Source: an optimization exercise on an open RTL-to-GDS flow (aim: small area). Production flows keep margins and buffers that such runs may drop. Only simulation tests tie the RTL to the original design; equivalence was not proved. Some runs may be left out. An edit can pass the tests and still lose a function that they never use. The flow treats the clock pin as an ideal source. Dropping or thinning the clock tree relies on that and would not hold on a real chip.

<file path="constraint.sdc">
create_clock -name core_clock -period 20.0 [get_ports {clk}]
set_input_delay 4.0000 -clock core_clock [delete_from_list [all_inputs] [get_ports {clk}]]
set_output_delay 4.0000 -clock core_clock [all_outputs]
set_load 0.01 [all_outputs]
</file>
<file path="design.v">
`timescale 1 ns / 1 ps
module washingmachine_top (
	clk,
	rst_n,
	i_start_n,
	i_water_full_n,
	i_acc_n,
	o_state,
	o_index_n,
	o_seg_n,
	o_lsb
);
input clk, rst_n;
input i_start_n;
input i_acc_n;
input i_water_full_n;
output [5:0] o_state;
output [3:0] o_index_n;
output [7:0] o_seg_n;
output [6:0] o_lsb;
reg [1:0] r4;    
reg [1:0] r3;    
reg [2:0] r5;    
reg h24;
reg h240;
wire odd   = r4[0] ^ r4[1];
wire r4is3 = r4[1] & ~r4[0];
wire r3is2 = r3[1];
wire r5is0 = ~r5[2] & ~r5[0];
wire r5is4 = r5[2] & ~r5[1];
wire t12   = r4is3 & r3is2;           
wire t120  = t12 & h24 & r5is4;       
always @(posedge clk or negedge rst_n) begin
	if (!rst_n) begin
		r4 <= 2'b00;
		r3 <= 2'b00;
		r5 <= 3'b000;
		h24 <= 1'b0;
		h240 <= 1'b0;
	end else begin
		r4 <= {r4[0], ~r4[1]};
		r3 <= {r3[0], ~(r3[0] | r3[1])};
		r5 <= {r5[1], r5[0], ~(r5[2] | r5[1])};
		h24 <= h24 ^ t12;
		h240 <= h240 ^ t120;
	end
end
wire scan = odd & r5is0;
reg clk_reg, clk_reg_d;
always @(posedge clk) begin
	clk_reg <= i_acc_n ? h240 : h24;
	clk_reg_d <= clk_reg;
end
wire tick = clk_reg & ~clk_reg_d;
reg [2:0] st;
wire s_idle  = ~st[2] & ~st[0];
wire s_water =  st[0] & ~st[1];
wire s_rinse =  st[1] & ~st[2];
wire s_drain =  st[2] &  st[0];
wire s_dry   =  st[1] & ~st[0];
wire s_alert =  st[2] & ~st[1];
wire run = st[1] | st[2];
reg done_r;
reg twinkle;
wire adv = (s_idle & ~i_start_n) | (s_water & ~i_water_full_n) | (run & done_r);
always @(posedge clk or negedge rst_n) begin
	if (!rst_n)
		st <= 3'b000;
	else if (adv)
		st <= {st[1], st[0], ~st[2]};
end
always @(posedge clk)
	twinkle <= s_alert;
assign o_state = ~{s_alert, s_dry, s_drain, s_rinse, s_water, s_idle};
reg [3:0] t;     
reg [3:0] s1;    
reg [2:0] s10;   
reg [3:0] m;     
wire at_limit = s_rinse ? (m[3] & m[1]) :
                s_drain ? (s10[1] & s10[0]) :
                s_dry   ? (m[2] & m[0]) :
                          s10[0];
wire clr = ~run | (tick & at_limit);
wire t9 = t[3] & t[0];
wire s19 = s1[3] & s1[0];
wire s105 = s10[2] & s10[0];
wire c1 = tick & t9;
wire c2 = c1 & s19;
wire c3 = c2 & s105;
function [3:0] inc10;
	input [3:0] v;
	begin
		inc10[0] = ~v[0];
		inc10[1] = (v[1] ^ v[0]) & ~v[3];
		inc10[2] = v[2] ^ (v[1] & v[0]);
		inc10[3] = (v[2] & v[1] & v[0]) | (v[3] & ~v[0]);
	end
endfunction
always @(posedge clk)
	done_r <= run & tick & at_limit;
always @(posedge clk or negedge rst_n) begin
	if (!rst_n)
		t <= 4'd0;
	else if (clr)
		t <= 4'd0;
	else if (tick)
		t <= inc10(t);
end
always @(posedge clk) begin
	if (clr) begin
		s1 <= 4'd0;
		s10 <= 3'd0;
		m <= 4'd0;
	end else begin
		if (c1)
			s1 <= inc10(s1);
		if (c2)
			s10 <= {(s10[1] & s10[0]) | (s10[2] & ~s10[0]), (s10[1] ^ s10[0]) & ~s10[2], ~s10[0]};
		if (c3)
			m <= {m[3] | (m[2] & m[1] & m[0]), m[2] ^ (m[1] & m[0]), m[1] ^ m[0], ~m[0]};
	end
end
reg [3:0] index;
reg [3:0] number;
wire m10 = m[3] & m[1];
always @(posedge clk or negedge rst_n) begin
	if (!rst_n) begin
		index <= 4'b0000;
		number <= 4'd0;
	end else if (scan) begin
		index <= {index[2:0], ~(index[0] | index[1] | index[2])};
		number <= index[0] ? {1'b0, s10} :
		          index[1] ? {m[3] & ~m[1], m[2], m[1] & ~m[3], m[0]} :
		          index[2] ? {3'b000, m10} :
		                     s1;
	end
end
function [6:0] seg7;
	input [3:0] v;
	begin
		seg7[6] = v[3] | v[1] | ~(v[2] ^ v[0]);
		seg7[5] = ~v[2] | ~(v[1] ^ v[0]);
		seg7[4] = v[2] | ~v[1] | v[0];
		seg7[3] = v[3] | (~v[2] & ~v[0]) | (v[1] & ~v[0]) | (~v[2] & v[1]) | (v[2] & ~v[1] & v[0]);
		seg7[2] = ~v[0] & (~v[2] | v[1]);
		seg7[1] = v[3] | (~v[1] & ~v[0]) | (v[2] & ~v[1]) | (v[2] & ~v[0]);
		seg7[0] = v[3] | (v[2] ^ v[1]) | (v[1] & ~v[0]);
	end
endfunction
assign o_lsb = ~seg7(t);
assign o_seg_n = ~{seg7(number), index[0] & (~twinkle | h240)};
assign o_index_n = ~index;
endmodule
</file>
<file path="run.sh">
#!/bin/bash
# synth_recipe.tcl (not shown) runs the flow's synth.tcl, then flattens the netlist and writes it again
# the make line also repeats each setting of config.mk as NAME=value (left out here)
make -C /OpenROAD-flow-scripts/flow DESIGN_CONFIG=/design/flow/config.mk WORK_HOME=/design/flow/orfs CLKGATE_MAP_FILE= SYNTH_SCRIPT=/design/flow/synth_recipe.tcl finish
</file>
<file path="config.mk">
export PLATFORM = sky130hd
export DESIGN_NAME = washingmachine_top
export DESIGN_NICKNAME = washingmachine_top
export VERILOG_FILES = /design/flow/design.v
export SDC_FILE = /design/flow/constraint.sdc
export NUM_CORES = 4
export LEC_CHECK = 0
export ABC_AREA = 1
export CAP_MARGIN = 20
export CORE_MARGIN = 2
export CORE_UTILIZATION = 40
export SLEW_MARGIN = 20
</file>
==> impl_metrics.py, run 1 <==
metrics = {
    "outcome": {
        "outcome": "timing/DRC/antenna clean",
    },
    "yosys": {
        "ys_ff_latch": 39,
        "ys_types": 31,
        "seq_area_frac_synth_pct": 43.9,
        "synth_top_area_share_pct": 29.3,
        "syn_avg_cell_area_um2": 7.93,
        "syn_inst": 259,
        "synthFlopType": "dfrtp_1",
        "yosys_warnings": 1,
        "synth.net_count": 283,
        "synth-edff-count": 0,
        "syn_area_um2": 2050,
        "synth_top_cell_by_area": "dfrtp_1",
        "synthTopCellsByArea": "dfrtp_1, dfxtp_1, ha_1",
        "ys_async_sr_fraction_pct": 61.5,
    },
    "placed_design": {
        "io_buffers": 29,
        "dp.final_hpwl_um": 3040,
        "dp_cells": 356,
        "gp_congestion": 0.770,
    },
    "critical_path": {
        "crit_type": "reg -> out",
        "crit_path_end_kind": "primary output",
        "arrival_ps": 2100,
        "cp_slowest_cell": "clkdlybuf4s50_1",
        "start_kind": "flop",
        "required_ps": 16000,
        "crit_path_max_incr_delay_ps": 540,
        "crit_chain": "inv_1, ha_1, nor3_1, nand2_1, a21oi_1, clkdlybuf4s50_1",
    },
    "cts": {
        "ctsHoldBuffers": 0,
        "cts_resized": 0,
        "postCtsSetupBuffers": 0,
        "cts.sinks": 39,
        "numCtsBuffers": 5,
        "clk_latency_ps": 290,
        "clk_pin_slew_ps": 80,
        "clockBufferDepth": 2,
        "cts_tree": "built",
        "clock-root-buffer": "clkbuf_8",
        "cts_max_level": 2,
    },
    "floorplanning": {
        "die_h_um": 75.6,
        "boundaryPins": 30,
        "dieArea_um2": 5720,
        "die_x_um": 75.6,
    },
    "global_route": {
        "track_usage_pct": 15.2,
        "grt_pass1_wl_um": 6570,
        "grt_remaining_overflow": 0,
        "grt_max_degree": 25,
        "antenna_found_initial": 0,
        "grt_pass1_vias": 1499,
    },
    "finish": {
        "area_delta_synth_final_pct": 21.6,
        "final_cell_mix": "nand2_1, inv_1, nor2_1",
        "nets": 317,
        "n_antenna_cell": 0,
    },
    "sta": {
        "fin_skew_ps": 6.56,
        "rsz0062_at_grt": "false",
        "achievable-frequency_mhz": 164,
        "finalHoldViolations": 0,
        "fin_crit_sh_pct": 30.5,
        "slew_viol_final": 0,
        "setup_viol": 0,
        "slew_headroom_pct": 64.6,
        "worstMarginPinSlew_ps": 531,
    },
    "routing": {
        "drtIter0Drc": 55,
        "wl_per_cell_um": 10.6,
        "firstDrtPassIters": 4,
        "via_count": 1662,
        "viasPerCell": 4.57,
        "wl_um": 3850,
        "antenna_left": 0,
        "route.detailed.drc": 0,
    },
    "hold_path": {
        "hp-class": "reg -> reg",
    },
    "flow_run": {
        "drv_cap": 0,
    },
}
-- run 1: synthesized netlist by cell type, types with 3 or more instances --
| master | number |
|---|---|
| nand2_1 | 59 |
| inv_1 | 44 |
| nor2_1 | 35 |
| dfrtp_1 | 24 |
| ha_1 | 19 |
| dfxtp_1 | 15 |
| o21ai_0 | 15 |
| nand3_1 | 7 |
| a21oi_1 | 6 |
| xor2_1 | 5 |
| nor3_1 | 3 |
| o22ai_1 | 3 |
-- run 1: stage by stage --
step                      util, %  hold slack [ps]  area [um^2]  setup WS, ps
after CTS                    49.6              358         2500         13870
after floorplan                 -              331         2050         14730
after global routing         49.5              365         2500         13780
final                        49.5              356         2500         13900
after global placement       47.9              339         2420         14220
after detailed placement     47.9              345         2420         14210
-- run 1: kinds of logic after synthesis --
kind of cell,after synthesis,share of synthesized area [%]
XOR/XNOR,5,2.13
flip-flops,39,43.9
buffers and inverters,47,9.08
adder cells (fa/ha/maj),19,11.6
AO/OA/AOI/OAI,31,8.65
AND/OR/NAND/NOR,118,24.7
-- run 1: path summary, 6_finish.rpt --
path	cells past startpoint	to	from	slack [ps]
min in group asynchronous	1	st[2]$_DFFE_PN0P_	rst_n	3680
max in group asynchronous	1	number[2]$_DFFE_PN0P_	rst_n	15960
setup reg to reg	7	m[0]$_SDFFE_PP0P_	t[0]$_DFFE_PN0P_	18490
hold reg to reg	0	clk_reg_d$_DFF_P_	clk_reg$_DFF_P_	360
hold / removal	0	clk_reg_d$_DFF_P_	clk_reg$_DFF_P_	360
setup / recovery	6	o_lsb[3]	t[0]$_DFFE_PN0P_	13900
-- run 1: per-layer routing --
layer	up-vias	global-route usage (%)	wire length, um
met5	-	0	0
li1	876	-	-
met1	753	18.6	1770
met3	4	3.57	158
met2	29	26.6	1870
met4	0	4.68	46
-- run 1: critical path, delay by kind of cell (launching register included) --
family	cells	cell delay [ps]
buf+inv	2	750
flops	1	490
fa+ha+maj	1	240
simple gates	2	220
compound gates	1	110
-- run 1: layout make-up --
| type | count | area [um^2] |
|---|---|---|
| fillers | 517 | 2550 |
| repair buffers | 30 | 293 |
| multi-input cells | 173 | 966 |
| well taps | 70 | 87.6 |
| clock inverters | 3 | 15.0 |
| flip-flops and latches | 39 | 901 |
| inverters | 44 | 165 |
| clock buffers | 5 | 68.8 |
Figure 1. Worst path highlighted (run 1).
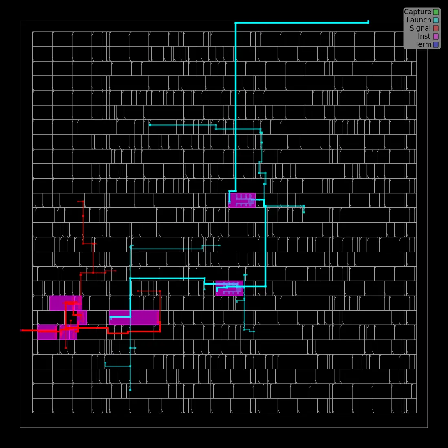
Final Worst Setup Slack: 13,900 ps
Setup TNS Final: 0 ps
fin cells: 364
Period minus WS final: 6100 ps
Util after Layout: 49.5%

Figure 2. Selected gate families (run 1).
Drawn at 8 px/um.
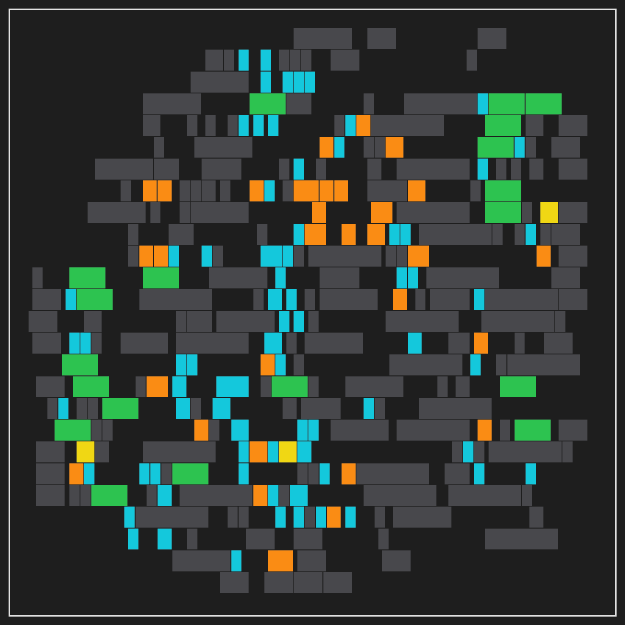
orange -> aoi and oai cells  # cells 31, most used o21ai_0
yellow -> and/or cells  # cells 3, most used or2_2
green -> fa/ha/maj cells  # cells 19, most used ha_1
cyan -> nand cells  # cells 72, most used nand2_1
multi-input combinational area share: 38.7%
commonest non-fill, non-tap cell in the layout: nand2_1

Figure 3. Placement density heat map (run 1).
Drawn at 4 px/um. 8 x 8 tiles, from dark blue (low) to red (high), 0 to 100% covered.
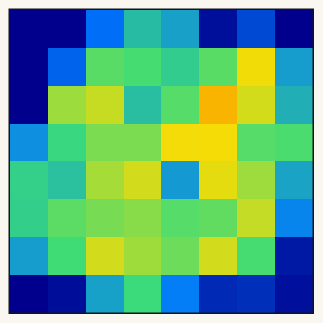
mean over tiles = 42%
fullest tile = 80%
emptiest ninth of the die = upper left
nearly empty tiles = 9.4%
Initial Util: 40.7%
core area: 5040 um^2

Figure 4. Routed clock nets over the placement (run 1).
Drawn at 8 px/um.
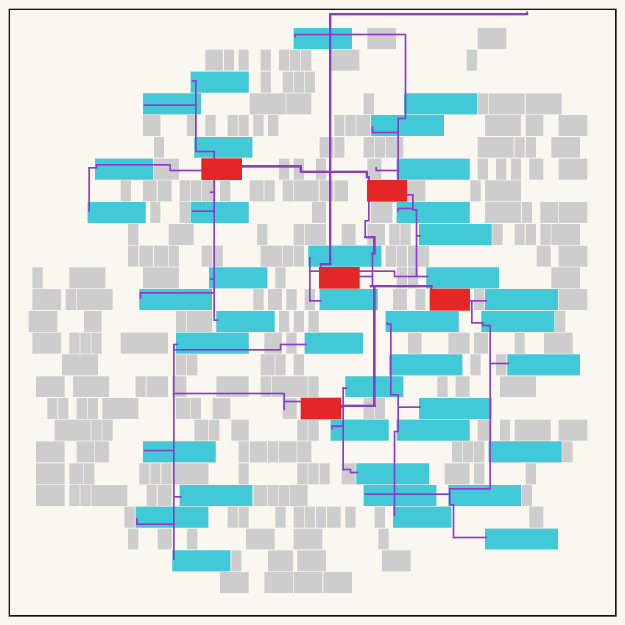

==> run 2: changes to the inputs <==
==> flow/run.sh (new file) <==
#!/bin/bash
# Own layout flow: the standard layout (standard.sh) with two changes:
#  - synthesis runs flow/synth.tcl: the standard synthesis script with an
#    area-oriented abc script and no half/full adder cell extraction
#    (registers and their names are unchanged);
#  - port buffers are the smallest buffer cell (buf_1).
# Each tool's output goes to a log file in this folder.
set -euo pipefail
W=$(pwd)
sed -e "s#SYNTH_SCRIPT=[^ ]*synth_recipe.tcl#SYNTH_SCRIPT=$W/flow/synth.tcl 'BUFFER_PORTS_ARGS=-buffer_cell sky130_fd_sc_hd__buf_1'#" standard.sh > own_standard.sh
grep -q "SYNTH_SCRIPT=$W/flow/synth.tcl" own_standard.sh
bash own_standard.sh > own_flow.log 2>&1
==> flow/area.abc (new file) <==
strash
dc2
&get -n
&deepsyn -I 4 -T 20
&dch -f
&nf -a -R 1000
&put
strash
dch -f
map -a
topo
==> flow/synth.tcl (new file) <==
proc synth {args} { yosys synth -nofsm -noshare {*}$args }
proc extract_fa {args} { puts "own flow: extract_fa skipped, adders go to abc" }
set ::own_abc_script [file join [file dirname [file normalize [info script]]] area.abc]
proc abc {args} {
  set i [lsearch -exact $args -script]
  if {$i >= 0} {
    set args [lreplace $args $i [expr {$i + 1}] -script $::own_abc_script]
  }
  puts "own flow: abc $args"
  yosys abc {*}$args
}
source $::env(SCRIPTS_DIR)/synth.tcl
# left out here: clear keep_hierarchy, flatten, clean up, hide names made inside functions, write 1_2_yosys.v
==> standard.sh (new file) <==
#!/bin/bash
# synth_recipe.tcl (not shown) runs the flow's synth.tcl, then flattens the netlist and writes it again
# the make line also repeats each setting of config.mk as NAME=value (left out here)
make -C /OpenROAD-flow-scripts/flow DESIGN_CONFIG=/design/flow/config.mk WORK_HOME=/design/flow/orfs CLKGATE_MAP_FILE= SYNTH_SCRIPT=/design/flow/synth_recipe.tcl "${@:-finish}"
--- a/config.mk
+++ b/config.mk
@@ -6,7 +6,7 @@
 export NUM_CORES = 4
 export LEC_CHECK = 0
-export ABC_AREA = 1
 export CAP_MARGIN = 20
 export CORE_MARGIN = 2
 export CORE_UTILIZATION = 40
+export CTS_BUF_LIST = sky130_fd_sc_hd__clkbuf_4
 export SLEW_MARGIN = 20
removed: run.sh
Figure 5. Routed clock nets over the placement (run 2).
Drawn at 8 px/um.
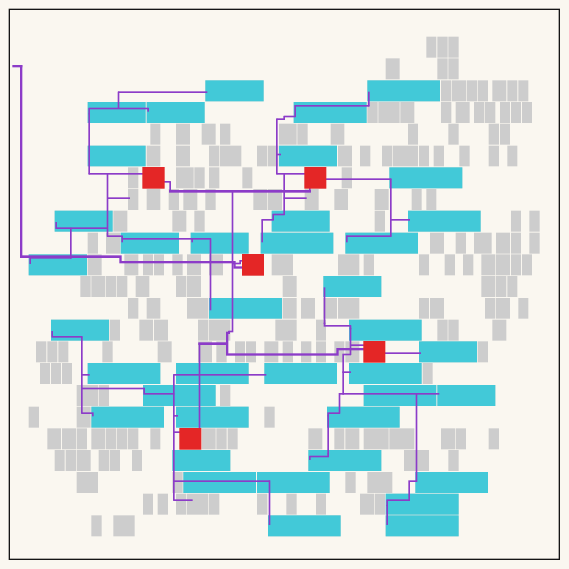
purple -> clock wires  # length 442 um
red -> clock-net drivers  # count 5
cyan -> flip-flops  # count 39
routed clock nets = 6
Final Skew: 7.97 ps
worst-skew pair later-pin latency: 340 ps

Figure 6. Placement density heat map (run 2).
Drawn at 6 px/um. 7 x 7 tiles, from dark blue (low) to red (high), 0 to 100% covered.
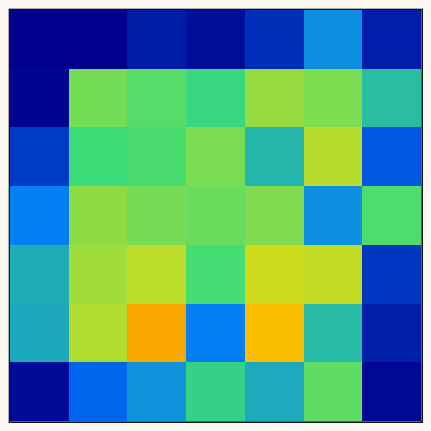
emptiest ninth of the die = upper left
tiles over 75% full = 4.1%
densest ninth of the die = center
mean over tiles = 39%
nearly empty tiles = 8.2%
Util after Layout: 47.5%
Initial Util: 41.7%
core area: 4000 um^2

==> impl_metrics.py, run 2 <==
metrics = {
    "global_route": {
        "grt_pass1_vias": 1218,
        "grt_max_degree": 25,
        "grt_use_met3_pct": 4.87,
        "grt_remaining_overflow": 0,
        "antenna_found_initial": 0,
        "grtUsageMet1_pct": 23.4,
        "grt_pass1_wl_um": 5660,
        "use_met2_pct": 23.8,
    },
    "cts": {
        "ctsHoldBuffers": 0,
        "clk_pin_slew_ps": 100,
        "cts_resized": 0,
        "clockBufferDepth": 2,
        "cts_max_level": 2,
        "cts_tree": "built",
        "cts.sinks": 39,
        "postCtsSetupBuffers": 0,
        "clock-root-buffer": "clkbuf_4",
    },
    "sta": {
        "fin_crit_sh_pct": 29.0,
        "slew_headroom_pct": 48.1,
        "worstMarginPinSlew_ps": 772,
        "finalSetupTns_ps": 0,
        "finalHoldViolations": 0,
        "fin_crit_ps": 5790,
        "rsz0062_at_grt": "false",
        "setup_viol": 0,
        "whs_ps": 371,
        "achievable-frequency_mhz": 173,
        "slew_viol_final": 0,
    },
    "critical_path": {
        "r2r_start": "clk_reg$_DFF_P_",
        "path_delay_family": "compound AO/OA/AOI/OAI gates",
        "crit_chain": "clkinv_1, nor2_1, clkinv_1, a21oi_1, a21oi_1, nor2_1, nand2_1, a21oi_1, buf_1",
        "start_kind": "flop",
        "cp_slowest_cell": "dfrtp_1",
        "reg2reg_setup_slack_ps": 17040,
        "crit_type": "reg -> out",
        "r2r_cells": 12,
        "required_ps": 16000,
        "crit_path_max_incr_delay_ps": 380,
        "critPathBufInv": 3,
        "r2r-end": "m[2]$_SDFFE_PP0P_",
    },
    "finish": {
        "final_common_cell": "clkinv_1",
        "final_cell_mix": "clkinv_1, nor2_1, buf_1",
        "nets": 248,
        "area_delta_synth_final_pct": 14.0,
    },
    "yosys": {
        "seq_area_frac_synth_pct": 54.0,
        "ys_types": 19,
        "synthSimpleGateAreaFrac_pct": 19.4,
        "synth-edff-count": 0,
        "syn_avg_cell_area_um2": 8.10,
        "synth_mux_area_share_pct": 0,
        "synthFlopType": "dfrtp_1",
        "yosys_warnings": 1,
        "synth.net_count": 211,
        "yosys.cell_count.top_type": "clkinv_1",
        "ys_ff_latch": 39,
        "synthTopCellsByArea": "dfrtp_1, dfxtp_1, clkinv_1",
        "syn_area_um2": 1670,
        "synthTopCellsByCount": "clkinv_1, nor2_1, dfrtp_1",
        "synthAdderAreaFrac_pct": 0,
        "ys_async_sr_fraction_pct": 61.5,
    },
    "outcome": {
        "outcome": "timing/DRC/antenna clean",
    },
    "routing": {
        "route.detailed.drc": 0,
        "drtIter0Drc": 83,
        "wl_um": 3440,
        "antenna_left": 0,
        "via_count": 1455,
        "wl_per_cell_um": 11.7,
        "firstDrtPassIters": 4,
    },
    "floorplanning": {
        "boundaryPins": 30,
        "die_x_um": 68.6,
        "die_h_um": 68.6,
    },
    "placed_design": {
        "dp.final_hpwl_um": 2600,
        "gp_congestion": 0.751,
        "io_buffers": 29,
    },
    "hold_path": {
        "hold_path_depth": 0,
        "hp-class": "reg -> reg",
    },
    "flow_run": {
        "drv_cap": 0,
    },
}
==> run 2: area by class of cell <==
cell class	count	area [um^2]
inverter	41	154
clock buffer	6	45.0
sequential	39	901
multi-input combinational	126	613
tap	50	62.6
fill	428	2100
clock inverter	2	8.76
timing repair buffer	30	116
==> run 2: stage by stage <==
| step | util, % | setup WS, ps | instance area [um^2] | std cells |
|---|---|---|---|---|
| floorplan | - | 14710 | 1670 | 206 |
| global placement | 46.2 | 14660 | 1850 | 286 |
| detailed placement | 46.2 | 14590 | 1850 | 286 |
| CTS | 47.5 | 14200 | 1900 | 294 |
| global route | 47.5 | 13980 | 1900 | 294 |
| finish | 47.5 | 14210 | 1900 | 294 |
==> run 2: worst max-delay path by stage <==
| stage | cells after the start | slack (ps) | startpoint | endpoint |
|---|---|---|---|---|
| after floorplan | 8 | 14710 | t[1]$_DFFE_PN0P_ | o_lsb[3] |
| after global placement | 9 | 14660 | t[1]$_DFFE_PN0P_ | o_lsb[3] |
| after detailed placement | 9 | 14590 | t[1]$_DFFE_PN0P_ | o_lsb[3] |
| after CTS | 9 | 14200 | t[1]$_DFFE_PN0P_ | o_lsb[3] |
| after global routing | 9 | 13980 | t[1]$_DFFE_PN0P_ | o_lsb[6] |
| final | 9 | 14210 | t[1]$_DFFE_PN0P_ | o_lsb[3] |
==> run 2: metal layers <==
metal / routed length, um / up-vias
li1: - / 750
met1: 1720 / 668
met2: 1500 / 35
met3: 198 / 2
met4: 23 / 0
met5: 0 / -
==> run 2: cells by family (layout without fill, tap and decap cells) <==
kind of cell | count (synthesis) | after routing
simple gates | 76 | 76
compound gates | 47 | 47
buf+inv | 41 | 79
flops | 39 | 39
xor+xnor | 3 | 3
Figure 7. Worst path highlighted (run 2).
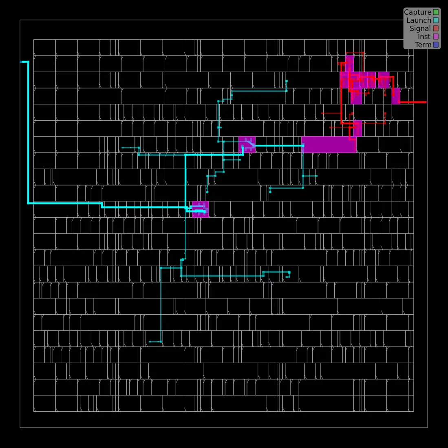

==> run 3: changes to the inputs <==
==> flow/run.sh (replaced) <==
#!/bin/bash
# Own layout flow: the standard layout (standard.sh) with these changes:
#  - synthesis runs flow/synth.tcl: the standard synthesis script with an
#    area-oriented abc script and no half/full adder cell extraction
#    (registers, their names and cell types are unchanged);
#  - port buffers are the smallest buffer cell (buf_1);
#  - clock tree synthesis uses the arguments in flow/cts_args (no dummy loads).
# Each tool's output goes to a log file in this folder (own_flow.log, and
# ORFS's own logs under orfs/logs).
set -euo pipefail
W=$(pwd)
CTS_ARGS=$(cat flow/cts_args)
sed -e "s#SYNTH_SCRIPT=[^ ]*synth_recipe.tcl#SYNTH_SCRIPT=$W/flow/synth.tcl 'BUFFER_PORTS_ARGS=-buffer_cell sky130_fd_sc_hd__buf_1' 'CTS_ARGS=$CTS_ARGS'#" standard.sh > own_standard.sh
grep -q "SYNTH_SCRIPT=$W/flow/synth.tcl" own_standard.sh
bash own_standard.sh > own_flow.log 2>&1
==> flow/cts_args (new file) <==
-sink_clustering_enable -repair_clock_nets -buf_list sky130_fd_sc_hd__clkbuf_4 -dont_use_dummy_load
--- a/config.mk
+++ b/config.mk
@@ -9,4 +9,3 @@
 export CORE_MARGIN = 2
 export CORE_UTILIZATION = 40
-export CTS_BUF_LIST = sky130_fd_sc_hd__clkbuf_4
 export SLEW_MARGIN = 20
Figure 8. Worst path highlighted (run 3).
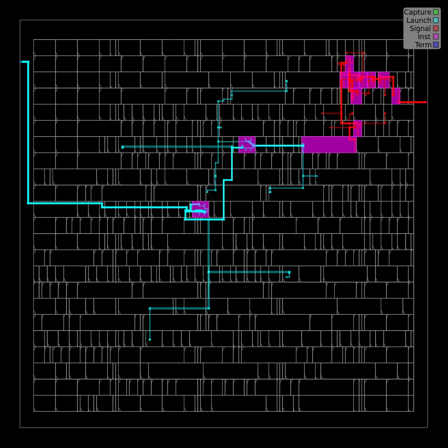
fin cells: 291
Final Worst Setup Slack: 14,220 ps
Period minus WS final: 5780 ps

Figure 9. Selected gate families (run 3).
Drawn at 8 px/um.
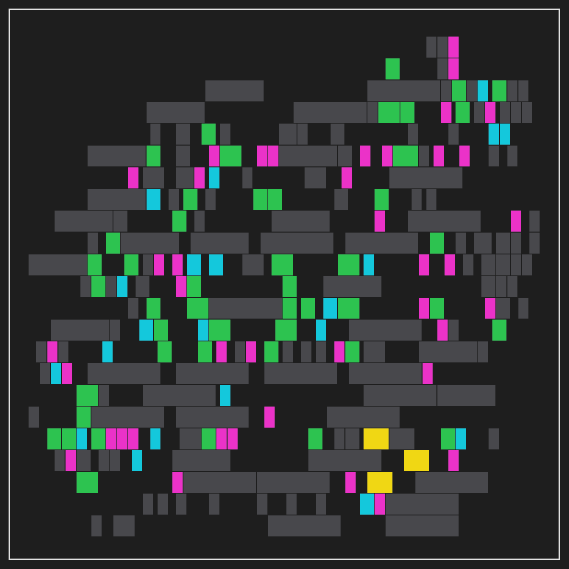
magenta -> inv cells  # cells 41, most used clkinv_1
yellow -> xor and xnor cells  # cells 3, most used xor2_1
green -> aoi and oai cells  # cells 47
cyan -> nand cells  # cells 21, most used nand2_1

==> impl_metrics.py, run 3 <==
metrics = {
    "outcome": {
        "outcome": "timing/DRC/antenna clean",
    },
    "critical_path": {
        "start_kind": "flop",
        "r2r_cells": 12,
        "cp_max_fo": 4,
        "r2r-end": "m[2]$_SDFFE_PP0P_",
        "crit_path_end_kind": "primary output",
        "reg2reg_setup_slack_ps": 17050,
        "timing.critical_path.to": "o_lsb[3]",
        "crit_type": "reg -> out",
        "crit_path_start": "t[1]$_DFFE_PN0P_",
        "required_ps": 16000,
        "r2r_start": "clk_reg$_DFF_P_",
        "arrival_ps": 1780,
    },
    "yosys": {
        "seq_area_frac_synth_pct": 54.0,
        "synth-edff-count": 0,
        "ys_ff_latch": 39,
        "ys_types": 19,
        "syn_area_um2": 1670,
        "ys_async_sr_fraction_pct": 61.5,
        "synthTopCellsByCount": "clkinv_1, nor2_1, dfrtp_1",
        "synth_top_cell_by_area": "dfrtp_1",
        "synthTopCellsByArea": "dfrtp_1, dfxtp_1, clkinv_1",
        "yosys.cell_count.top_type": "clkinv_1",
        "synth_top_area_share_pct": 36.0,
        "syn_avg_cell_area_um2": 8.10,
        "synth.net_count": 211,
        "synthFlopType": "dfrtp_1",
        "yosys_warnings": 1,
        "syn_inst": 206,
    },
    "cts": {
        "clockBufferDepth": 2,
        "cts_resized": 0,
        "clk_pin_slew_ps": 100,
        "cts.sinks": 39,
        "clk_latency_ps": 340,
        "clock-root-buffer": "clkbuf_4",
        "postCtsSetupBuffers": 0,
        "cts_tree": "built",
        "cts_max_level": 2,
        "ctsHoldBuffers": 0,
        "numCtsBuffers": 5,
    },
    "routing": {
        "wl_um": 3400,
        "route.detailed.drc": 0,
        "via_count": 1438,
        "wl_per_cell_um": 11.7,
        "antenna_left": 0,
        "viasPerCell": 4.94,
        "firstDrtPassIters": 4,
        "drtIter0Drc": 82,
    },
    "finish": {
        "final_common_cell": "clkinv_1",
        "nets": 248,
        "n_antenna_cell": 0,
        "drive_gt1_share_pct": 2.90,
        "final_cell_mix": "clkinv_1, nor2_1, buf_1",
        "n_fill_cell": 428,
        "area_delta_synth_final_pct": 13.0,
    },
    "floorplanning": {
        "boundaryPins": 30,
        "die_h_um": 68.6,
        "initial_core_util_pct": 41.7,
        "std_cell_rows": 23,
        "dieArea_um2": 4700,
        "fp.coreArea_um2": 4000,
        "die_x_um": 68.6,
    },
    "sta": {
        "slew_viol_final": 0,
        "worstMarginPinSlew_ps": 773,
        "achievable-frequency_mhz": 173,
        "rsz0062_at_grt": "false",
        "fin_crit_sh_pct": 28.9,
        "fin_skew_ps": 12.6,
        "finalSetupTns_ps": 0,
        "slew_headroom_pct": 48.0,
        "whs_ps": 371,
        "finalHoldViolations": 0,
        "setup_viol": 0,
    },
    "global_route": {
        "grt_remaining_overflow": 0,
        "track_usage_pct": 16.2,
        "grt_pass1_vias": 1216,
        "grt_pass1_wl_um": 5620,
        "grt_max_degree": 25,
        "antenna_found_initial": 0,
    },
    "placed_design": {
        "gp_congestion": 0.751,
        "io_buffers": 29,
        "dp.final_hpwl_um": 2600,
        "dp_cells": 286,
    },
    "flow_run": {
        "drv_cap": 0,
    },
    "hold_path": {
        "hp-class": "reg -> reg",
        "worstHoldStart": "clk_reg$_DFF_P_",
        "hold_path_depth": 0,
    },
}
run 3: cell types whose count changed in the layout (fill, tap and decap cells not counted), sizes merged:
cell    delta
clkinv     -2
clkbuf     -1
run 3: worst max-delay path, cell delays in order, from the launching register on:
cell	delay, ps
dfrtp_1	380
clkinv_1	130
nor2_1	120
clkinv_1	100
a21oi_1	200
a21oi_1	80
nor2_1	90
nand2_1	80
a21oi_1	120
buf_1	160
run 3: worst min-delay path by stage:
stage / endpoint / slack [ps]
after floorplan: clk_reg_d$_DFF_P_ / 340
after global placement: clk_reg_d$_DFF_P_ / 350
after detailed placement: clk_reg_d$_DFF_P_ / 360
after CTS: clk_reg_d$_DFF_P_ / 370
after global routing: clk_reg_d$_DFF_P_ / 390
final: clk_reg_d$_DFF_P_ / 370
run 3: cell families after synthesis:
logic type	after synthesis	synth area share (%)
AOI/OAI and AO/OA	47	15.8
xor gates and xnor gates	3	1.58
and+or+nand+nor	76	19.4
buffers and inverters	41	9.23
DFF	39	54.0
run 3: final cells by class:
| class | instances | area [um^2] | area share, % |
|---|---|---|---|
| clock buffer | 5 | 37.5 | 1.99 |
| timing repair buffer | 30 | 116 | 6.18 |
| multi-input combinational | 126 | 613 | 32.5 |
| sequential | 39 | 901 | 47.8 |
| tap | 50 | 62.6 | 3.32 |
| inverter | 41 | 154 | 8.17 |
run 3: layer usage:
metal | up-vias | routed length [um] | GRT usage (%)
met5 | - | 0 | 0
met4 | 0 | 38 | 5.25
met3 | 5 | 190 | 4.87
met2 | 31 | 1460 | 23.7
met1 | 653 | 1720 | 23.0
li1 | 749 | - | -
run 3: per-stage QoR:
step	cell area (um^2)	setup WS, ps	util [%]
2_1_floorplan	1670	14710	-
3_3_place_gp	1850	14660	46.2
3_5_place_dp	1850	14590	46.2
4_1_cts	1880	14220	47.1
5_1_grt	1880	13990	47.1
6_report	1880	14220	47.1
Figure 10. Placement density heat map (run 3).
Drawn at 6 px/um. 7 x 7 tiles, from dark blue (low) to red (high), 0 to 100% covered.
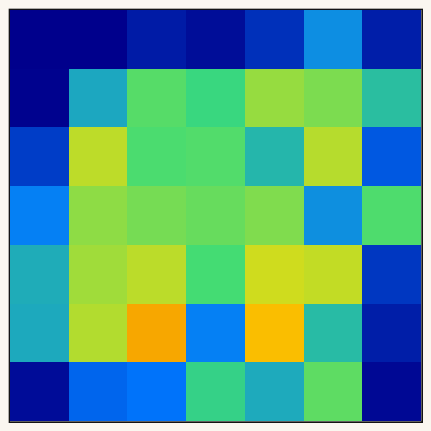

==> run 4: changes to the inputs <==
==> flow/cts_args (replaced) <==
-repair_clock_nets -buf_list sky130_fd_sc_hd__clkbuf_8 -dont_use_dummy_load
Figure 11. Placement density heat map (run 4).
Drawn at 6 px/um. 7 x 7 tiles, from dark blue (low) to red (high), 0 to 100% covered.
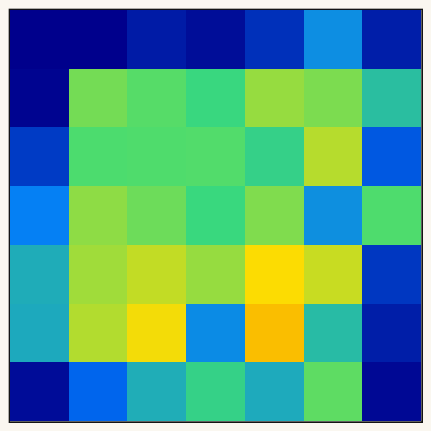
mean over tiles = 39%
emptiest ninth of the die = upper left
fullest tile = 78%
densest ninth of the die = center

==> impl_metrics.py, run 4 <==
metrics = {
    "outcome": {
        "outcome": "timing/DRC/antenna clean",
    },
    "routing": {
        "firstDrtPassIters": 4,
        "route.detailed.drc": 0,
        "antenna_left": 0,
        "drtIter0Drc": 72,
        "viasPerCell": 4.94,
    },
    "finish": {
        "final_cell_mix": "clkinv_1, nor2_1, buf_1",
        "area_delta_synth_final_pct": 14.9,
        "n_antenna_cell": 0,
        "utilization_pct": 47.9,
        "nets": 248,
        "drive_gt1_share_pct": 2.90,
        "final_common_cell": "clkinv_1",
    },
    "sta": {
        "fin_crit_sh_pct": 28.6,
        "finalSetupTns_ps": 0,
        "slew_viol_final": 0,
        "achievable-frequency_mhz": 175,
        "timing.final.ws_setup_ps": 14280,
        "fin_crit_ps": 5720,
        "rsz0062_at_grt": "false",
        "setup_viol": 0,
        "worstMarginPinSlew_ps": 772,
        "fin_skew_ps": 7.72,
        "slew_headroom_pct": 48.1,
        "finalHoldViolations": 0,
    },
    "floorplanning": {
        "die_x_um": 68.6,
        "dieArea_um2": 4700,
        "initial_core_util_pct": 41.7,
        "boundaryPins": 30,
        "std_cell_rows": 23,
        "fp.coreArea_um2": 4000,
        "die_h_um": 68.6,
    },
    "yosys": {
        "synth_top_area_share_pct": 36.0,
        "ys_async_sr_fraction_pct": 61.5,
        "syn_inst": 206,
        "ys_ff_latch": 39,
        "synthFlopType": "dfrtp_1",
        "seq_area_frac_synth_pct": 54.0,
        "synth_top_cell_by_area": "dfrtp_1",
        "synth.net_count": 211,
        "syn_avg_cell_area_um2": 8.10,
        "yosys.cell_count.top_type": "clkinv_1",
        "synthTopCellsByArea": "dfrtp_1, dfxtp_1, clkinv_1",
        "yosys_warnings": 1,
        "syn_area_um2": 1670,
        "ys_types": 19,
        "synthTopCellsByCount": "clkinv_1, nor2_1, dfrtp_1",
        "synth-edff-count": 0,
    },
    "cts": {
        "ctsHoldBuffers": 0,
        "cts_resized": 0,
        "postCtsSetupBuffers": 0,
        "cts.sinks": 39,
        "clk_latency_ps": 290,
        "clock-root-buffer": "clkbuf_8",
        "clockBufferDepth": 2,
        "numCtsBuffers": 5,
        "cts_max_level": 2,
        "clk_pin_slew_ps": 70,
        "cts_tree": "built",
    },
    "critical_path": {
        "cpMostUsedCell": "a21oi_1",
        "crit_type": "reg -> out",
        "r2r-end": "m[2]$_SDFFE_PP0P_",
        "crit_path_end_kind": "primary output",
        "cp_slowest_cell": "dfrtp_1",
        "crit_chain": "clkinv_1, nor2_1, clkinv_1, a21oi_1, a21oi_1, nor2_1, nand2_1, a21oi_1, buf_1",
        "cp_max_fo": 4,
        "r2r_cells": 12,
        "crit_path_max_incr_delay_ps": 370,
        "start_kind": "flop",
        "required_ps": 16000,
        "arrival_ps": 1720,
        "r2r_start": "clk_reg$_DFF_P_",
        "reg2reg_setup_slack_ps": 17080,
    },
    "global_route": {
        "grt_max_degree": 25,
        "grt_pass1_wl_um": 5710,
        "antenna_found_initial": 0,
        "grt_remaining_overflow": 0,
        "grt_pass1_vias": 1223,
    },
    "placed_design": {
        "place_ws_ps": 14590,
        "dp.final_hpwl_um": 2600,
        "io_buffers": 29,
        "gp_congestion": 0.751,
    },
    "hold_path": {
        "min_to": "clk_reg_d$_DFF_P_",
        "hold_path_depth": 0,
        "hp-class": "reg -> reg",
        "worstHoldStart": "clk_reg$_DFF_P_",
    },
    "flow_run": {
        "drv_cap": 0,
    },
}
Figure 12. Wiring by layer (run 4).
Drawn at 8 px/um.
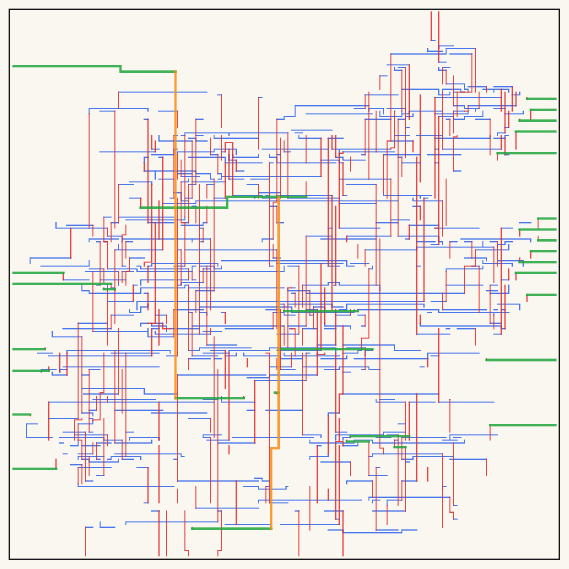
red -> M2  # wire length 1,470 um
green -> M3  # wire length 194 um
orange -> M4  # wire length 83.2 um
blue -> M1  # wire length 1,690 um
via count: 1,437
Routed wire per std cell: 11.8 um
gr usage total: 17.0%
final WL: 3440 um

[run 4: routing by layer]
layer | vias up | share of wire (%) | global-route usage, %
met2 | 36 | 43 | 23.8
met1 | 650 | 49 | 23.5
met5 | - | 0 | 0
li1 | 745 | - | -
met4 | 0 | 2.4 | 9.00
met3 | 6 | 5.6 | 4.87
[run 4: worst max path at each step]
| stage | from | cells past startpoint | end | slack (ps) |
|---|---|---|---|---|
| after global routing | t[1]$_DFFE_PN0P_ | 9 | o_lsb[6] | 14060 |
| final | t[1]$_DFFE_PN0P_ | 9 | o_lsb[3] | 14280 |
| after floorplan | t[1]$_DFFE_PN0P_ | 8 | o_lsb[3] | 14710 |
| after CTS | t[1]$_DFFE_PN0P_ | 9 | o_lsb[3] | 14280 |
| after global placement | t[1]$_DFFE_PN0P_ | 9 | o_lsb[3] | 14660 |
| after detailed placement | t[1]$_DFFE_PN0P_ | 9 | o_lsb[3] | 14590 |
[run 4: worst max-delay path, delay by kind of cell, from the launching register on]
kind	cells	cell delay, ps
AO/OA/AOI/OAI	3	400
buffers and inverters	3	390
flip-flops	1	370
AND/OR/NAND/NOR	3	290
[run 4: cells by family after synthesis]
| group | count (synthesis) | share of synthesized area (%) |
|---|---|---|
| simple gates | 76 | 19.4 |
| compound gates | 47 | 15.8 |
| buf+inv | 41 | 9.23 |
| flops | 39 | 54.0 |
| xor+xnor | 3 | 1.58 |
[run 4: stage by stage]
step | std cells | cell area, um^2 | hold WS, ps
floorplan | 206 | 1670 | 338
global placement | 286 | 1850 | 353
detailed placement | 286 | 1850 | 359
CTS | 291 | 1920 | 368
global route | 291 | 1920 | 381
finish | 291 | 1920 | 366
[run 4: area by class of cell]
cell class	count	area [um^2]
Fill cell	427	2080
Sequential cell	39	901
Multi-Input combinational cell	126	613
Inverter	41	154
Timing Repair Buffer	30	116
Clock buffer	5	68.8
Tap cell	50	62.6
==> run 5: changes to the inputs <==
==> flow/cts_args (replaced) <==
-sink_clustering_enable -repair_clock_nets -buf_list sky130_fd_sc_hd__clkbuf_8 -dont_use_dummy_load -sink_clustering_size 50 -sink_clustering_max_diameter 500
Figure 13. Routed clock nets over the placement (run 5).
Drawn at 8 px/um.
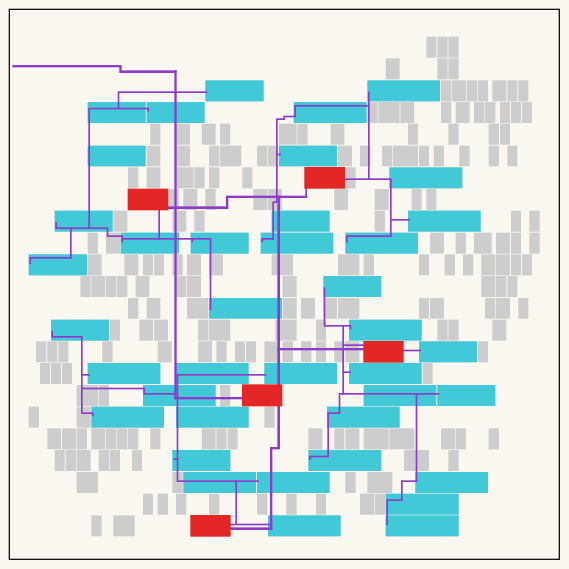
purple -> clock wires  # length 455 um
red -> clock-net drivers  # count 5
cyan -> flip-flops  # count 39
routed clock nets = 6

==> impl_metrics.py, run 5 <==
metrics = {
    "yosys": {
        "synth_top_area_share_pct": 36.0,
        "syn_area_um2": 1670,
        "yosys_warnings": 1,
        "synth-edff-count": 0,
        "seq_area_frac_synth_pct": 54.0,
        "synthFlopType": "dfrtp_1",
        "ys_async_sr_fraction_pct": 61.5,
        "ys_ff_latch": 39,
        "yosys.cell_count.top_type": "clkinv_1",
        "syn_avg_cell_area_um2": 8.10,
        "syn_inst": 206,
        "synthTopCellsByArea": "dfrtp_1, dfxtp_1, clkinv_1",
        "ys_types": 19,
        "synth.net_count": 211,
        "synthTopCellsByCount": "clkinv_1, nor2_1, dfrtp_1",
    },
    "cts": {
        "clk_pin_slew_ps": 70,
        "cts_tree": "built",
        "cts.sinks": 39,
        "postCtsSetupBuffers": 0,
        "cts_max_level": 2,
        "cts_resized": 0,
        "clk_latency_ps": 290,
        "numCtsBuffers": 5,
        "ctsHoldBuffers": 0,
        "clockBufferDepth": 2,
        "clock-root-buffer": "clkbuf_8",
    },
    "critical_path": {
        "required_ps": 16000,
        "cpMostUsedCell": "a21oi_1",
        "crit_path_start": "t[1]$_DFFE_PN0P_",
        "crit_path_end_kind": "primary output",
        "arrival_ps": 1720,
        "r2r_start": "clk_reg$_DFF_P_",
        "r2r-end": "m[2]$_SDFFE_PP0P_",
        "cp_max_fo": 4,
        "crit_path_max_incr_delay_ps": 370,
        "crit_type": "reg -> out",
        "crit_chain": "clkinv_1, nor2_1, clkinv_1, a21oi_1, a21oi_1, nor2_1, nand2_1, a21oi_1, buf_1",
        "reg2reg_setup_slack_ps": 17080,
        "r2r_cells": 12,
        "start_kind": "flop",
        "timing.critical_path.to": "o_lsb[3]",
    },
    "floorplanning": {
        "die_x_um": 68.6,
        "boundaryPins": 30,
        "std_cell_rows": 23,
        "die_h_um": 68.6,
        "fp.coreArea_um2": 4000,
        "dieArea_um2": 4700,
        "initial_core_util_pct": 41.7,
    },
    "finish": {
        "area_delta_synth_final_pct": 14.9,
        "n_antenna_cell": 0,
        "final_cell_mix": "clkinv_1, nor2_1, buf_1",
        "nets": 248,
        "final_common_cell": "clkinv_1",
    },
    "routing": {
        "firstDrtPassIters": 4,
        "antenna_left": 0,
        "viasPerCell": 4.94,
        "route.detailed.drc": 0,
        "drtIter0Drc": 72,
        "via_count": 1437,
        "wl_um": 3440,
    },
    "placed_design": {
        "place_ws_ps": 14590,
        "io_buffers": 29,
        "dp.final_hpwl_um": 2600,
        "gp_congestion": 0.751,
    },
    "sta": {
        "achievable-frequency_mhz": 175,
        "rsz0062_at_grt": "false",
        "worstMarginPinSlew_ps": 772,
        "setup_viol": 0,
        "slew_viol_final": 0,
        "finalSetupTns_ps": 0,
        "timing.final.ws_setup_ps": 14280,
        "fin_crit_ps": 5720,
        "fin_crit_sh_pct": 28.6,
        "slew_headroom_pct": 48.1,
        "fin_skew_ps": 7.72,
    },
    "global_route": {
        "track_usage_pct": 17.0,
        "grt_pass1_vias": 1223,
        "antenna_found_initial": 0,
        "use_met2_pct": 23.8,
        "grt_pass1_wl_um": 5710,
        "grt_max_degree": 25,
        "grt_remaining_overflow": 0,
        "top_usage_layer": "met2",
        "grtUsageMet1_pct": 23.5,
        "grt_use_met3_pct": 4.87,
    },
    "outcome": {
        "outcome": "timing/DRC/antenna clean",
    },
    "hold_path": {
        "hp-class": "reg -> reg",
    },
    "flow_run": {
        "drv_cap": 0,
    },
}
Figure 14. Selected gate families (run 5).
Drawn at 8 px/um.
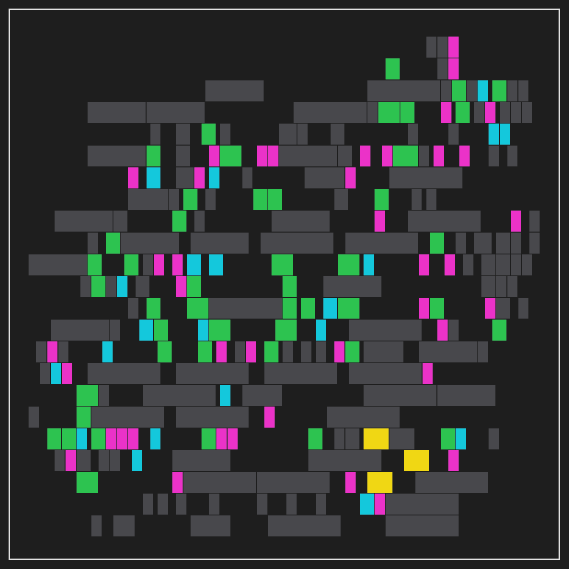
yellow -> xor and xnor cells  # cells 3, most used xor2_1
cyan -> nand cells  # cells 21, most used nand2_1
magenta -> inv cells  # cells 41, most used clkinv_1
green -> aoi and oai cells  # cells 47

run 5: cell counts after synthesis:
No cell type changed its count.
run 5: worst min-delay path by stage:
stage	start	endpoint	slack, ps	cells past startpoint
after floorplan	clk_reg$_DFF_P_	clk_reg_d$_DFF_P_	340	0
after detailed placement	clk_reg$_DFF_P_	clk_reg_d$_DFF_P_	360	0
after global routing	clk_reg$_DFF_P_	clk_reg_d$_DFF_P_	380	0
after global placement	clk_reg$_DFF_P_	clk_reg_d$_DFF_P_	350	0
after CTS	clk_reg$_DFF_P_	clk_reg_d$_DFF_P_	370	0
final	clk_reg$_DFF_P_	clk_reg_d$_DFF_P_	370	0
run 5: metal layers:
metal	share of wire, %	vias to the layer above
met5	0	-
met4	2.4	0
met3	5.6	6
met2	43	36
met1	49	650
li1	-	745
run 5: critical path, delay by kind of cell (launching register included):
kind / cells / cell delay, ps
flops: 1 / 370
buf+inv: 3 / 390
compound gates: 3 / 400
simple gates: 3 / 290
run 5: layout make-up:
| class | count | area, um^2 |
|---|---|---|
| clock buffers | 5 | 68.8 |
| fillers | 427 | 2080 |
| inverters | 41 | 154 |
| multi-input cells | 126 | 613 |
| flip-flops and latches | 39 | 901 |
| well taps | 50 | 62.6 |
| repair buffers | 30 | 116 |
run 5: metrics by stage:
step                instance area [um^2]  hold slack [ps]  instances  utilization [%]
detailed placement                  1850              359        286             46.2
CTS                                 1920              368        291             47.9
floorplan                           1670              338        206                -
global placement                    1850              353        286             46.2
global route                        1920              381        291             47.9
finish                              1920              366        291             47.9
run 5: logic make-up after synthesis:
family | after synthesis | synth area share [%]
flip-flops | 39 | 54.0
buffers and inverters | 41 | 9.23
XOR/XNOR | 3 | 1.58
AO/OA/AOI/OAI | 47 | 15.8
AND/OR/NAND/NOR | 76 | 19.4
Figure 15. Worst path highlighted (run 5).
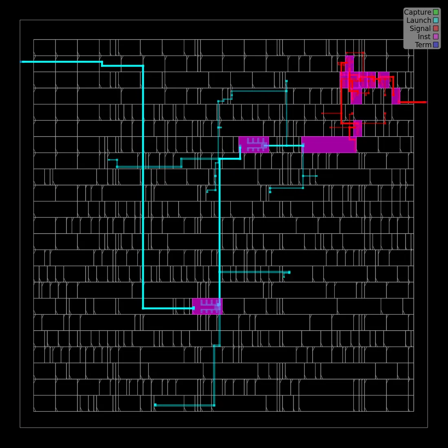

==> run 6: a larger rewrite; changed files in full <==
==> design.v <==
`timescale 1 ns / 1 ps
module washingmachine_top (
	clk,
	rst_n,
	i_start_n,
	i_water_full_n,
	i_acc_n,
	o_state,
	o_index_n,
	o_seg_n,
	o_lsb
);
input clk, rst_n;
input i_start_n;
input i_acc_n;
input i_water_full_n;
output [5:0] o_state;
output [3:0] o_index_n;
output [7:0] o_seg_n;
output [6:0] o_lsb;
reg [1:0] r4;    
reg [1:0] r3;    
reg [2:0] r5;    
reg h24;
reg h240;
wire odd   = r4[0] ^ r4[1];
wire r4is3 = r4[1] & ~r4[0];
wire r5is0 = ~r5[2] & ~r5[0];
wire r5is4 = r5[2] & ~r5[1];
wire t12   = r4is3 & r3[1];           
wire t120  = t12 & h24 & r5is4;       
always @(posedge clk or negedge rst_n) begin
	if (!rst_n) begin
		r4 <= 2'b00;
		r3 <= 2'b00;
		r5 <= 3'b000;
		h24 <= 1'b0;
		h240 <= 1'b0;
	end else begin
		r4 <= {r4[0], ~r4[1]};
		r3 <= {r3[0], ~(r3[0] | r3[1])};
		r5 <= {r5[1], r5[0], ~(r5[2] | r5[1])};
		h24 <= h24 ^ t12;
		h240 <= h240 ^ t120;
	end
end
wire scan = odd & r5is0;
reg clk_reg, clk_reg_d;
always @(posedge clk) begin
	clk_reg <= i_acc_n ? h240 : h24;
	clk_reg_d <= clk_reg;
end
wire tick = clk_reg & ~clk_reg_d;
reg [2:0] st;       
reg [3:0] t;        
reg [3:0] s1;       
reg [2:0] s10;      
reg [3:0] m;        
reg [1:0] p;        
reg [3:0] number;   
wire s_idle = (~st[2] & ~st[1]);
wire s_water = (~st[2] & st[1] & ~st[0]);
wire s_rinse = (~st[2] & st[1] & st[0]);
wire s_drain = (st[2] & ~st[1] & ~st[0]);
wire s_dry = (st[2] & ~st[1] & st[0]);
wire s_alert = (st[2] & st[1]);
wire run = (st[1] & st[0]) | (st[2]);
wire tw = (~st[2] & ~st[1] & st[0]) | (st[2] & st[1] & st[0]);
wire [2:0] st_nx;
assign st_nx[0] = (~pend & st[2] & st[0]) | (pend & ~st[1] & ~st[0]) | (st[2] & st[1] & st[0]) | (~pend & st[1] & st[0]) | (~pend & st[2] & st[1]) | (~pend & ~i_water_full_n & st[1]);
assign st_nx[1] = (~pend & st[1]) | (pend & ~st[1] & st[0]) | (~pend & ~i_start_n & ~st[2]);
assign st_nx[2] = (~pend & st[2]) | (pend & ~st[2]) | (st[2] & ~st[1]);
wire t9 = (t[3] & t[0]);
wire pend = (t[3] & t[1]);
wire s19 = (s1[3] & s1[0]);
wire s105 = (s10[2] & s10[0]);
wire s10is3 = (s10[1] & s10[0]);
wire s10is1 = (~s10[2] & ~s10[1] & s10[0]);
wire m10 = (m[3] & m[1]);
wire m5 = (m[2] & ~m[1] & m[0]);
wire at_limit = (s_rinse & m10) | (s_drain & s10is3) | (s_dry & m5) | (s_alert & s10is1);
wire clr = ~run | (tick & at_limit);
wire c1 = tick & t9;
wire c2 = c1 & s19;
wire c3 = c2 & s105;
wire [3:0] t_nx;
assign t_nx[0] = (~at_limit & tick & run & ~t[0]) | (~tick & run & t[0]);
assign t_nx[1] = (at_limit & tick & run) | (tick & run & ~t[3] & ~t[1] & t[0]) | (run & ~t[3] & t[1] & ~t[0]) | (~tick & run & ~t[3] & t[1]);
assign t_nx[2] = (tick & run & ~t[2] & t[1] & t[0]) | (~tick & run & t[2]) | (run & t[2] & ~t[1]) | (run & t[2] & ~t[0]);
assign t_nx[3] = (at_limit & tick & run) | (run & t[3] & ~t[1] & ~t[0]) | (tick & run & t[2] & t[1] & t[0]) | (~tick & run & t[3] & ~t[1]);
wire [3:0] s1_nx;
assign s1_nx[0] = (c1 & ~clr & ~s1[0]) | (~c1 & ~clr & s1[0]);
assign s1_nx[1] = (c1 & ~clr & ~s1[3] & ~s1[1] & s1[0]) | (~c1 & ~clr & s1[1]) | (~clr & s1[1] & ~s1[0]);
assign s1_nx[2] = (c1 & ~clr & ~s1[2] & s1[1] & s1[0]) | (~c1 & ~clr & s1[2]) | (~clr & s1[2] & ~s1[1]) | (~clr & s1[2] & ~s1[0]);
assign s1_nx[3] = (~c1 & ~clr & s1[3]) | (~clr & s1[3] & ~s1[0]) | (c1 & ~clr & s1[2] & s1[1] & s1[0]);
wire [2:0] s10_nx;
assign s10_nx[0] = (c2 & ~clr & ~s10[0]) | (~c2 & ~clr & s10[0]);
assign s10_nx[1] = (~clr & s10[1] & ~s10[0]) | (c2 & ~clr & ~s10[2] & ~s10[1] & s10[0]) | (~c2 & ~clr & s10[1]);
assign s10_nx[2] = (~clr & s10[2] & ~s10[0]) | (c2 & ~clr & s10[1] & s10[0]) | (~c2 & ~clr & s10[2]);
wire [3:0] m_nx;
assign m_nx[0] = (~c3 & ~clr & m[0]) | (c3 & ~clr & ~m[3] & ~m[0]) | (c3 & ~clr & ~m[1] & ~m[0]);
assign m_nx[1] = (c3 & ~clr & ~m[1] & m[0]) | (~c3 & ~clr & m[1]) | (~clr & ~m[3] & m[1] & ~m[0]);
assign m_nx[2] = (c3 & ~clr & ~m[2] & m[1] & m[0]) | (~c3 & ~clr & m[2]) | (~clr & m[2] & ~m[1]) | (~clr & m[2] & ~m[0]);
assign m_nx[3] = (~clr & m[3] & ~m[1]) | (~c3 & ~clr & m[3]) | (c3 & ~clr & m[2] & m[1] & m[0]);
wire [3:0] d_s10;
assign d_s10[0] = (s10[0]);
assign d_s10[1] = (s10[1]);
assign d_s10[2] = (s10[2]);
assign d_s10[3] = 1'b0;
wire [3:0] d_m0;
assign d_m0[0] = (m[0]);
assign d_m0[1] = (~m[3] & m[1]);
assign d_m0[2] = (m[2]);
assign d_m0[3] = (m[3] & ~m[1]);
wire [3:0] d_m1;
assign d_m1[0] = (m[3] & m[1]);
assign d_m1[1] = 1'b0;
assign d_m1[2] = 1'b0;
assign d_m1[3] = 1'b0;
wire started = (~number[3]) | (~number[1]);
wire [1:0] pn = started ? {p[0], ~p[1]} : 2'b00;
wire [3:0] index = {4{started}} & {p == 2'b10, p == 2'b11, p == 2'b01, p == 2'b00};
wire [3:0] num_nx = (pn == 2'b00) ? s1 : (pn == 2'b01) ? d_s10 : (pn == 2'b11) ? d_m0 : d_m1;
wire [6:0] seg_t;
assign seg_t[0] = (t[2] & ~t[1]) | (t[3] & ~t[1]) | (~t[3] & ~t[2] & t[1]) | (t[2] & ~t[0]);
assign seg_t[1] = (~t[1] & ~t[0]) | (t[3]) | (t[2] & ~t[1]) | (t[2] & ~t[0]);
assign seg_t[2] = (~t[2] & ~t[0]) | (t[1] & ~t[0]);
assign seg_t[3] = (~t[2] & ~t[0]) | (t[3]) | (~t[2] & t[1]) | (t[2] & ~t[1] & t[0]) | (t[1] & ~t[0]);
assign seg_t[4] = (~t[1]) | (t[3]) | (t[0]) | (t[2]);
assign seg_t[5] = (~t[2]) | (~t[1] & ~t[0]) | (t[1] & t[0]);
assign seg_t[6] = (~t[2] & ~t[0]) | (t[1]) | (t[3]) | (t[2] & t[0]);
wire [6:0] seg_n;
assign seg_n[0] = (number[2] & ~number[1]) | (number[3] & ~number[1]) | (~number[3] & ~number[2] & number[1]) | (number[2] & ~number[0]);
assign seg_n[1] = (~number[1] & ~number[0]) | (number[3]) | (number[2] & ~number[1]) | (number[2] & ~number[0]);
assign seg_n[2] = (~number[2] & ~number[0]) | (number[1] & ~number[0]);
assign seg_n[3] = (~number[2] & ~number[0]) | (number[3]) | (~number[2] & number[1]) | (number[2] & ~number[1] & number[0]) | (number[1] & ~number[0]);
assign seg_n[4] = (~number[1]) | (number[3]) | (number[0]) | (number[2]);
assign seg_n[5] = (~number[2]) | (~number[1] & ~number[0]) | (number[1] & number[0]);
assign seg_n[6] = (~number[2] & ~number[0]) | (number[1]) | (number[3]) | (number[2] & number[0]);
always @(posedge clk or negedge rst_n) begin
	if (!rst_n) begin
		st <= 3'd0;
		t <= 4'd0;
		number <= 4'd10;
	end else begin
		st <= st_nx;
		t <= t_nx;
		if (scan)
			number <= num_nx;
	end
end
always @(posedge clk)
	if (scan)
		p <= pn;
always @(posedge clk) begin
	s1 <= s1_nx;
	s10 <= s10_nx;
	m <= m_nx;
end
assign o_state = ~{s_alert, s_dry, s_drain, s_rinse, s_water, s_idle};
assign o_index_n = ~index;
assign o_lsb = ~seg_t;
assign o_seg_n = ~{seg_n, index[0] & (~tw | h240)};
endmodule
==> flow/area.abc <==
strash
&get -n
&deepsyn -T 60
&dch -f
&nf -a -R 1000
&put
topo
==> flow/cts_args <==
-sink_clustering_enable -repair_clock_nets -buf_list sky130_fd_sc_hd__clkbuf_4 -dont_use_dummy_load
Figure 16. Worst path highlighted (run 6).
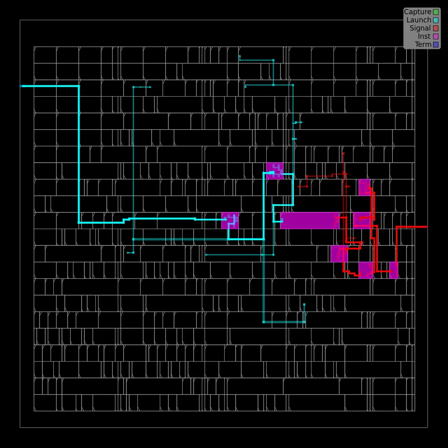
fin cells: 263
Final Worst Setup Slack: 14,210 ps
Period minus WS final: 5790 ps
Util after Layout: 48.0%

==> impl_metrics.py, run 6 <==
metrics = {
    "yosys": {
        "yosys_warnings": 1,
        "syn_area_um2": 1590,
        "synth.net_count": 185,
        "synth_top_cell_by_area": "dfrtp_1",
        "ys_ff_latch": 35,
        "yosys.cell_count.top_type": "nor2_1",
        "synthTopCellsByArea": "dfrtp_1, dfxtp_1, nor2_1",
        "ys_async_sr_fraction_pct": 57.1,
        "ys_types": 32,
        "synth-edff-count": 2,
        "synthTopCellsByCount": "nor2_1, a21oi_1, dfrtp_1",
        "synthFlopType": "dfrtp_1",
        "syn_avg_cell_area_um2": 8.81,
        "synth_top_area_share_pct": 28.4,
        "seq_area_frac_synth_pct": 51.9,
        "syn_inst": 180,
    },
    "cts": {
        "cts.sinks": 35,
        "numCtsBuffers": 5,
        "clockBufferDepth": 2,
        "cts_max_level": 2,
        "cts_tree": "built",
        "clk_latency_ps": 330,
        "clk_pin_slew_ps": 100,
        "ctsHoldBuffers": 0,
        "cts_resized": 0,
        "postCtsSetupBuffers": 0,
        "clock-root-buffer": "clkbuf_4",
    },
    "sta": {
        "achievable-frequency_mhz": 173,
        "fin_skew_ps": 12.9,
        "fin_crit_sh_pct": 28.9,
        "slew_headroom_pct": 61.6,
        "finalSetupTns_ps": 0,
        "finalHoldViolations": 0,
        "rsz0062_at_grt": "false",
        "setup_viol": 0,
        "slew_viol_final": 0,
        "worstMarginPinSlew_ps": 572,
    },
    "floorplanning": {
        "die_x_um": 67.0,
        "std_cell_rows": 22,
        "dieArea_um2": 4480,
        "boundaryPins": 30,
        "initial_core_util_pct": 42.3,
        "die_h_um": 67.0,
        "fp.coreArea_um2": 3740,
    },
    "global_route": {
        "grt_remaining_overflow": 0,
        "grt_pass1_vias": 1310,
        "grt_pass1_wl_um": 5800,
        "antenna_found_initial": 0,
        "grt_max_degree": 21,
    },
    "finish": {
        "final_common_cell": "buf_1",
        "final_cell_mix": "buf_1, nor2_1, a21oi_1",
        "design_area_um2": 1800,
        "n_antenna_cell": 0,
        "nets": 222,
        "area_delta_synth_final_pct": 13.4,
        "drive_gt1_share_pct": 4.19,
    },
    "placed_design": {
        "gp_congestion": 0.800,
        "dp.final_hpwl_um": 2590,
        "dpl_cell_area_um2": 1750,
        "dp_cells": 257,
        "io_buffers": 29,
        "place_ws_ps": 14560,
    },
    "critical_path": {
        "crit_type": "reg -> out",
        "crit_path_end_kind": "primary output",
        "start_kind": "flop",
        "crit_chain": "a21boi_0, nor2b_1, nor3_1, a21o_1, buf_1",
        "crit_path_max_incr_delay_ps": 600,
        "cp_slowest_cell": "dfstp_2",
        "arrival_ps": 1790,
        "cp_max_fo": 8,
        "required_ps": 16000,
    },
    "hold_path": {
        "hp-class": "reg -> reg",
    },
    "routing": {
        "via_count": 1374,
        "viasPerCell": 5.22,
        "firstDrtPassIters": 4,
        "antenna_left": 0,
        "drtIter0Drc": 41,
        "route.detailed.drc": 0,
    },
    "outcome": {
        "outcome": "timing/DRC/antenna clean",
    },
    "flow_run": {
        "drv_cap": 0,
    },
}
Figure 17. Wiring by layer (run 6).
Drawn at 8 px/um.
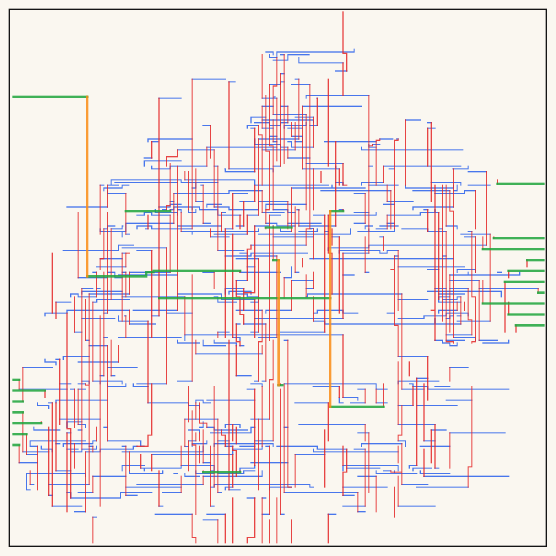
red -> M2  # wire length 1,690 um
blue -> M1  # wire length 1,520 um
orange -> M4  # wire length 62.6 um
green -> M3  # wire length 133 um
final WL: 3400 um
gr usage total: 17.5%
Routed wire per std cell: 12.9 um

==> run 6: changes by cell type after synthesis, moves of 5 or more <==
cell,delta
nor2_1,-10
and3_1,+5
clkinv_1,-30
dfrtp_1,-6
o21ai_0,-11
==> run 6: final timing paths <==
path                                            start  slack, ps                    end  cells past startpoint
worst max-delay path            number[1]$_DFFE_PN1P_      14210             o_seg_n[4]                      5
worst min-delay path                  clk_reg$_DFF_P_        350      clk_reg_d$_DFF_P_                      0
worst max register to register        clk_reg$_DFF_P_      17770           m[3]$_DFF_P_                      8
worst min register to register        clk_reg$_DFF_P_        350      clk_reg_d$_DFF_P_                      0
max in group asynchronous                       rst_n      16020  number[3]$_DFFE_PN1P_                      1
min in group asynchronous                       rst_n       3610         h240$_DFF_PN0_                      1
==> run 6: layout make-up <==
| class | instances | area (um^2) |
|---|---|---|
| Sequential cell | 35 | 823 |
| Multi-Input combinational cell | 134 | 721 |
| Inverter | 11 | 41.3 |
| Clock buffer | 5 | 37.5 |
| Tap cell | 48 | 60.1 |
| Timing Repair Buffer | 30 | 115 |
| Fill cell | 379 | 1950 |
==> run 6: per-stage QoR <==
stage / hold slack, ps
floorplan: 324
global placement: 336
detailed placement: 337
CTS: 354
global route: 368
finish: 353
==> run 6: kinds of logic after synthesis <==
kind of cell              share of synthesized area (%)
and+or+nand+nor                                    26.5
AOI/OAI and AO/OA                                  15.5
DFF                                                51.9
buffers and inverters                              2.60
xor gates and xnor gates                           2.76
muxes                                             0.710
==> run 6: metal layers <==
metal | up-vias | track usage, % | part of all wire [%]
li1 | 702 | - | -
met1 | 635 | 19.9 | 45
met2 | 30 | 29.6 | 50
met3 | 7 | 5.24 | 3.9
met4 | 0 | 8.93 | 1.8
met5 | - | 0 | 0
==> run 6: worst max-delay path: cells and delay by family, from the launching register on <==
family	cells	cell delay (ps)
flip-flops	1	600
AND/OR/NAND/NOR	2	430
AO/OA/AOI/OAI	2	280
buffers and inverters	1	150
Figure 18. Selected gate families (run 6).
Drawn at 8 px/um.
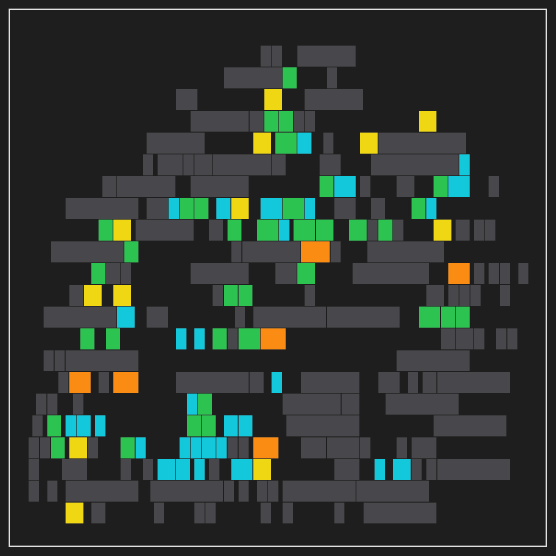

==> run 7: changes to the inputs <==
--- a/design.v
+++ b/design.v
@@ -61,14 +61,14 @@
 wire s_idle = (~st[2] & ~st[1]);
 wire s_water = (~st[2] & st[1] & ~st[0]);
-wire s_rinse = (~st[2] & st[1] & st[0]);
+wire s_rinse = (st[2] & st[1] & ~st[0]);
 wire s_drain = (st[2] & ~st[1] & ~st[0]);
 wire s_dry = (st[2] & ~st[1] & st[0]);
-wire s_alert = (st[2] & st[1]);
+wire s_alert = (st[1] & st[0]);
 wire run = (st[1] & st[0]) | (st[2]);
-wire tw = (~st[2] & ~st[1] & st[0]) | (st[2] & st[1] & st[0]);
+wire tw = (~st[2] & st[0]);
 wire [2:0] st_nx;
-assign st_nx[0] = (~pend & st[2] & st[0]) | (pend & ~st[1] & ~st[0]) | (st[2] & st[1] & st[0]) | (~pend & st[1] & st[0]) | (~pend & st[2] & st[1]) | (~pend & ~i_water_full_n & st[1]);
+assign st_nx[0] = (pend & ~st[1]) | (~st[2] & st[1] & st[0]) | (~pend & st[2] & st[0]);
 assign st_nx[1] = (~pend & st[1]) | (pend & ~st[1] & st[0]) | (~pend & ~i_start_n & ~st[2]);
-assign st_nx[2] = (~pend & st[2]) | (pend & ~st[2]) | (st[2] & ~st[1]);
+assign st_nx[2] = (~i_water_full_n & st[1] & ~st[0]) | (st[2] & ~st[1]) | (st[2] & ~st[0]);
 wire t9 = (t[3] & t[0]);
 wire pend = (t[3] & t[1]);
@@ -77,6 +77,6 @@
 wire s10is3 = (s10[1] & s10[0]);
 wire s10is1 = (~s10[2] & ~s10[1] & s10[0]);
-wire m10 = (m[3] & m[1]);
-wire m5 = (m[2] & ~m[1] & m[0]);
+wire m10 = (m[3] & m[2]);
+wire m5 = (~m[3] & m[2] & ~m[1] & m[0]);
 wire at_limit = (s_rinse & m10) | (s_drain & s10is3) | (s_dry & m5) | (s_alert & s10is1);
 wire clr = ~run | (tick & at_limit);
@@ -99,8 +99,8 @@
 assign s10_nx[2] = (~clr & s10[2] & ~s10[0]) | (c2 & ~clr & s10[1] & s10[0]) | (~c2 & ~clr & s10[2]);
 wire [3:0] m_nx;
-assign m_nx[0] = (~c3 & ~clr & m[0]) | (c3 & ~clr & ~m[3] & ~m[0]) | (c3 & ~clr & ~m[1] & ~m[0]);
-assign m_nx[1] = (c3 & ~clr & ~m[1] & m[0]) | (~c3 & ~clr & m[1]) | (~clr & ~m[3] & m[1] & ~m[0]);
-assign m_nx[2] = (c3 & ~clr & ~m[2] & m[1] & m[0]) | (~c3 & ~clr & m[2]) | (~clr & m[2] & ~m[1]) | (~clr & m[2] & ~m[0]);
-assign m_nx[3] = (~clr & m[3] & ~m[1]) | (~c3 & ~clr & m[3]) | (c3 & ~clr & m[2] & m[1] & m[0]);
+assign m_nx[0] = (c3 & ~clr & ~m[0]) | (~c3 & ~clr & m[0]) | (c3 & ~clr & m[3] & ~m[2]);
+assign m_nx[1] = (c3 & ~clr & ~m[3] & ~m[1] & m[0]) | (~c3 & ~clr & m[1]) | (~clr & m[1] & ~m[0]);
+assign m_nx[2] = (c3 & ~clr & ~m[2] & m[1] & m[0]) | (~c3 & ~clr & m[2]) | (c3 & ~clr & m[3] & ~m[2] & m[0]) | (~clr & ~m[3] & m[2] & ~m[1]) | (~clr & m[2] & ~m[0]);
+assign m_nx[3] = (c3 & ~clr & m[2] & m[1] & m[0]) | (~clr & m[3] & ~m[2]) | (~c3 & ~clr & m[3]);
 wire [3:0] d_s10;
 assign d_s10[0] = (s10[0]);
@@ -109,10 +109,10 @@
 assign d_s10[3] = 1'b0;
 wire [3:0] d_m0;
-assign d_m0[0] = (m[0]);
-assign d_m0[1] = (~m[3] & m[1]);
-assign d_m0[2] = (m[2]);
-assign d_m0[3] = (m[3] & ~m[1]);
+assign d_m0[0] = (~m[3] & m[0]) | (~m[2] & m[0]);
+assign d_m0[1] = (m[1]);
+assign d_m0[2] = (~m[3] & m[2]);
+assign d_m0[3] = (m[3] & ~m[2]);
 wire [3:0] d_m1;
-assign d_m1[0] = (m[3] & m[1]);
+assign d_m1[0] = (m[3] & m[2]);
 assign d_m1[1] = 1'b0;
 assign d_m1[2] = 1'b0;
@@ -120,4 +120,7 @@
 wire started = (~number[3]) | (~number[1]);
 wire [1:0] pn = started ? {p[0], ~p[1]} : 2'b00;
+wire [1:0] p_nx;
+assign p_nx[0] = (~scan & p[0]) | (started & scan & ~p[1]);
+assign p_nx[1] = (~scan & p[1]) | (started & scan & p[0]);
 wire [3:0] index = {4{started}} & {p == 2'b10, p == 2'b11, p == 2'b01, p == 2'b00};
 wire [3:0] num_nx = (pn == 2'b00) ? s1 : (pn == 2'b01) ? d_s10 : (pn == 2'b11) ? d_m0 : d_m1;
@@ -151,6 +154,5 @@
 end
 always @(posedge clk)
-	if (scan)
-		p <= pn;
+	p <= p_nx;
 always @(posedge clk) begin
 	s1 <= s1_nx;
==> flow/abc_c2s1.abc (new file) <==
strash
&get -n
&deepsyn -T 60 -S 1
&dch -f
&nf -a -R 1000
&put
topo
==> flow/abc_c2s2.abc (new file) <==
strash
&get -n
&deepsyn -T 60 -S 2
&dch -f
&nf -a -R 1000
&put
topo
==> flow/abc_d3s1.abc (new file) <==
strash
&get -n
&deepsyn -T 60 -S 1
&dch -f
&nf -a -R 1000
&put
strash
&get -n
&dch -f
&nf -a -R 1000
&put
topo
==> flow/abc_d3s2.abc (new file) <==
strash
&get -n
&deepsyn -T 60 -S 2
&dch -f
&nf -a -R 1000
&put
strash
&get -n
&dch -f
&nf -a -R 1000
&put
topo
==> flow/synth.tcl (replaced) <==
proc synth {args} { yosys synth -nofsm -noshare {*}$args }
proc extract_fa {args} { puts "own flow: extract_fa skipped, adders go to abc" }
set ::own_dir [file dirname [file normalize [info script]]]
proc own_area {libs} {
  set s [tee -q -s result.string stat {*}$libs]
  if {[regexp {Chip area for (?:module|top module) [^:]*:\s*([0-9.]+)} $s -> a]} { return $a }
  return 1e18
}
proc abc {args} {
  set i [lsearch -exact $args -script]
  set libs {}
  for {set j 0} {$j < [llength $args]} {incr j} {
    if {[lindex $args $j] eq "-liberty"} { lappend libs -liberty [lindex $args [expr {$j + 1}]] }
  }
  design -save own_pre_abc
  set best 1e18
  foreach script [lsort [glob [file join $::own_dir abc_*.abc]]] {
    design -load own_pre_abc
    set a2 [lreplace $args $i [expr {$i + 1}] -script $script]
    puts "own flow: abc $a2"
    yosys abc {*}$a2
    set a [own_area $libs]
    puts "own flow: [file tail $script] area $a"
    if {$a < $best} { set best $a; design -save own_best_abc }
  }
  design -load own_best_abc
  puts "own flow: kept abc result with area $best"
}
source $::env(SCRIPTS_DIR)/synth.tcl
# left out here: clear keep_hierarchy, flatten, clean up, hide names made inside functions, write 1_2_yosys.v
--- a/config.mk
+++ b/config.mk
@@ -6,6 +6,6 @@
 export NUM_CORES = 4
 export LEC_CHECK = 0
-export CAP_MARGIN = 20
+export CAP_MARGIN = 0
 export CORE_MARGIN = 2
-export CORE_UTILIZATION = 40
-export SLEW_MARGIN = 20
+export CORE_UTILIZATION = 60
+export SLEW_MARGIN = 0
removed: flow/area.abc
Figure 19. Selected gate families (run 7).
Drawn at 10 px/um.
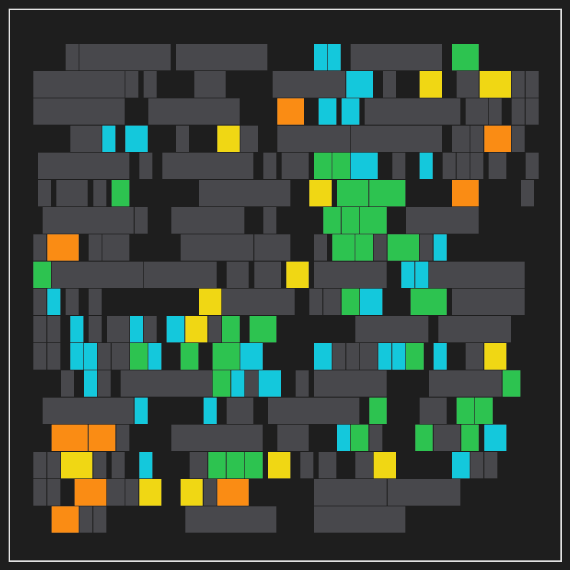
cyan -> nand cells  # cells 34, most used nand2_1
orange -> non-inverting ao/oa cells  # cells 9, most used a21o_1, where widely spread
green -> aoi and oai cells  # cells 32, most used a21oi_1
yellow -> and/or cells  # cells 13
fin cells: 241
multi-input combinational area share: 41.8%
commonest non-fill, non-tap cell in the layout: buf_1

==> impl_metrics.py, run 7 <==
metrics = {
    "outcome": {
        "outcome": "timing/DRC/antenna clean",
    },
    "yosys": {
        "syn_area_um2": 1560,
        "synthTopCellsByCount": "nor2_1, nand2_1, dfrtp_1",
        "synthTopCellsByArea": "dfrtp_1, dfxtp_1, nor2_1",
        "seq_area_frac_synth_pct": 51.4,
        "ys_ff_latch": 35,
        "synth_top_cell_by_area": "dfrtp_1",
        "ys_types": 37,
        "synth_top_area_share_pct": 28.8,
        "ys_async_sr_fraction_pct": 57.1,
        "syn_avg_cell_area_um2": 8.83,
        "yosys_warnings": 1,
        "synth-edff-count": 0,
        "synth.net_count": 182,
        "yosys.cell_count.top_type": "nor2_1",
        "syn_inst": 177,
        "synthFlopType": "dfrtp_1",
    },
    "routing": {
        "drtIter0Drc": 35,
        "via_count": 1409,
        "wl_um": 3390,
        "firstDrtPassIters": 4,
        "viasPerCell": 5.85,
        "antenna_left": 0,
        "route.detailed.drc": 0,
        "wl_per_cell_um": 14.1,
    },
    "hold_path": {
        "hp-class": "reg -> reg",
        "hold_path_depth": 0,
    },
    "critical_path": {
        "start_kind": "flop",
        "crit_path_max_incr_delay_ps": 440,
        "path_delay_family": "compound AO/OA/AOI/OAI gates",
        "cp_slowest_cell": "dfrtp_1",
        "crit_cells": 5,
        "critPathBufInv": 1,
        "crit_type": "reg -> out",
        "arrival_ps": 1750,
        "crit_chain": "a21boi_0, nor2b_1, and3b_1, a21o_1, buf_1",
        "cp_max_fo": 6,
        "required_ps": 16000,
        "crit_path_end_kind": "primary output",
        "r2r_cells": 9,
    },
    "sta": {
        "rsz0062_at_grt": "false",
        "fin_skew_ps": 10.1,
        "achievable-frequency_mhz": 174,
        "finalHoldViolations": 0,
        "setup_viol": 0,
        "slew_viol_final": 0,
        "fin_crit_ps": 5750,
        "finalSetupTns_ps": 0,
        "slew_headroom_pct": 24.0,
        "fin_crit_sh_pct": 28.8,
        "worstMarginPinSlew_ps": 1140,
    },
    "placed_design": {
        "io_buffers": 29,
        "dpl_cell_area_um2": 1710,
        "gp_congestion": 0.836,
        "dp.final_hpwl_um": 2470,
    },
    "cts": {
        "ctsHoldBuffers": 0,
        "clk_pin_slew_ps": 100,
        "numCtsBuffers": 5,
        "cts_max_level": 2,
        "postCtsSetupBuffers": 0,
        "clockBufferDepth": 2,
        "clock-root-buffer": "clkbuf_4",
        "clk_latency_ps": 320,
        "cts.sinks": 35,
        "cts_tree": "built",
        "cts_resized": 0,
    },
    "global_route": {
        "grt_max_degree": 21,
        "grt_remaining_overflow": 0,
        "track_usage_pct": 25.1,
        "antenna_found_initial": 0,
        "grt_pass1_vias": 1213,
        "grt_pass1_wl_um": 5330,
    },
    "finish": {
        "n_fill_cell": 214,
        "seq_area_um2": 803,
        "n_antenna_cell": 0,
        "drive_gt1_share_pct": 3.32,
        "nets": 218,
        "area_delta_synth_final_pct": 11.8,
        "design_area_um2": 1750,
        "multiInputGateArea_um2": 729,
        "final_cell_mix": "buf_1, nor2_1, nand2_1",
    },
    "floorplanning": {
        "std_cell_rows": 18,
        "boundaryPins": 30,
        "fp.coreArea_um2": 2480,
        "initial_core_util_pct": 63.1,
        "dieArea_um2": 3030,
        "die_h_um": 55.0,
        "die_x_um": 55.0,
    },
    "flow_run": {
        "drv_cap": 0,
    },
}
Figure 20. Wiring by layer (run 7).
Drawn at 10 px/um.
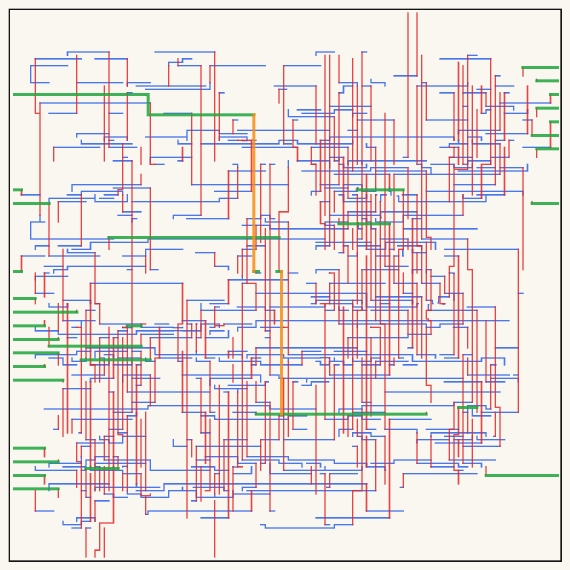
red -> M2  # wire length 1,630 um
orange -> M4  # wire length 29.9 um
green -> M3  # wire length 163 um
blue -> M1  # wire length 1,570 um

==> run 7: per-layer routing <==
| layer | share of wire [%] | wire length [um] | global-route usage (%) |
|---|---|---|---|
| met1 | 46 | 1570 | 32.1 |
| met2 | 48 | 1630 | 40.9 |
| met3 | 4.8 | 163 | 7.53 |
| met4 | 0.86 | 29 | 8.13 |
| met5 | 0 | 0 | 0 |
==> run 7: worst register-to-register path: cells and delay by family, from the launching register on <==
family,cells,cell delay (ps)
and+or+nand+nor,8,1850
DFF,1,330
xor gates and xnor gates,1,150
==> run 7: stage by stage <==
| step | cells | util (%) | setup WS, ps | hold WS (ps) |
|---|---|---|---|---|
| after floorplan | 177 | - | 14640 | 324 |
| after global placement | 236 | 69.0 | 14690 | 332 |
| after detailed placement | 236 | 69.0 | 14620 | 332 |
| after CTS | 241 | 70.5 | 14240 | 353 |
| after global routing | 241 | 70.5 | 14120 | 367 |
| final | 241 | 70.5 | 14250 | 351 |
==> run 7: path summary, 6_finish.rpt <==
| path | from | to | slack, ps |
|---|---|---|---|
| max | number[2]$_DFFE_PN0P_ | o_seg_n[4] | 14250 |
| min | clk_reg$_DFF_P_ | clk_reg_d$_DFF_P_ | 350 |
| max reg2reg | clk_reg$_DFF_P_ | m[2]$_DFF_P_ | 17540 |
| min reg2reg | clk_reg$_DFF_P_ | clk_reg_d$_DFF_P_ | 350 |
| max in group asynchronous | rst_n | t[0]$_DFF_PN0_ | 15440 |
| min in group asynchronous | rst_n | number[2]$_DFFE_PN0P_ | 3870 |
==> run 7: layout make-up <==
type	count	area share, %
inverters	8	1.72
multi-input cells	134	41.8
repair buffers	29	6.23
well taps	30	2.15
flip-flops and latches	35	46.0
clock buffers	5	2.15
==> run 7: logic make-up (layout without fill, tap and decap cells) <==
logic type / after synthesis / count (layout) / share of synthesized area (%)
simple gates: 88 / 88 / 27.0
compound gates: 41 / 41 / 16.8
flops: 35 / 35 / 51.4
buf+inv: 8 / 42 / 1.92
xor+xnor: 4 / 4 / 2.24
mux: 1 / 1 / 0.641
Figure 21. Placement density heat map (run 7).
Drawn at 6 px/um. 11 x 11 tiles, from dark blue (low) to red (high), 0 to 100% covered.
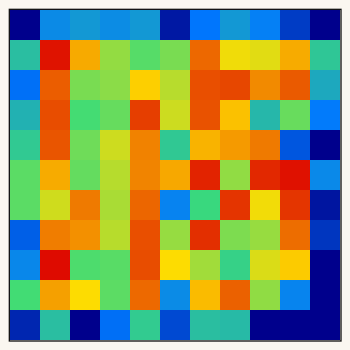

==> run 8: changes to the inputs <==
--- a/config.mk
+++ b/config.mk
@@ -6,6 +6,6 @@
 export NUM_CORES = 4
 export LEC_CHECK = 0
-export CAP_MARGIN = 0
+export CAP_MARGIN = 20
 export CORE_MARGIN = 2
-export CORE_UTILIZATION = 60
-export SLEW_MARGIN = 0
+export CORE_UTILIZATION = 40
+export SLEW_MARGIN = 20
Figure 22. Placement density heat map (run 8).
Drawn at 6 px/um. 7 x 7 tiles, from dark blue (low) to red (high), 0 to 100% covered.
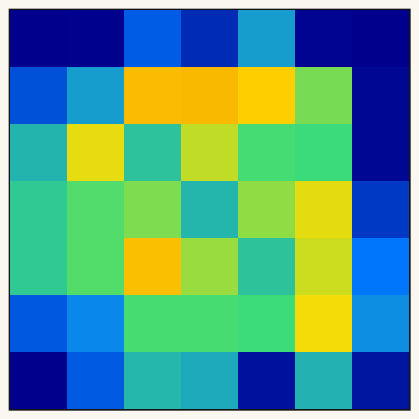
nearly empty tiles = 14%
tiles over 75% full = 8.2%
mean over tiles = 39%
core area: 3720 um^2
Util after Layout: 47.6%
Initial Util: 42.1%

==> impl_metrics.py, run 8 <==
metrics = {
    "outcome": {
        "outcome": "timing/DRC/antenna clean",
    },
    "routing": {
        "antenna_left": 0,
        "route.detailed.drc": 0,
        "wl_um": 3230,
        "drtIter0Drc": 57,
        "wl_per_cell_um": 12.5,
        "firstDrtPassIters": 4,
        "via_count": 1390,
        "viasPerCell": 5.37,
    },
    "cts": {
        "ctsHoldBuffers": 0,
        "numCtsBuffers": 5,
        "cts.sinks": 35,
        "cts_resized": 0,
        "clk_latency_ps": 330,
        "postCtsSetupBuffers": 0,
        "clock-root-buffer": "clkbuf_4",
        "clockBufferDepth": 2,
        "clk_pin_slew_ps": 90,
        "cts_max_level": 2,
        "cts_tree": "built",
    },
    "finish": {
        "nets": 218,
        "multiInputGateArea_um2": 729,
        "drive_gt1_share_pct": 3.79,
        "final_common_cell": "buf_1",
        "n_antenna_cell": 0,
        "final_cell_mix": "buf_1, nor2_1, nand2_1",
        "seq_area_um2": 803,
        "area_delta_synth_final_pct": 13.3,
        "n_fill_cell": 377,
        "finalNonFillerCells": 259,
    },
    "yosys": {
        "syn_avg_cell_area_um2": 8.83,
        "synth-edff-count": 0,
        "ys_async_sr_fraction_pct": 57.1,
        "synthTopCellsByArea": "dfrtp_1, dfxtp_1, nor2_1",
        "yosys_warnings": 1,
        "synthFlopType": "dfrtp_1",
        "seq_area_frac_synth_pct": 51.4,
        "synth.net_count": 182,
        "syn_inst": 177,
        "yosys.cell_count.top_type": "nor2_1",
        "synth_top_cell_by_area": "dfrtp_1",
        "ys_ff_latch": 35,
        "synth_top_area_share_pct": 28.8,
        "synthTopCellsByCount": "nor2_1, nand2_1, dfrtp_1",
        "ys_types": 37,
        "syn_area_um2": 1560,
    },
    "hold_path": {
        "hp-class": "reg -> reg",
        "worstHoldStart": "clk_reg$_DFF_P_",
    },
    "critical_path": {
        "start_kind": "flop",
        "cp_max_fo": 6,
        "crit_path_end_kind": "primary output",
        "reg2reg_setup_slack_ps": 17590,
        "crit_type": "reg -> out",
        "arrival_ps": 1740,
        "crit_path_start": "number[2]$_DFFE_PN0P_",
        "required_ps": 16000,
        "r2r_start": "clk_reg$_DFF_P_",
    },
    "floorplanning": {
        "dieArea_um2": 4420,
        "die_x_um": 66.5,
        "die_h_um": 66.5,
        "boundaryPins": 30,
        "std_cell_rows": 22,
    },
    "sta": {
        "rsz0062_at_grt": "false",
        "finalHoldViolations": 0,
        "slew_viol_final": 0,
        "achievable-frequency_mhz": 174,
        "slew_headroom_pct": 66.3,
        "setup_viol": 0,
        "finalSetupTns_ps": 0,
        "fin_crit_sh_pct": 28.7,
        "worstMarginPinSlew_ps": 506,
        "whs_ps": 356,
        "timing.final.ws_setup_ps": 14260,
        "fin_crit_ps": 5740,
    },
    "global_route": {
        "grt_pass1_vias": 1323,
        "track_usage_pct": 17.0,
        "antenna_found_initial": 0,
        "grt_pass1_wl_um": 5620,
        "grt_max_degree": 21,
        "grt_remaining_overflow": 0,
    },
    "placed_design": {
        "io_buffers": 29,
        "dp.final_hpwl_um": 2490,
        "dp_cells": 254,
        "gp_congestion": 0.788,
        "place_ws_ps": 14610,
    },
    "flow_run": {
        "drv_cap": 0,
    },
}
Figure 23. Routed clock nets over the placement (run 8).
Drawn at 8 px/um.
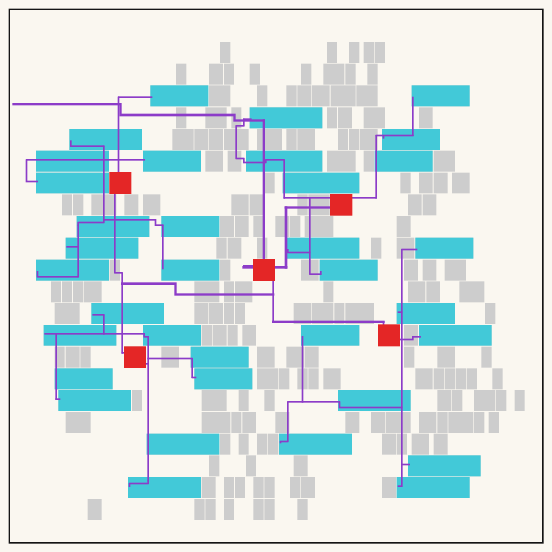
red -> clock-net drivers  # count 5
cyan -> flip-flops  # count 35
purple -> clock wires  # length 400 um
routed clock nets = 6
Final Skew: 12.7 ps

## run 8: cell types whose count changed in the layout (fill, tap and decap cells not counted), sizes merged
| cell | change |
|---|---|
| buf | -1 |
| clkbuf | +1 |
## run 8: cells by family after synthesis
group                  Yosys count  synth area share (%)
AND/OR/NAND/NOR                 88                  27.0
multiplexers                     1                 0.641
XOR/XNOR                         4                  2.24
flip-flops                      35                  51.4
AO/OA/AOI/OAI                   41                  16.8
buffers and inverters            8                  1.92
## run 8: cell type report
type | instances | share of cell area, %
inverters | 8 | 1.70
repair buffers | 29 | 6.22
flip-flops and latches | 35 | 45.4
well taps | 48 | 3.39
multi-input cells | 134 | 41.2
clock buffers | 5 | 2.12
## run 8: per-layer routing
metal	GRT usage, %	share of wire (%)	wire, um
met1	19.3	43	1400
met2	28.9	52	1670
met3	6.93	4.2	134
met4	5.36	0.77	25
met5	0	0	0
## run 8: worst paths after layout
| path | to | depth (start not counted) |
|---|---|---|
| worst max-delay path | o_seg_n[4] | 5 |
| worst min-delay path | clk_reg_d$_DFF_P_ | 0 |
| worst max register to register | m[2]$_DFF_P_ | 9 |
| worst min register to register | clk_reg_d$_DFF_P_ | 0 |
| max in group asynchronous | number[1]$_DFFE_PN1P_ | 1 |
| min in group asynchronous | r3[0]$_DFF_PN0_ | 1 |
## run 8: per-stage QoR
step,area (um^2)
2_1_floorplan,1560
3_3_place_gp,1730
3_5_place_dp,1730
4_1_cts,1770
5_1_grt,1770
6_report,1770
## run 8: worst max-delay path, stage by stage (launching register included)
cell	delay, ps
dfrtp_1	430
a21boi_0	320
nor2b_1	200
and3b_1	200
a21o_1	150
buf_1	120
Figure 24. Selected gate families (run 8).
Drawn at 8 px/um.
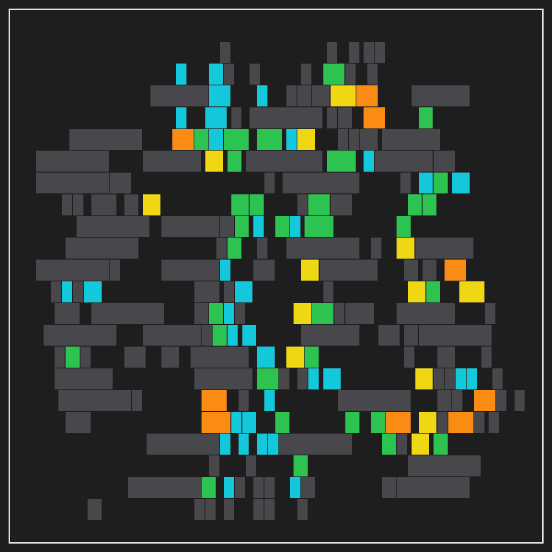

==> run 9: changes to the inputs <==
==> flow/run.sh (replaced) <==
#!/bin/bash
# Own layout flow: the standard layout (standard.sh) with these changes:
#  - synthesis runs flow/synth.tcl: the standard synthesis script with
#    area-oriented abc scripts (flow/abc_*.abc, the smallest result is kept)
#    and no half/full adder cell extraction (registers, their names and cell
#    types are unchanged);
#  - port buffers are the smallest buffer cell (buf_1);
set -euo pipefail
W=$(pwd)
CTS_ARGS=$(cat flow/cts_args)
sed -e "s#SYNTH_SCRIPT=[^ ]*synth_recipe.tcl#SYNTH_SCRIPT=$W/flow/synth.tcl 'BUFFER_PORTS_ARGS=-buffer_cell sky130_fd_sc_hd__buf_1' 'CTS_ARGS=$CTS_ARGS' POST_CTS_TCL=$W/flow/post_cts.tcl#" standard.sh > own_standard.sh
grep -q "SYNTH_SCRIPT=$W/flow/synth.tcl" own_standard.sh
bash own_standard.sh > own_flow.log 2>&1
==> flow/post_cts.tcl (new file) <==
set block [ord::get_db_block]
set root [$block findInst clkbuf_0_clk]
if {$root ne "NULL" && $root ne ""} {
  set in_net [[$root findITerm A] getNet]
  set out_net [[$root findITerm X] getNet]
  set loads {}
  foreach it [$out_net getITerms] {
    if {[[$it getInst] getName] ne [$root getName]} { lappend loads $it }
  }
  if {[llength $loads] <= 4 && [llength [$in_net getITerms]] == 1} {
    foreach it $loads { $it disconnect; $it connect $in_net }
    odb::dbInst_destroy $root
    odb::dbNet_destroy $out_net
    puts "own flow: removed clock root buffer, clock port drives [llength $loads] leaf buffers"
  } else {
    puts "own flow: clock root buffer kept ([llength $loads] loads)"
  }
}
--- a/config.mk
+++ b/config.mk
@@ -6,6 +6,6 @@
 export NUM_CORES = 4
 export LEC_CHECK = 0
-export CAP_MARGIN = 20
+export CAP_MARGIN = 5
 export CORE_MARGIN = 2
 export CORE_UTILIZATION = 40
-export SLEW_MARGIN = 20
+export SLEW_MARGIN = 5
Figure 25. Selected gate families (run 9).
Drawn at 8 px/um.
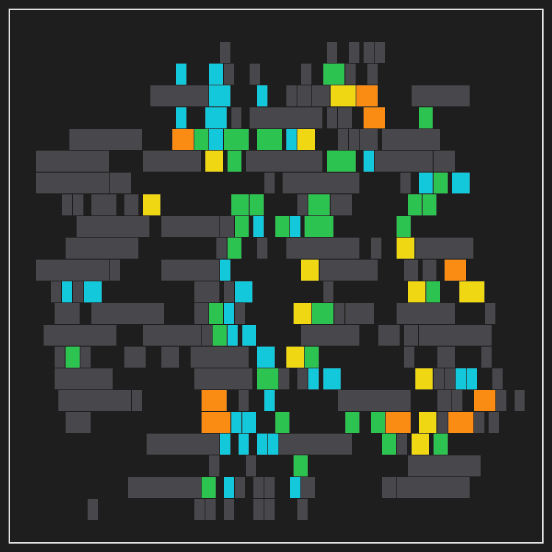
orange -> non-inverting ao/oa cells  # cells 9, most used a21o_1
green -> aoi and oai cells  # cells 32, most used a21oi_1
cyan -> nand cells  # cells 34, most used nand2_1
yellow -> and/or cells  # cells 13
multi-input combinational area share: 41.4%
fin cells: 258

Figure 26. Worst path highlighted (run 9).
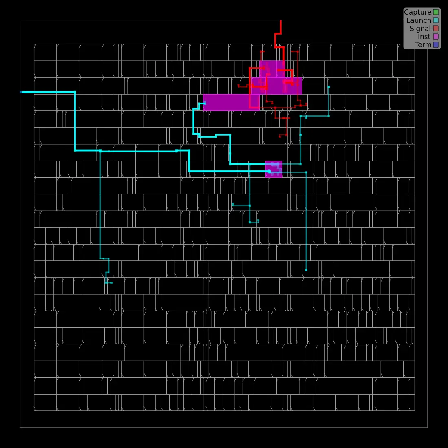
Util after Layout: 47.4%
Final Worst Setup Slack: 14,430 ps
Period minus WS final: 5570 ps

==> impl_metrics.py, run 9 <==
metrics = {
    "sta": {
        "fin_crit_sh_pct": 27.9,
        "slew_headroom_pct": 27.7,
        "whs_ps": 356,
        "rsz0062_at_grt": "false",
        "achievable-frequency_mhz": 179,
        "fin_skew_ps": 12.4,
        "setup_viol": 0,
        "slew_viol_final": 0,
        "worstMarginPinSlew_ps": 1080,
        "finalHoldViolations": 0,
        "finalSetupTns_ps": 0,
    },
    "global_route": {
        "grt_max_degree": 21,
        "top_usage_layer": "met2",
        "grt_pass1_wl_um": 5560,
        "antenna_found_initial": 0,
        "grt_use_met3_pct": 4.90,
        "grtUsageMet1_pct": 19.3,
        "track_usage_pct": 16.3,
        "use_met2_pct": 28.9,
        "grt_pass1_vias": 1304,
        "grt_remaining_overflow": 0,
    },
    "finish": {
        "n_fill_cell": 378,
        "drive_gt1_share_pct": 2.86,
        "multiInputGateArea_um2": 729,
        "nets": 217,
        "area_delta_synth_final_pct": 12.7,
        "final_cell_mix": "buf_1, nor2_1, nand2_1",
        "design_area_um2": 1760,
        "n_antenna_cell": 0,
        "seq_area_um2": 803,
        "final_common_cell": "buf_1",
    },
    "yosys": {
        "seq_area_frac_synth_pct": 51.4,
        "synth.net_count": 182,
        "synth_top_area_share_pct": 28.8,
        "synth-edff-count": 0,
        "yosys.cell_count.top_type": "nor2_1",
        "synthFlopType": "dfrtp_1",
        "synth_top_cell_by_area": "dfrtp_1",
        "ys_async_sr_fraction_pct": 57.1,
        "ys_types": 37,
        "syn_inst": 177,
        "syn_area_um2": 1560,
        "syn_avg_cell_area_um2": 8.83,
        "yosys_warnings": 1,
        "synthTopCellsByArea": "dfrtp_1, dfxtp_1, nor2_1",
        "synthTopCellsByCount": "nor2_1, nand2_1, dfrtp_1",
        "ys_ff_latch": 35,
    },
    "floorplanning": {
        "boundaryPins": 30,
        "die_x_um": 66.5,
        "initial_core_util_pct": 42.1,
        "die_h_um": 66.5,
        "dieArea_um2": 4420,
        "fp.coreArea_um2": 3720,
        "std_cell_rows": 22,
    },
    "cts": {
        "clk_latency_ps": 160,
        "clk_pin_slew_ps": 90,
        "cts.sinks": 35,
    },
    "critical_path": {
        "crit_type": "reg -> out",
        "cp_slowest_cell": "dfrtp_1",
        "crit_path_end_kind": "primary output",
        "required_ps": 16000,
        "arrival_ps": 1570,
        "crit_path_max_incr_delay_ps": 430,
        "critPathBufInv": 1,
        "reg2reg_setup_slack_ps": 17600,
        "start_kind": "flop",
        "crit_chain": "a21boi_0, nor2b_1, and3b_1, a21o_1, buf_1",
        "path_delay_family": "compound AO/OA/AOI/OAI gates",
        "cp_max_fo": 6,
    },
    "placed_design": {
        "dp_cells": 254,
        "dpl_cell_area_um2": 1730,
        "gp_congestion": 0.788,
        "dp.final_hpwl_um": 2490,
        "io_buffers": 29,
    },
    "routing": {
        "route.detailed.drc": 0,
        "viasPerCell": 5.33,
        "firstDrtPassIters": 4,
        "wl_per_cell_um": 12.4,
        "antenna_left": 0,
        "wl_um": 3210,
        "drtIter0Drc": 60,
        "via_count": 1375,
    },
    "outcome": {
        "outcome": "timing/DRC/antenna clean",
    },
    "hold_path": {
        "hp-class": "reg -> reg",
    },
    "flow_run": {
        "drv_cap": 0,
    },
}
==> run 9: cell counts after synthesis <==
No cell type changed its count.
==> run 9: cells by family (layout without fill, tap and decap cells) <==
logic type	Yosys count	after routing	share of synthesized area, %
XOR/XNOR	4	4	2.24
buffers and inverters	8	41	1.92
AO/OA/AOI/OAI	41	41	16.8
AND/OR/NAND/NOR	88	88	27.0
multiplexers	1	1	0.641
flip-flops	35	35	51.4
==> run 9: through the flow <==
step / util, % / setup slack, ps
final: 47.4 / 14430
after global routing: 47.4 / 14290
after detailed placement: 46.6 / 14610
after floorplan: - / 14640
after global placement: 46.6 / 14680
==> run 9: worst paths after layout <==
check | from | endpoint | cells past startpoint
worst min-delay path | clk_reg$_DFF_P_ | clk_reg_d$_DFF_P_ | 0
worst max register to register | clk_reg$_DFF_P_ | m[2]$_DFF_P_ | 9
worst max-delay path | number[2]$_DFFE_PN0P_ | o_seg_n[4] | 5
min in group asynchronous | rst_n | r3[0]$_DFF_PN0_ | 1
worst min register to register | clk_reg$_DFF_P_ | clk_reg_d$_DFF_P_ | 0
max in group asynchronous | rst_n | h24$_DFF_PN0_ | 1
==> run 9: layout make-up <==
cell class / instances / share of cell area, %
Tap cell: 48 / 3.41
Sequential cell: 35 / 45.6
Timing Repair Buffer: 29 / 6.18
Multi-Input combinational cell: 134 / 41.4
Clock buffer: 4 / 1.70
Inverter: 8 / 1.70
==> run 9: routing by layer <==
layer / up-vias / part of all wire, %
met3: 0 / 2.7
met4: 0 / 0
met5: - / 0
li1: 700 / -
met1: 652 / 44
met2: 23 / 53
Figure 27. Placement density heat map (run 9).
Drawn at 6 px/um. 7 x 7 tiles, from dark blue (low) to red (high), 0 to 100% covered.
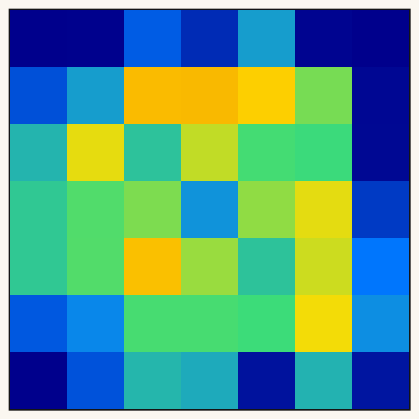

==> run 10: changes to the inputs <==
==> flow/abc_c2s3.abc (new file) <==
strash
&get -n
&deepsyn -T 60 -S 3
&dch -f
&nf -a -R 1000
&put
topo
==> flow/abc_c2s4.abc (new file) <==
strash
&get -n
&deepsyn -T 60 -S 4
&dch -f
&nf -a -R 1000
&put
topo
==> flow/abc_d3s3.abc (new file) <==
strash
&get -n
&deepsyn -T 60 -S 3
&dch -f
&nf -a -R 1000
&put
strash
&get -n
&dch -f
&nf -a -R 1000
&put
topo
==> flow/abc_d3s4.abc (new file) <==
strash
&get -n
&deepsyn -T 60 -S 4
&dch -f
&nf -a -R 1000
&put
strash
&get -n
&dch -f
&nf -a -R 1000
&put
topo
Figure 28. Placement density heat map (run 10).
Drawn at 6 px/um. 7 x 7 tiles, from dark blue (low) to red (high), 0 to 100% covered.
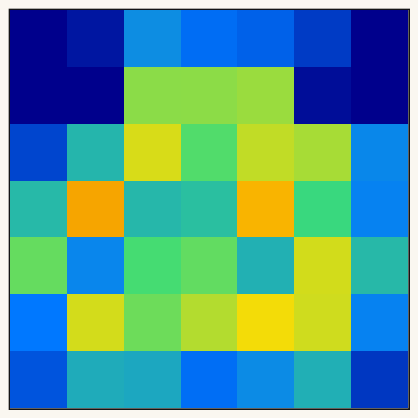
fullest tile = 81%
nearly empty tiles = 10%
mean over tiles = 39%
tiles over 75% full = 4.1%
densest ninth of the die = center
emptiest ninth of the die = upper left

==> impl_metrics.py, run 10 <==
metrics = {
    "routing": {
        "drtIter0Drc": 52,
        "antenna_left": 0,
        "firstDrtPassIters": 4,
        "viasPerCell": 5.21,
        "via_count": 1354,
        "route.detailed.drc": 0,
        "wl_per_cell_um": 12.6,
        "wl_um": 3280,
    },
    "placed_design": {
        "dp.final_hpwl_um": 2490,
        "io_buffers": 29,
        "gp_congestion": 0.814,
    },
    "critical_path": {
        "required_ps": 16000,
        "timing.critical_path.to": "o_lsb[3]",
        "cp_max_fo": 11,
        "crit_path_max_incr_delay_ps": 480,
        "critPathBufInv": 1,
        "r2r_start": "clk_reg$_DFF_P_",
        "crit_cells": 5,
        "crit_chain": "nor2_1, nor2_1, nor4_1, a21o_1, buf_1",
        "path_delay_family": "simple AND/OR/NAND/NOR gates",
        "crit_path_end_kind": "primary output",
        "reg2reg_setup_slack_ps": 17560,
        "cpMostUsedCell": "nor2_1",
        "crit_path_start": "t[1]$_DFF_PN0_",
        "r2r-end": "m[2]$_DFF_P_",
        "cp_slowest_cell": "dfrtp_1",
        "arrival_ps": 1560,
        "r2r_cells": 9,
        "start_kind": "flop",
        "crit_type": "reg -> out",
    },
    "yosys": {
        "synthFlopType": "dfrtp_1",
        "synth-edff-count": 0,
        "yosys.cell_count.top_type": "nor2_1",
        "ys_ff_latch": 35,
        "synthTopCellsByCount": "nor2_1, dfrtp_1, nand2_1",
        "synth_top_cell_by_area": "dfrtp_1",
        "seq_area_frac_synth_pct": 51.6,
        "yosys_warnings": 1,
        "synth.net_count": 183,
        "ys_async_sr_fraction_pct": 57.1,
        "synth_top_area_share_pct": 28.9,
        "syn_inst": 178,
        "ys_types": 33,
        "syn_area_um2": 1560,
        "syn_avg_cell_area_um2": 8.75,
        "synthTopCellsByArea": "dfrtp_1, dfxtp_1, nor2_1",
    },
    "global_route": {
        "grt_pass1_vias": 1257,
        "grt_remaining_overflow": 0,
        "track_usage_pct": 16.6,
        "use_met2_pct": 27.9,
        "antenna_found_initial": 0,
        "top_usage_layer": "met2",
        "grt_max_degree": 21,
        "grt_pass1_wl_um": 5630,
        "grt_use_met3_pct": 3.75,
        "grtUsageMet1_pct": 20.7,
    },
    "sta": {
        "fin_skew_ps": 25.4,
        "fin_crit_ps": 5560,
        "slew_viol_final": 0,
        "worstMarginPinSlew_ps": 1110,
        "slew_headroom_pct": 26.1,
        "setup_viol": 0,
        "finalHoldViolations": 0,
        "rsz0062_at_grt": "false",
        "fin_crit_sh_pct": 27.8,
        "finalSetupTns_ps": 0,
        "achievable-frequency_mhz": 180,
    },
    "finish": {
        "nets": 219,
        "final_cell_mix": "buf_1, nor2_1, nand2_1, dfrtp_1, o21ai_0",
        "seq_area_um2": 803,
        "multiInputGateArea_um2": 724,
        "final_common_cell": "buf_1",
        "n_antenna_cell": 0,
        "n_fill_cell": 357,
        "area_delta_synth_final_pct": 13.3,
        "drive_gt1_share_pct": 3.30,
    },
    "floorplanning": {
        "boundaryPins": 30,
        "fp.coreArea_um2": 3720,
        "std_cell_rows": 22,
        "initial_core_util_pct": 41.9,
        "dieArea_um2": 4410,
        "die_h_um": 66.4,
        "die_x_um": 66.4,
    },
    "cts": {
        "clk_pin_slew_ps": 110,
        "cts.sinks": 35,
    },
    "flow_run": {
        "drv_cap": 0,
    },
    "outcome": {
        "outcome": "timing/DRC/antenna clean",
    },
    "hold_path": {
        "hp-class": "reg -> reg",
    },
}
Figure 29. Routed clock nets over the placement (run 10).
Drawn at 8 px/um.
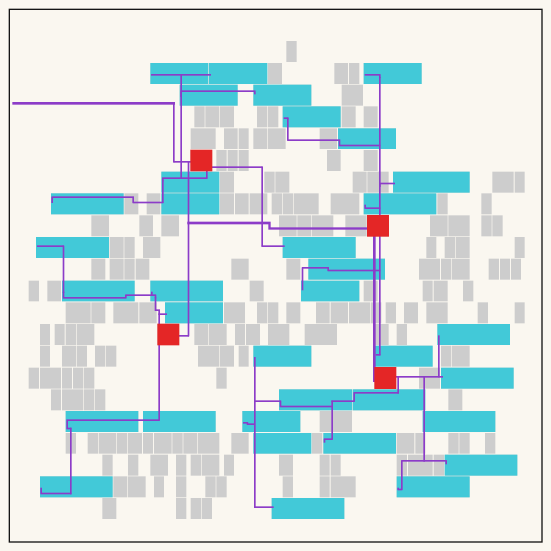
purple -> clock wires  # length 392 um
cyan -> flip-flops  # count 35
red -> clock-net drivers  # count 4
routed clock nets = 5
flops lie = widely spread
worst-skew pair later-pin latency: 170 ps

==> run 10: cell types whose count changed after synthesis, moves of 2 or more <==
| cell | change |
|---|---|
| and2_0 | -2 |
| nand2_1 | -4 |
| and3b_1 | -2 |
| o21ai_0 | +9 |
| nand3_1 | -2 |
| nor2b_1 | +2 |
| xnor2_1 | -2 |
| a222oi_1 | -2 |
| mux2_1 | +2 |
| o22ai_1 | +2 |
| nor2_1 | +2 |
| a22oi_1 | +3 |
| nor4b_1 | +2 |
==> run 10: how the worst min path moves through the flow <==
| stage | start | endpoint | slack [ps] | cells past startpoint |
|---|---|---|---|---|
| after detailed placement | clk_reg$_DFF_P_ | clk_reg_d$_DFF_P_ | 340 | 0 |
| final | clk_reg$_DFF_P_ | clk_reg_d$_DFF_P_ | 360 | 0 |
| after global placement | clk_reg$_DFF_P_ | clk_reg_d$_DFF_P_ | 340 | 0 |
| after global routing | clk_reg$_DFF_P_ | clk_reg_d$_DFF_P_ | 380 | 0 |
| after floorplan | clk_reg$_DFF_P_ | clk_reg_d$_DFF_P_ | 320 | 0 |
==> run 10: kinds of logic (layout without fill, tap and decap cells) <==
logic type / after synthesis / count (layout) / share of synthesized area, %
muxes: 2 / 2 / 1.45
xor gates and xnor gates: 3 / 3 / 1.69
and+or+nand+nor: 83 / 83 / 25.7
AOI/OAI and AO/OA: 47 / 47 / 17.7
buffers and inverters: 8 / 42 / 1.93
DFF: 35 / 35 / 51.6
==> run 10: area by class of cell <==
type,instances,share of cell area [%]
timing repair buffer,30,6.60
sequential,35,45.5
clock buffer,4,1.70
multi-input combinational,135,41.1
inverter,8,1.70
tap,48,3.40
==> run 10: per-layer routing <==
layer	share of wire, %	vias to the layer above
met5	0	-
met4	1.2	0
met3	4.3	4
met2	48	32
met1	46	620
li1	-	698
==> run 10: metrics by stage <==
step / hold slack (ps) / worst slack [ps] / cell area, um^2 / util [%] / instances
after detailed placement: 337 / 14620 / 1730 / 46.7 / 256
after floorplan: 324 / 14640 / 1560 / - / 178
final: 360 / 14440 / 1760 / 47.5 / 260
after global placement: 340 / 14770 / 1730 / 46.7 / 256
after global routing: 376 / 14300 / 1760 / 47.5 / 260
Figure 30. Selected gate families (run 10).
Drawn at 8 px/um.
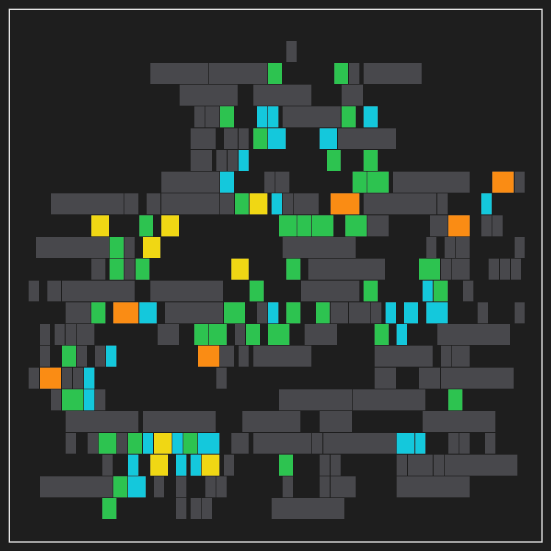

==> run 11: changes to the inputs <==
--- a/config.mk
+++ b/config.mk
@@ -9,3 +9,4 @@
 export CORE_MARGIN = 2
 export CORE_UTILIZATION = 40
+export GPL_TIMING_DRIVEN = 0
 export SLEW_MARGIN = 5
Figure 31. Selected gate families (run 11).
Drawn at 8 px/um.
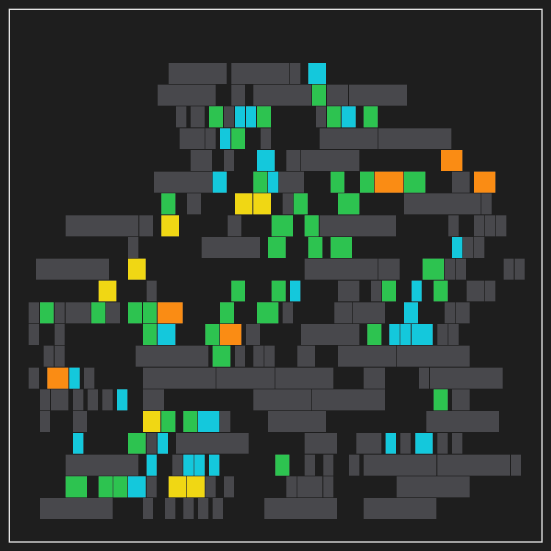
cyan -> nand cells  # cells 28, most used nand2_1
green -> aoi and oai cells  # cells 41, most used o21ai_0
yellow -> and/or cells  # cells 8, most used and3_1
orange -> non-inverting ao/oa cells  # cells 6, most used a21o_1
multi-input combinational area share: 41.2%
fin cells: 259

==> impl_metrics.py, run 11 <==
metrics = {
    "finish": {
        "area_delta_synth_final_pct": 12.8,
        "drive_gt1_share_pct": 2.84,
        "design_area_um2": 1760,
        "n_fill_cell": 382,
        "final_common_cell": "buf_1",
        "final_cell_mix": "buf_1, nor2_1, nand2_1, dfrtp_1, o21ai_0",
        "multiInputGateArea_um2": 724,
        "n_antenna_cell": 0,
        "nets": 218,
        "utilization_pct": 47.3,
        "seq_area_um2": 803,
    },
    "routing": {
        "route.detailed.drc": 0,
        "via_count": 1351,
        "firstDrtPassIters": 4,
        "wl_um": 3270,
        "wl_per_cell_um": 12.6,
        "viasPerCell": 5.22,
        "drtIter0Drc": 78,
        "antenna_left": 0,
    },
    "sta": {
        "slew_headroom_pct": 22.0,
        "setup_viol": 0,
        "rsz0062_at_grt": "false",
        "worstMarginPinSlew_ps": 1160,
        "achievable-frequency_mhz": 182,
        "fin_crit_ps": 5490,
        "timing.final.ws_setup_ps": 14510,
        "fin_crit_sh_pct": 27.4,
        "fin_skew_ps": 35.7,
        "finalHoldViolations": 0,
        "finalSetupTns_ps": 0,
        "whs_ps": 362,
        "slew_viol_final": 0,
    },
    "floorplanning": {
        "std_cell_rows": 22,
        "initial_core_util_pct": 41.9,
        "die_h_um": 66.4,
        "boundaryPins": 30,
        "die_x_um": 66.4,
        "dieArea_um2": 4410,
        "fp.coreArea_um2": 3720,
    },
    "placed_design": {
        "dp_cells": 255,
        "dp.final_hpwl_um": 2490,
        "dpl_cell_area_um2": 1730,
        "gp_congestion": 0.803,
        "place_ws_ps": 14690,
        "io_buffers": 29,
    },
    "cts": {
        "clk_pin_slew_ps": 120,
        "cts.sinks": 35,
        "clk_latency_ps": 180,
    },
    "yosys": {
        "syn_avg_cell_area_um2": 8.75,
        "synth_top_cell_by_area": "dfrtp_1",
        "ys_ff_latch": 35,
        "seq_area_frac_synth_pct": 51.6,
        "yosys.cell_count.top_type": "nor2_1",
        "ys_async_sr_fraction_pct": 57.1,
        "synthFlopType": "dfrtp_1",
        "synth.net_count": 183,
        "syn_inst": 178,
        "synthTopCellsByCount": "nor2_1, dfrtp_1, nand2_1",
        "synth-edff-count": 0,
        "synthTopCellsByArea": "dfrtp_1, dfxtp_1, nor2_1",
        "yosys_warnings": 1,
        "ys_types": 33,
        "synth_top_area_share_pct": 28.9,
        "syn_area_um2": 1560,
    },
    "global_route": {
        "grt_max_degree": 21,
        "grt_pass1_wl_um": 5690,
        "grt_pass1_vias": 1244,
        "track_usage_pct": 16.6,
        "antenna_found_initial": 0,
        "grt_remaining_overflow": 0,
    },
    "critical_path": {
        "r2r_cells": 9,
        "crit_path_end_kind": "primary output",
        "reg2reg_setup_slack_ps": 17560,
        "crit_path_max_incr_delay_ps": 520,
        "crit_type": "reg -> out",
        "crit_chain": "nand2_1, nand2_1, nor2_1, nor4_1, a21o_1, buf_1",
        "cpMostUsedCell": "nand2_1",
        "cp_slowest_cell": "dfrtp_1",
        "crit_path_start": "t[1]$_DFF_PN0_",
        "critPathBufInv": 1,
        "crit_cells": 6,
        "arrival_ps": 1490,
        "start_kind": "flop",
        "cp_max_fo": 11,
        "r2r-end": "m[2]$_DFF_P_",
        "required_ps": 16000,
        "r2r_start": "clk_reg$_DFF_P_",
        "timing.critical_path.to": "o_lsb[3]",
        "path_delay_family": "simple AND/OR/NAND/NOR gates",
    },
    "outcome": {
        "outcome": "timing/DRC/antenna clean",
    },
    "flow_run": {
        "drv_cap": 0,
    },
    "hold_path": {
        "hp-class": "reg -> reg",
    },
}
Figure 32. Routed clock nets over the placement (run 11).
Drawn at 8 px/um.
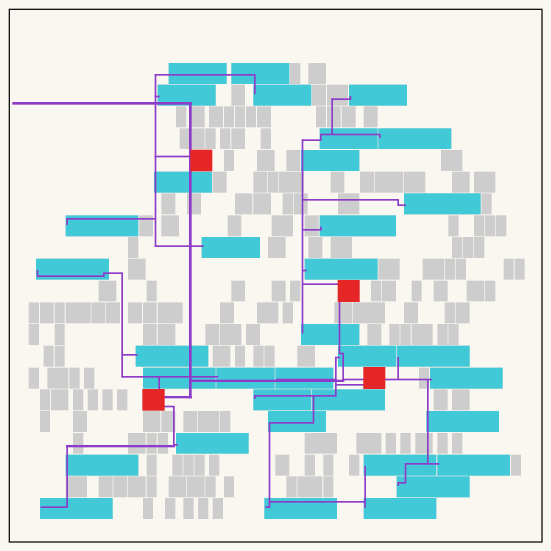
red -> clock-net drivers  # count 4
cyan -> flip-flops  # count 35
purple -> clock wires  # length 387 um
routed clock nets = 5

-- run 11: changes by cell type in the layout (fill, tap and decap cells not counted) --
cell / delta
buf_4: -1
-- run 11: worst min-delay path by stage --
| stage | from | endpoint | slack, ps | cells past startpoint |
|---|---|---|---|---|
| after floorplan | clk_reg$_DFF_P_ | clk_reg_d$_DFF_P_ | 320 | 0 |
| after global placement | clk_reg$_DFF_P_ | clk_reg_d$_DFF_P_ | 340 | 0 |
| after detailed placement | clk_reg$_DFF_P_ | clk_reg_d$_DFF_P_ | 340 | 0 |
| after global routing | clk_reg$_DFF_P_ | clk_reg_d$_DFF_P_ | 370 | 0 |
| final | clk_reg$_DFF_P_ | clk_reg_d$_DFF_P_ | 360 | 0 |
-- run 11: per-layer routing --
| layer | wire length [um] | vias to the layer above | global-route usage [%] |
|---|---|---|---|
| met5 | 0 | - | 0 |
| met4 | 36 | 0 | 5.36 |
| met3 | 111 | 4 | 3.58 |
| met2 | 1560 | 24 | 28.2 |
| met1 | 1560 | 633 | 20.8 |
| li1 | - | 690 | - |
-- run 11: layout make-up --
cell class	instances	share of cell area [%]
clock buffer	4	1.71
tap	48	3.42
inverter	8	1.71
multi-input combinational	135	41.2
sequential	35	45.7
timing repair buffer	29	6.20
-- run 11: kinds of logic after synthesis --
group	share of synthesized area (%)
buf+inv	1.93
mux	1.45
simple gates	25.7
compound gates	17.7
flops	51.6
xor+xnor	1.69
Figure 33. Worst path highlighted (run 11).
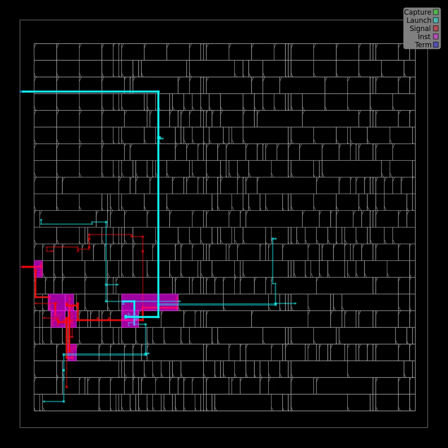

==> run 12: changes to the inputs <==
--- a/config.mk
+++ b/config.mk
@@ -10,3 +10,4 @@
 export CORE_UTILIZATION = 40
 export GPL_TIMING_DRIVEN = 0
+export PLACE_DENSITY = 0.85
 export SLEW_MARGIN = 5
Figure 34. Worst path highlighted (run 12).
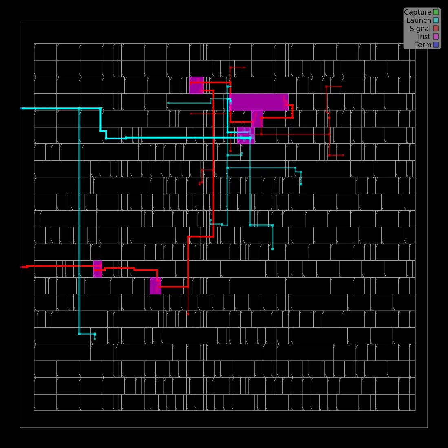
Util after Layout: 47.3%
Period minus WS final: 5540 ps
Final Worst Setup Slack: 14,460 ps

==> impl_metrics.py, run 12 <==
metrics = {
    "outcome": {
        "outcome": "timing/DRC/antenna clean",
    },
    "finish": {
        "finalNonFillerCells": 259,
        "design_area_um2": 1760,
        "area_delta_synth_final_pct": 12.8,
        "final_cell_mix": "buf_1, nor2_1, nand2_1, dfrtp_1",
        "drive_gt1_share_pct": 2.84,
        "n_antenna_cell": 0,
        "nets": 218,
        "final_common_cell": "buf_1",
    },
    "hold_path": {
        "hold_path_depth": 0,
        "hp-class": "reg -> reg",
    },
    "floorplanning": {
        "initial_core_util_pct": 41.9,
        "std_cell_rows": 22,
        "dieArea_um2": 4410,
        "die_x_um": 66.4,
        "boundaryPins": 30,
        "die_h_um": 66.4,
        "fp.coreArea_um2": 3720,
    },
    "sta": {
        "fin_crit_sh_pct": 27.7,
        "finalSetupTns_ps": 0,
        "worstMarginPinSlew_ps": 1040,
        "rsz0062_at_grt": "false",
        "finalHoldViolations": 0,
        "slew_headroom_pct": 30.3,
        "achievable-frequency_mhz": 181,
        "setup_viol": 0,
        "fin_skew_ps": 13.9,
        "slew_viol_final": 0,
        "whs_ps": 353,
    },
    "yosys": {
        "synth-edff-count": 0,
        "yosys_warnings": 1,
        "syn_inst": 178,
        "yosys.cell_count.top_type": "nor2_1",
        "synth_top_cell_by_area": "dfrtp_1",
        "synthTopCellsByArea": "dfrtp_1, dfxtp_1, nor2_1",
        "synthFlopType": "dfrtp_1",
        "syn_avg_cell_area_um2": 8.75,
        "seq_area_frac_synth_pct": 51.6,
        "synthTopCellsByCount": "nor2_1, dfrtp_1, nand2_1",
        "syn_area_um2": 1560,
        "ys_types": 33,
        "synth.net_count": 183,
        "synth_top_area_share_pct": 28.9,
        "ys_async_sr_fraction_pct": 57.1,
        "ys_ff_latch": 35,
    },
    "placed_design": {
        "place_ws_ps": 14660,
        "dpl_cell_area_um2": 1730,
        "dp_cells": 255,
        "gp_congestion": 0.849,
        "dp.final_hpwl_um": 2360,
        "io_buffers": 29,
    },
    "cts": {
        "clk_pin_slew_ps": 100,
        "cts.sinks": 35,
    },
    "routing": {
        "antenna_left": 0,
        "via_count": 1347,
        "drtIter0Drc": 71,
        "viasPerCell": 5.20,
        "wl_um": 3190,
        "wl_per_cell_um": 12.3,
        "route.detailed.drc": 0,
        "firstDrtPassIters": 4,
    },
    "global_route": {
        "grt_remaining_overflow": 0,
        "track_usage_pct": 16.0,
        "antenna_found_initial": 0,
        "grt_max_degree": 21,
        "grt_pass1_wl_um": 5460,
        "grt_pass1_vias": 1323,
    },
    "critical_path": {
        "crit_type": "reg -> out",
        "arrival_ps": 1540,
        "start_kind": "flop",
        "crit_path_end_kind": "primary output",
        "required_ps": 16000,
        "reg2reg_setup_slack_ps": 17650,
        "r2r_cells": 9,
        "cp_max_fo": 6,
    },
    "flow_run": {
        "drv_cap": 0,
    },
}
Figure 35. Routed clock nets over the placement (run 12).
Drawn at 8 px/um.
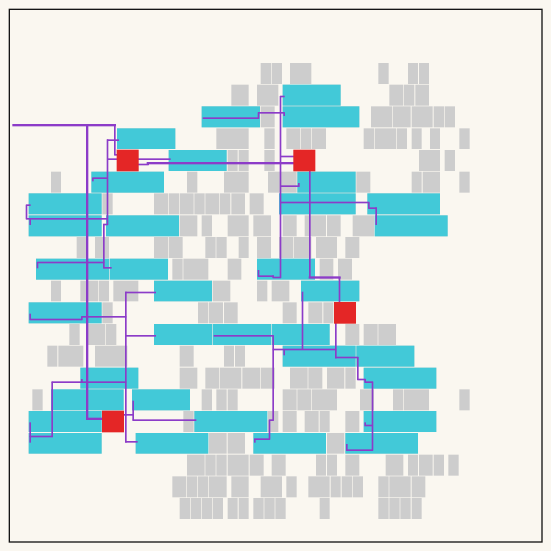
purple -> clock wires  # length 354 um
red -> clock-net drivers  # count 4
cyan -> flip-flops  # count 35
routed clock nets = 5
worst-skew pair later-pin latency: 160 ps

-- run 12: area by class of cell --
| class | instances | area (um^2) |
|---|---|---|
| inverter | 8 | 30.0 |
| timing repair buffer | 29 | 109 |
| sequential | 35 | 803 |
| multi-input combinational | 135 | 724 |
| fill | 366 | 1960 |
| clock buffer | 4 | 30.0 |
| tap | 48 | 60.1 |
-- run 12: final timing paths --
| check | from | end |
|---|---|---|
| worst max-delay path | number[3]$_DFFE_PN1P_ | o_seg_n[0] |
| worst min-delay path | clk_reg$_DFF_P_ | clk_reg_d$_DFF_P_ |
| worst max register to register | clk_reg$_DFF_P_ | m[2]$_DFF_P_ |
| worst min register to register | clk_reg$_DFF_P_ | clk_reg_d$_DFF_P_ |
| max in group asynchronous | rst_n | number[0]$_DFFE_PN0P_ |
| min in group asynchronous | rst_n | r5[2]$_DFF_PN0_ |
-- run 12: per-layer routing --
metal / GRT usage, % / vias to the layer above / part of all wire, %
met5: 0 / - / 0
met1: 18.9 / 628 / 45
li1: - / 692 / -
met2: 27.9 / 25 / 50
met4: 7.65 / 0 / 1.1
met3: 2.73 / 2 / 3.7
-- run 12: kinds of logic (layout without fill, tap and decap cells) --
logic type	after synthesis	count (layout)	share of synthesized area, %
simple gates	83	83	25.7
compound gates	47	47	17.7
flops	35	35	51.6
buf+inv	8	41	1.93
xor+xnor	3	3	1.69
mux	2	2	1.45
-- run 12: worst max-delay path, stage by stage (launching register included) --
cell and delay [ps]:
dfstp_2 400, a21oi_1 250, nor2b_1 390, o21ai_0 170, buf_1 160

what the ideal ports hide:
How much do the figures lean on ideal ports? The routed layouts below were timed once more, with nothing changed but the port constraints. Step 1 sets driving cells, clkbuf_16 on the clock port and buf_2 on the other inputs (assumed; they add their load-dependent delay and slew). Step 2 times the ports against the registers' clock, not the clock port: input delays grow and output delays shrink by t, the midpoint of the rising clock arrivals with the driver on. a / b / c = ideal / step 1 / step 2; a / b = the first two.
run	t (ns)	slack for setup (ns)	worst setup path at the end	latest minus earliest clock arrival (ns)	pins driven straight from the clock port
run 1	0.309	13.902 / 13.877 / 14.186	register to output	0.007 / 0.007	1
run 2	0.356	14.207 / 14.184 / 14.540	register to output	0.008 / 0.008	1
run 3	0.352	14.220 / 14.197 / 14.549	register to output	0.013 / 0.013	1
run 4	0.311	14.276 / 14.247 / 14.558	register to output	0.008 / 0.008	1
run 5	0.311	14.276 / 14.247 / 14.558	register to output	0.008 / 0.008	1
run 6	0.349	14.212 / 14.189 / 14.537	register to output	0.014 / 0.013	1
run 7	0.338	14.249 / 14.227 / 14.565	register to output	0.010 / 0.010	1
run 8	0.345	14.259 / 14.235 / 14.579	register to output	0.012 / 0.013	1
run 9	0.192	14.426 / 14.388 / 14.580	register to output	0.013 / 0.013	4
run 10	0.196	14.442 / 14.403 / 14.599	register to output	0.025 / 0.025	4
run 11	0.198	14.514 / 14.475 / 14.673	register to output	0.036 / 0.036	4
run 12	0.192	14.463 / 14.423 / 14.615	register to output	0.014 / 0.014	4
After both steps every run listed still meets setup and hold.
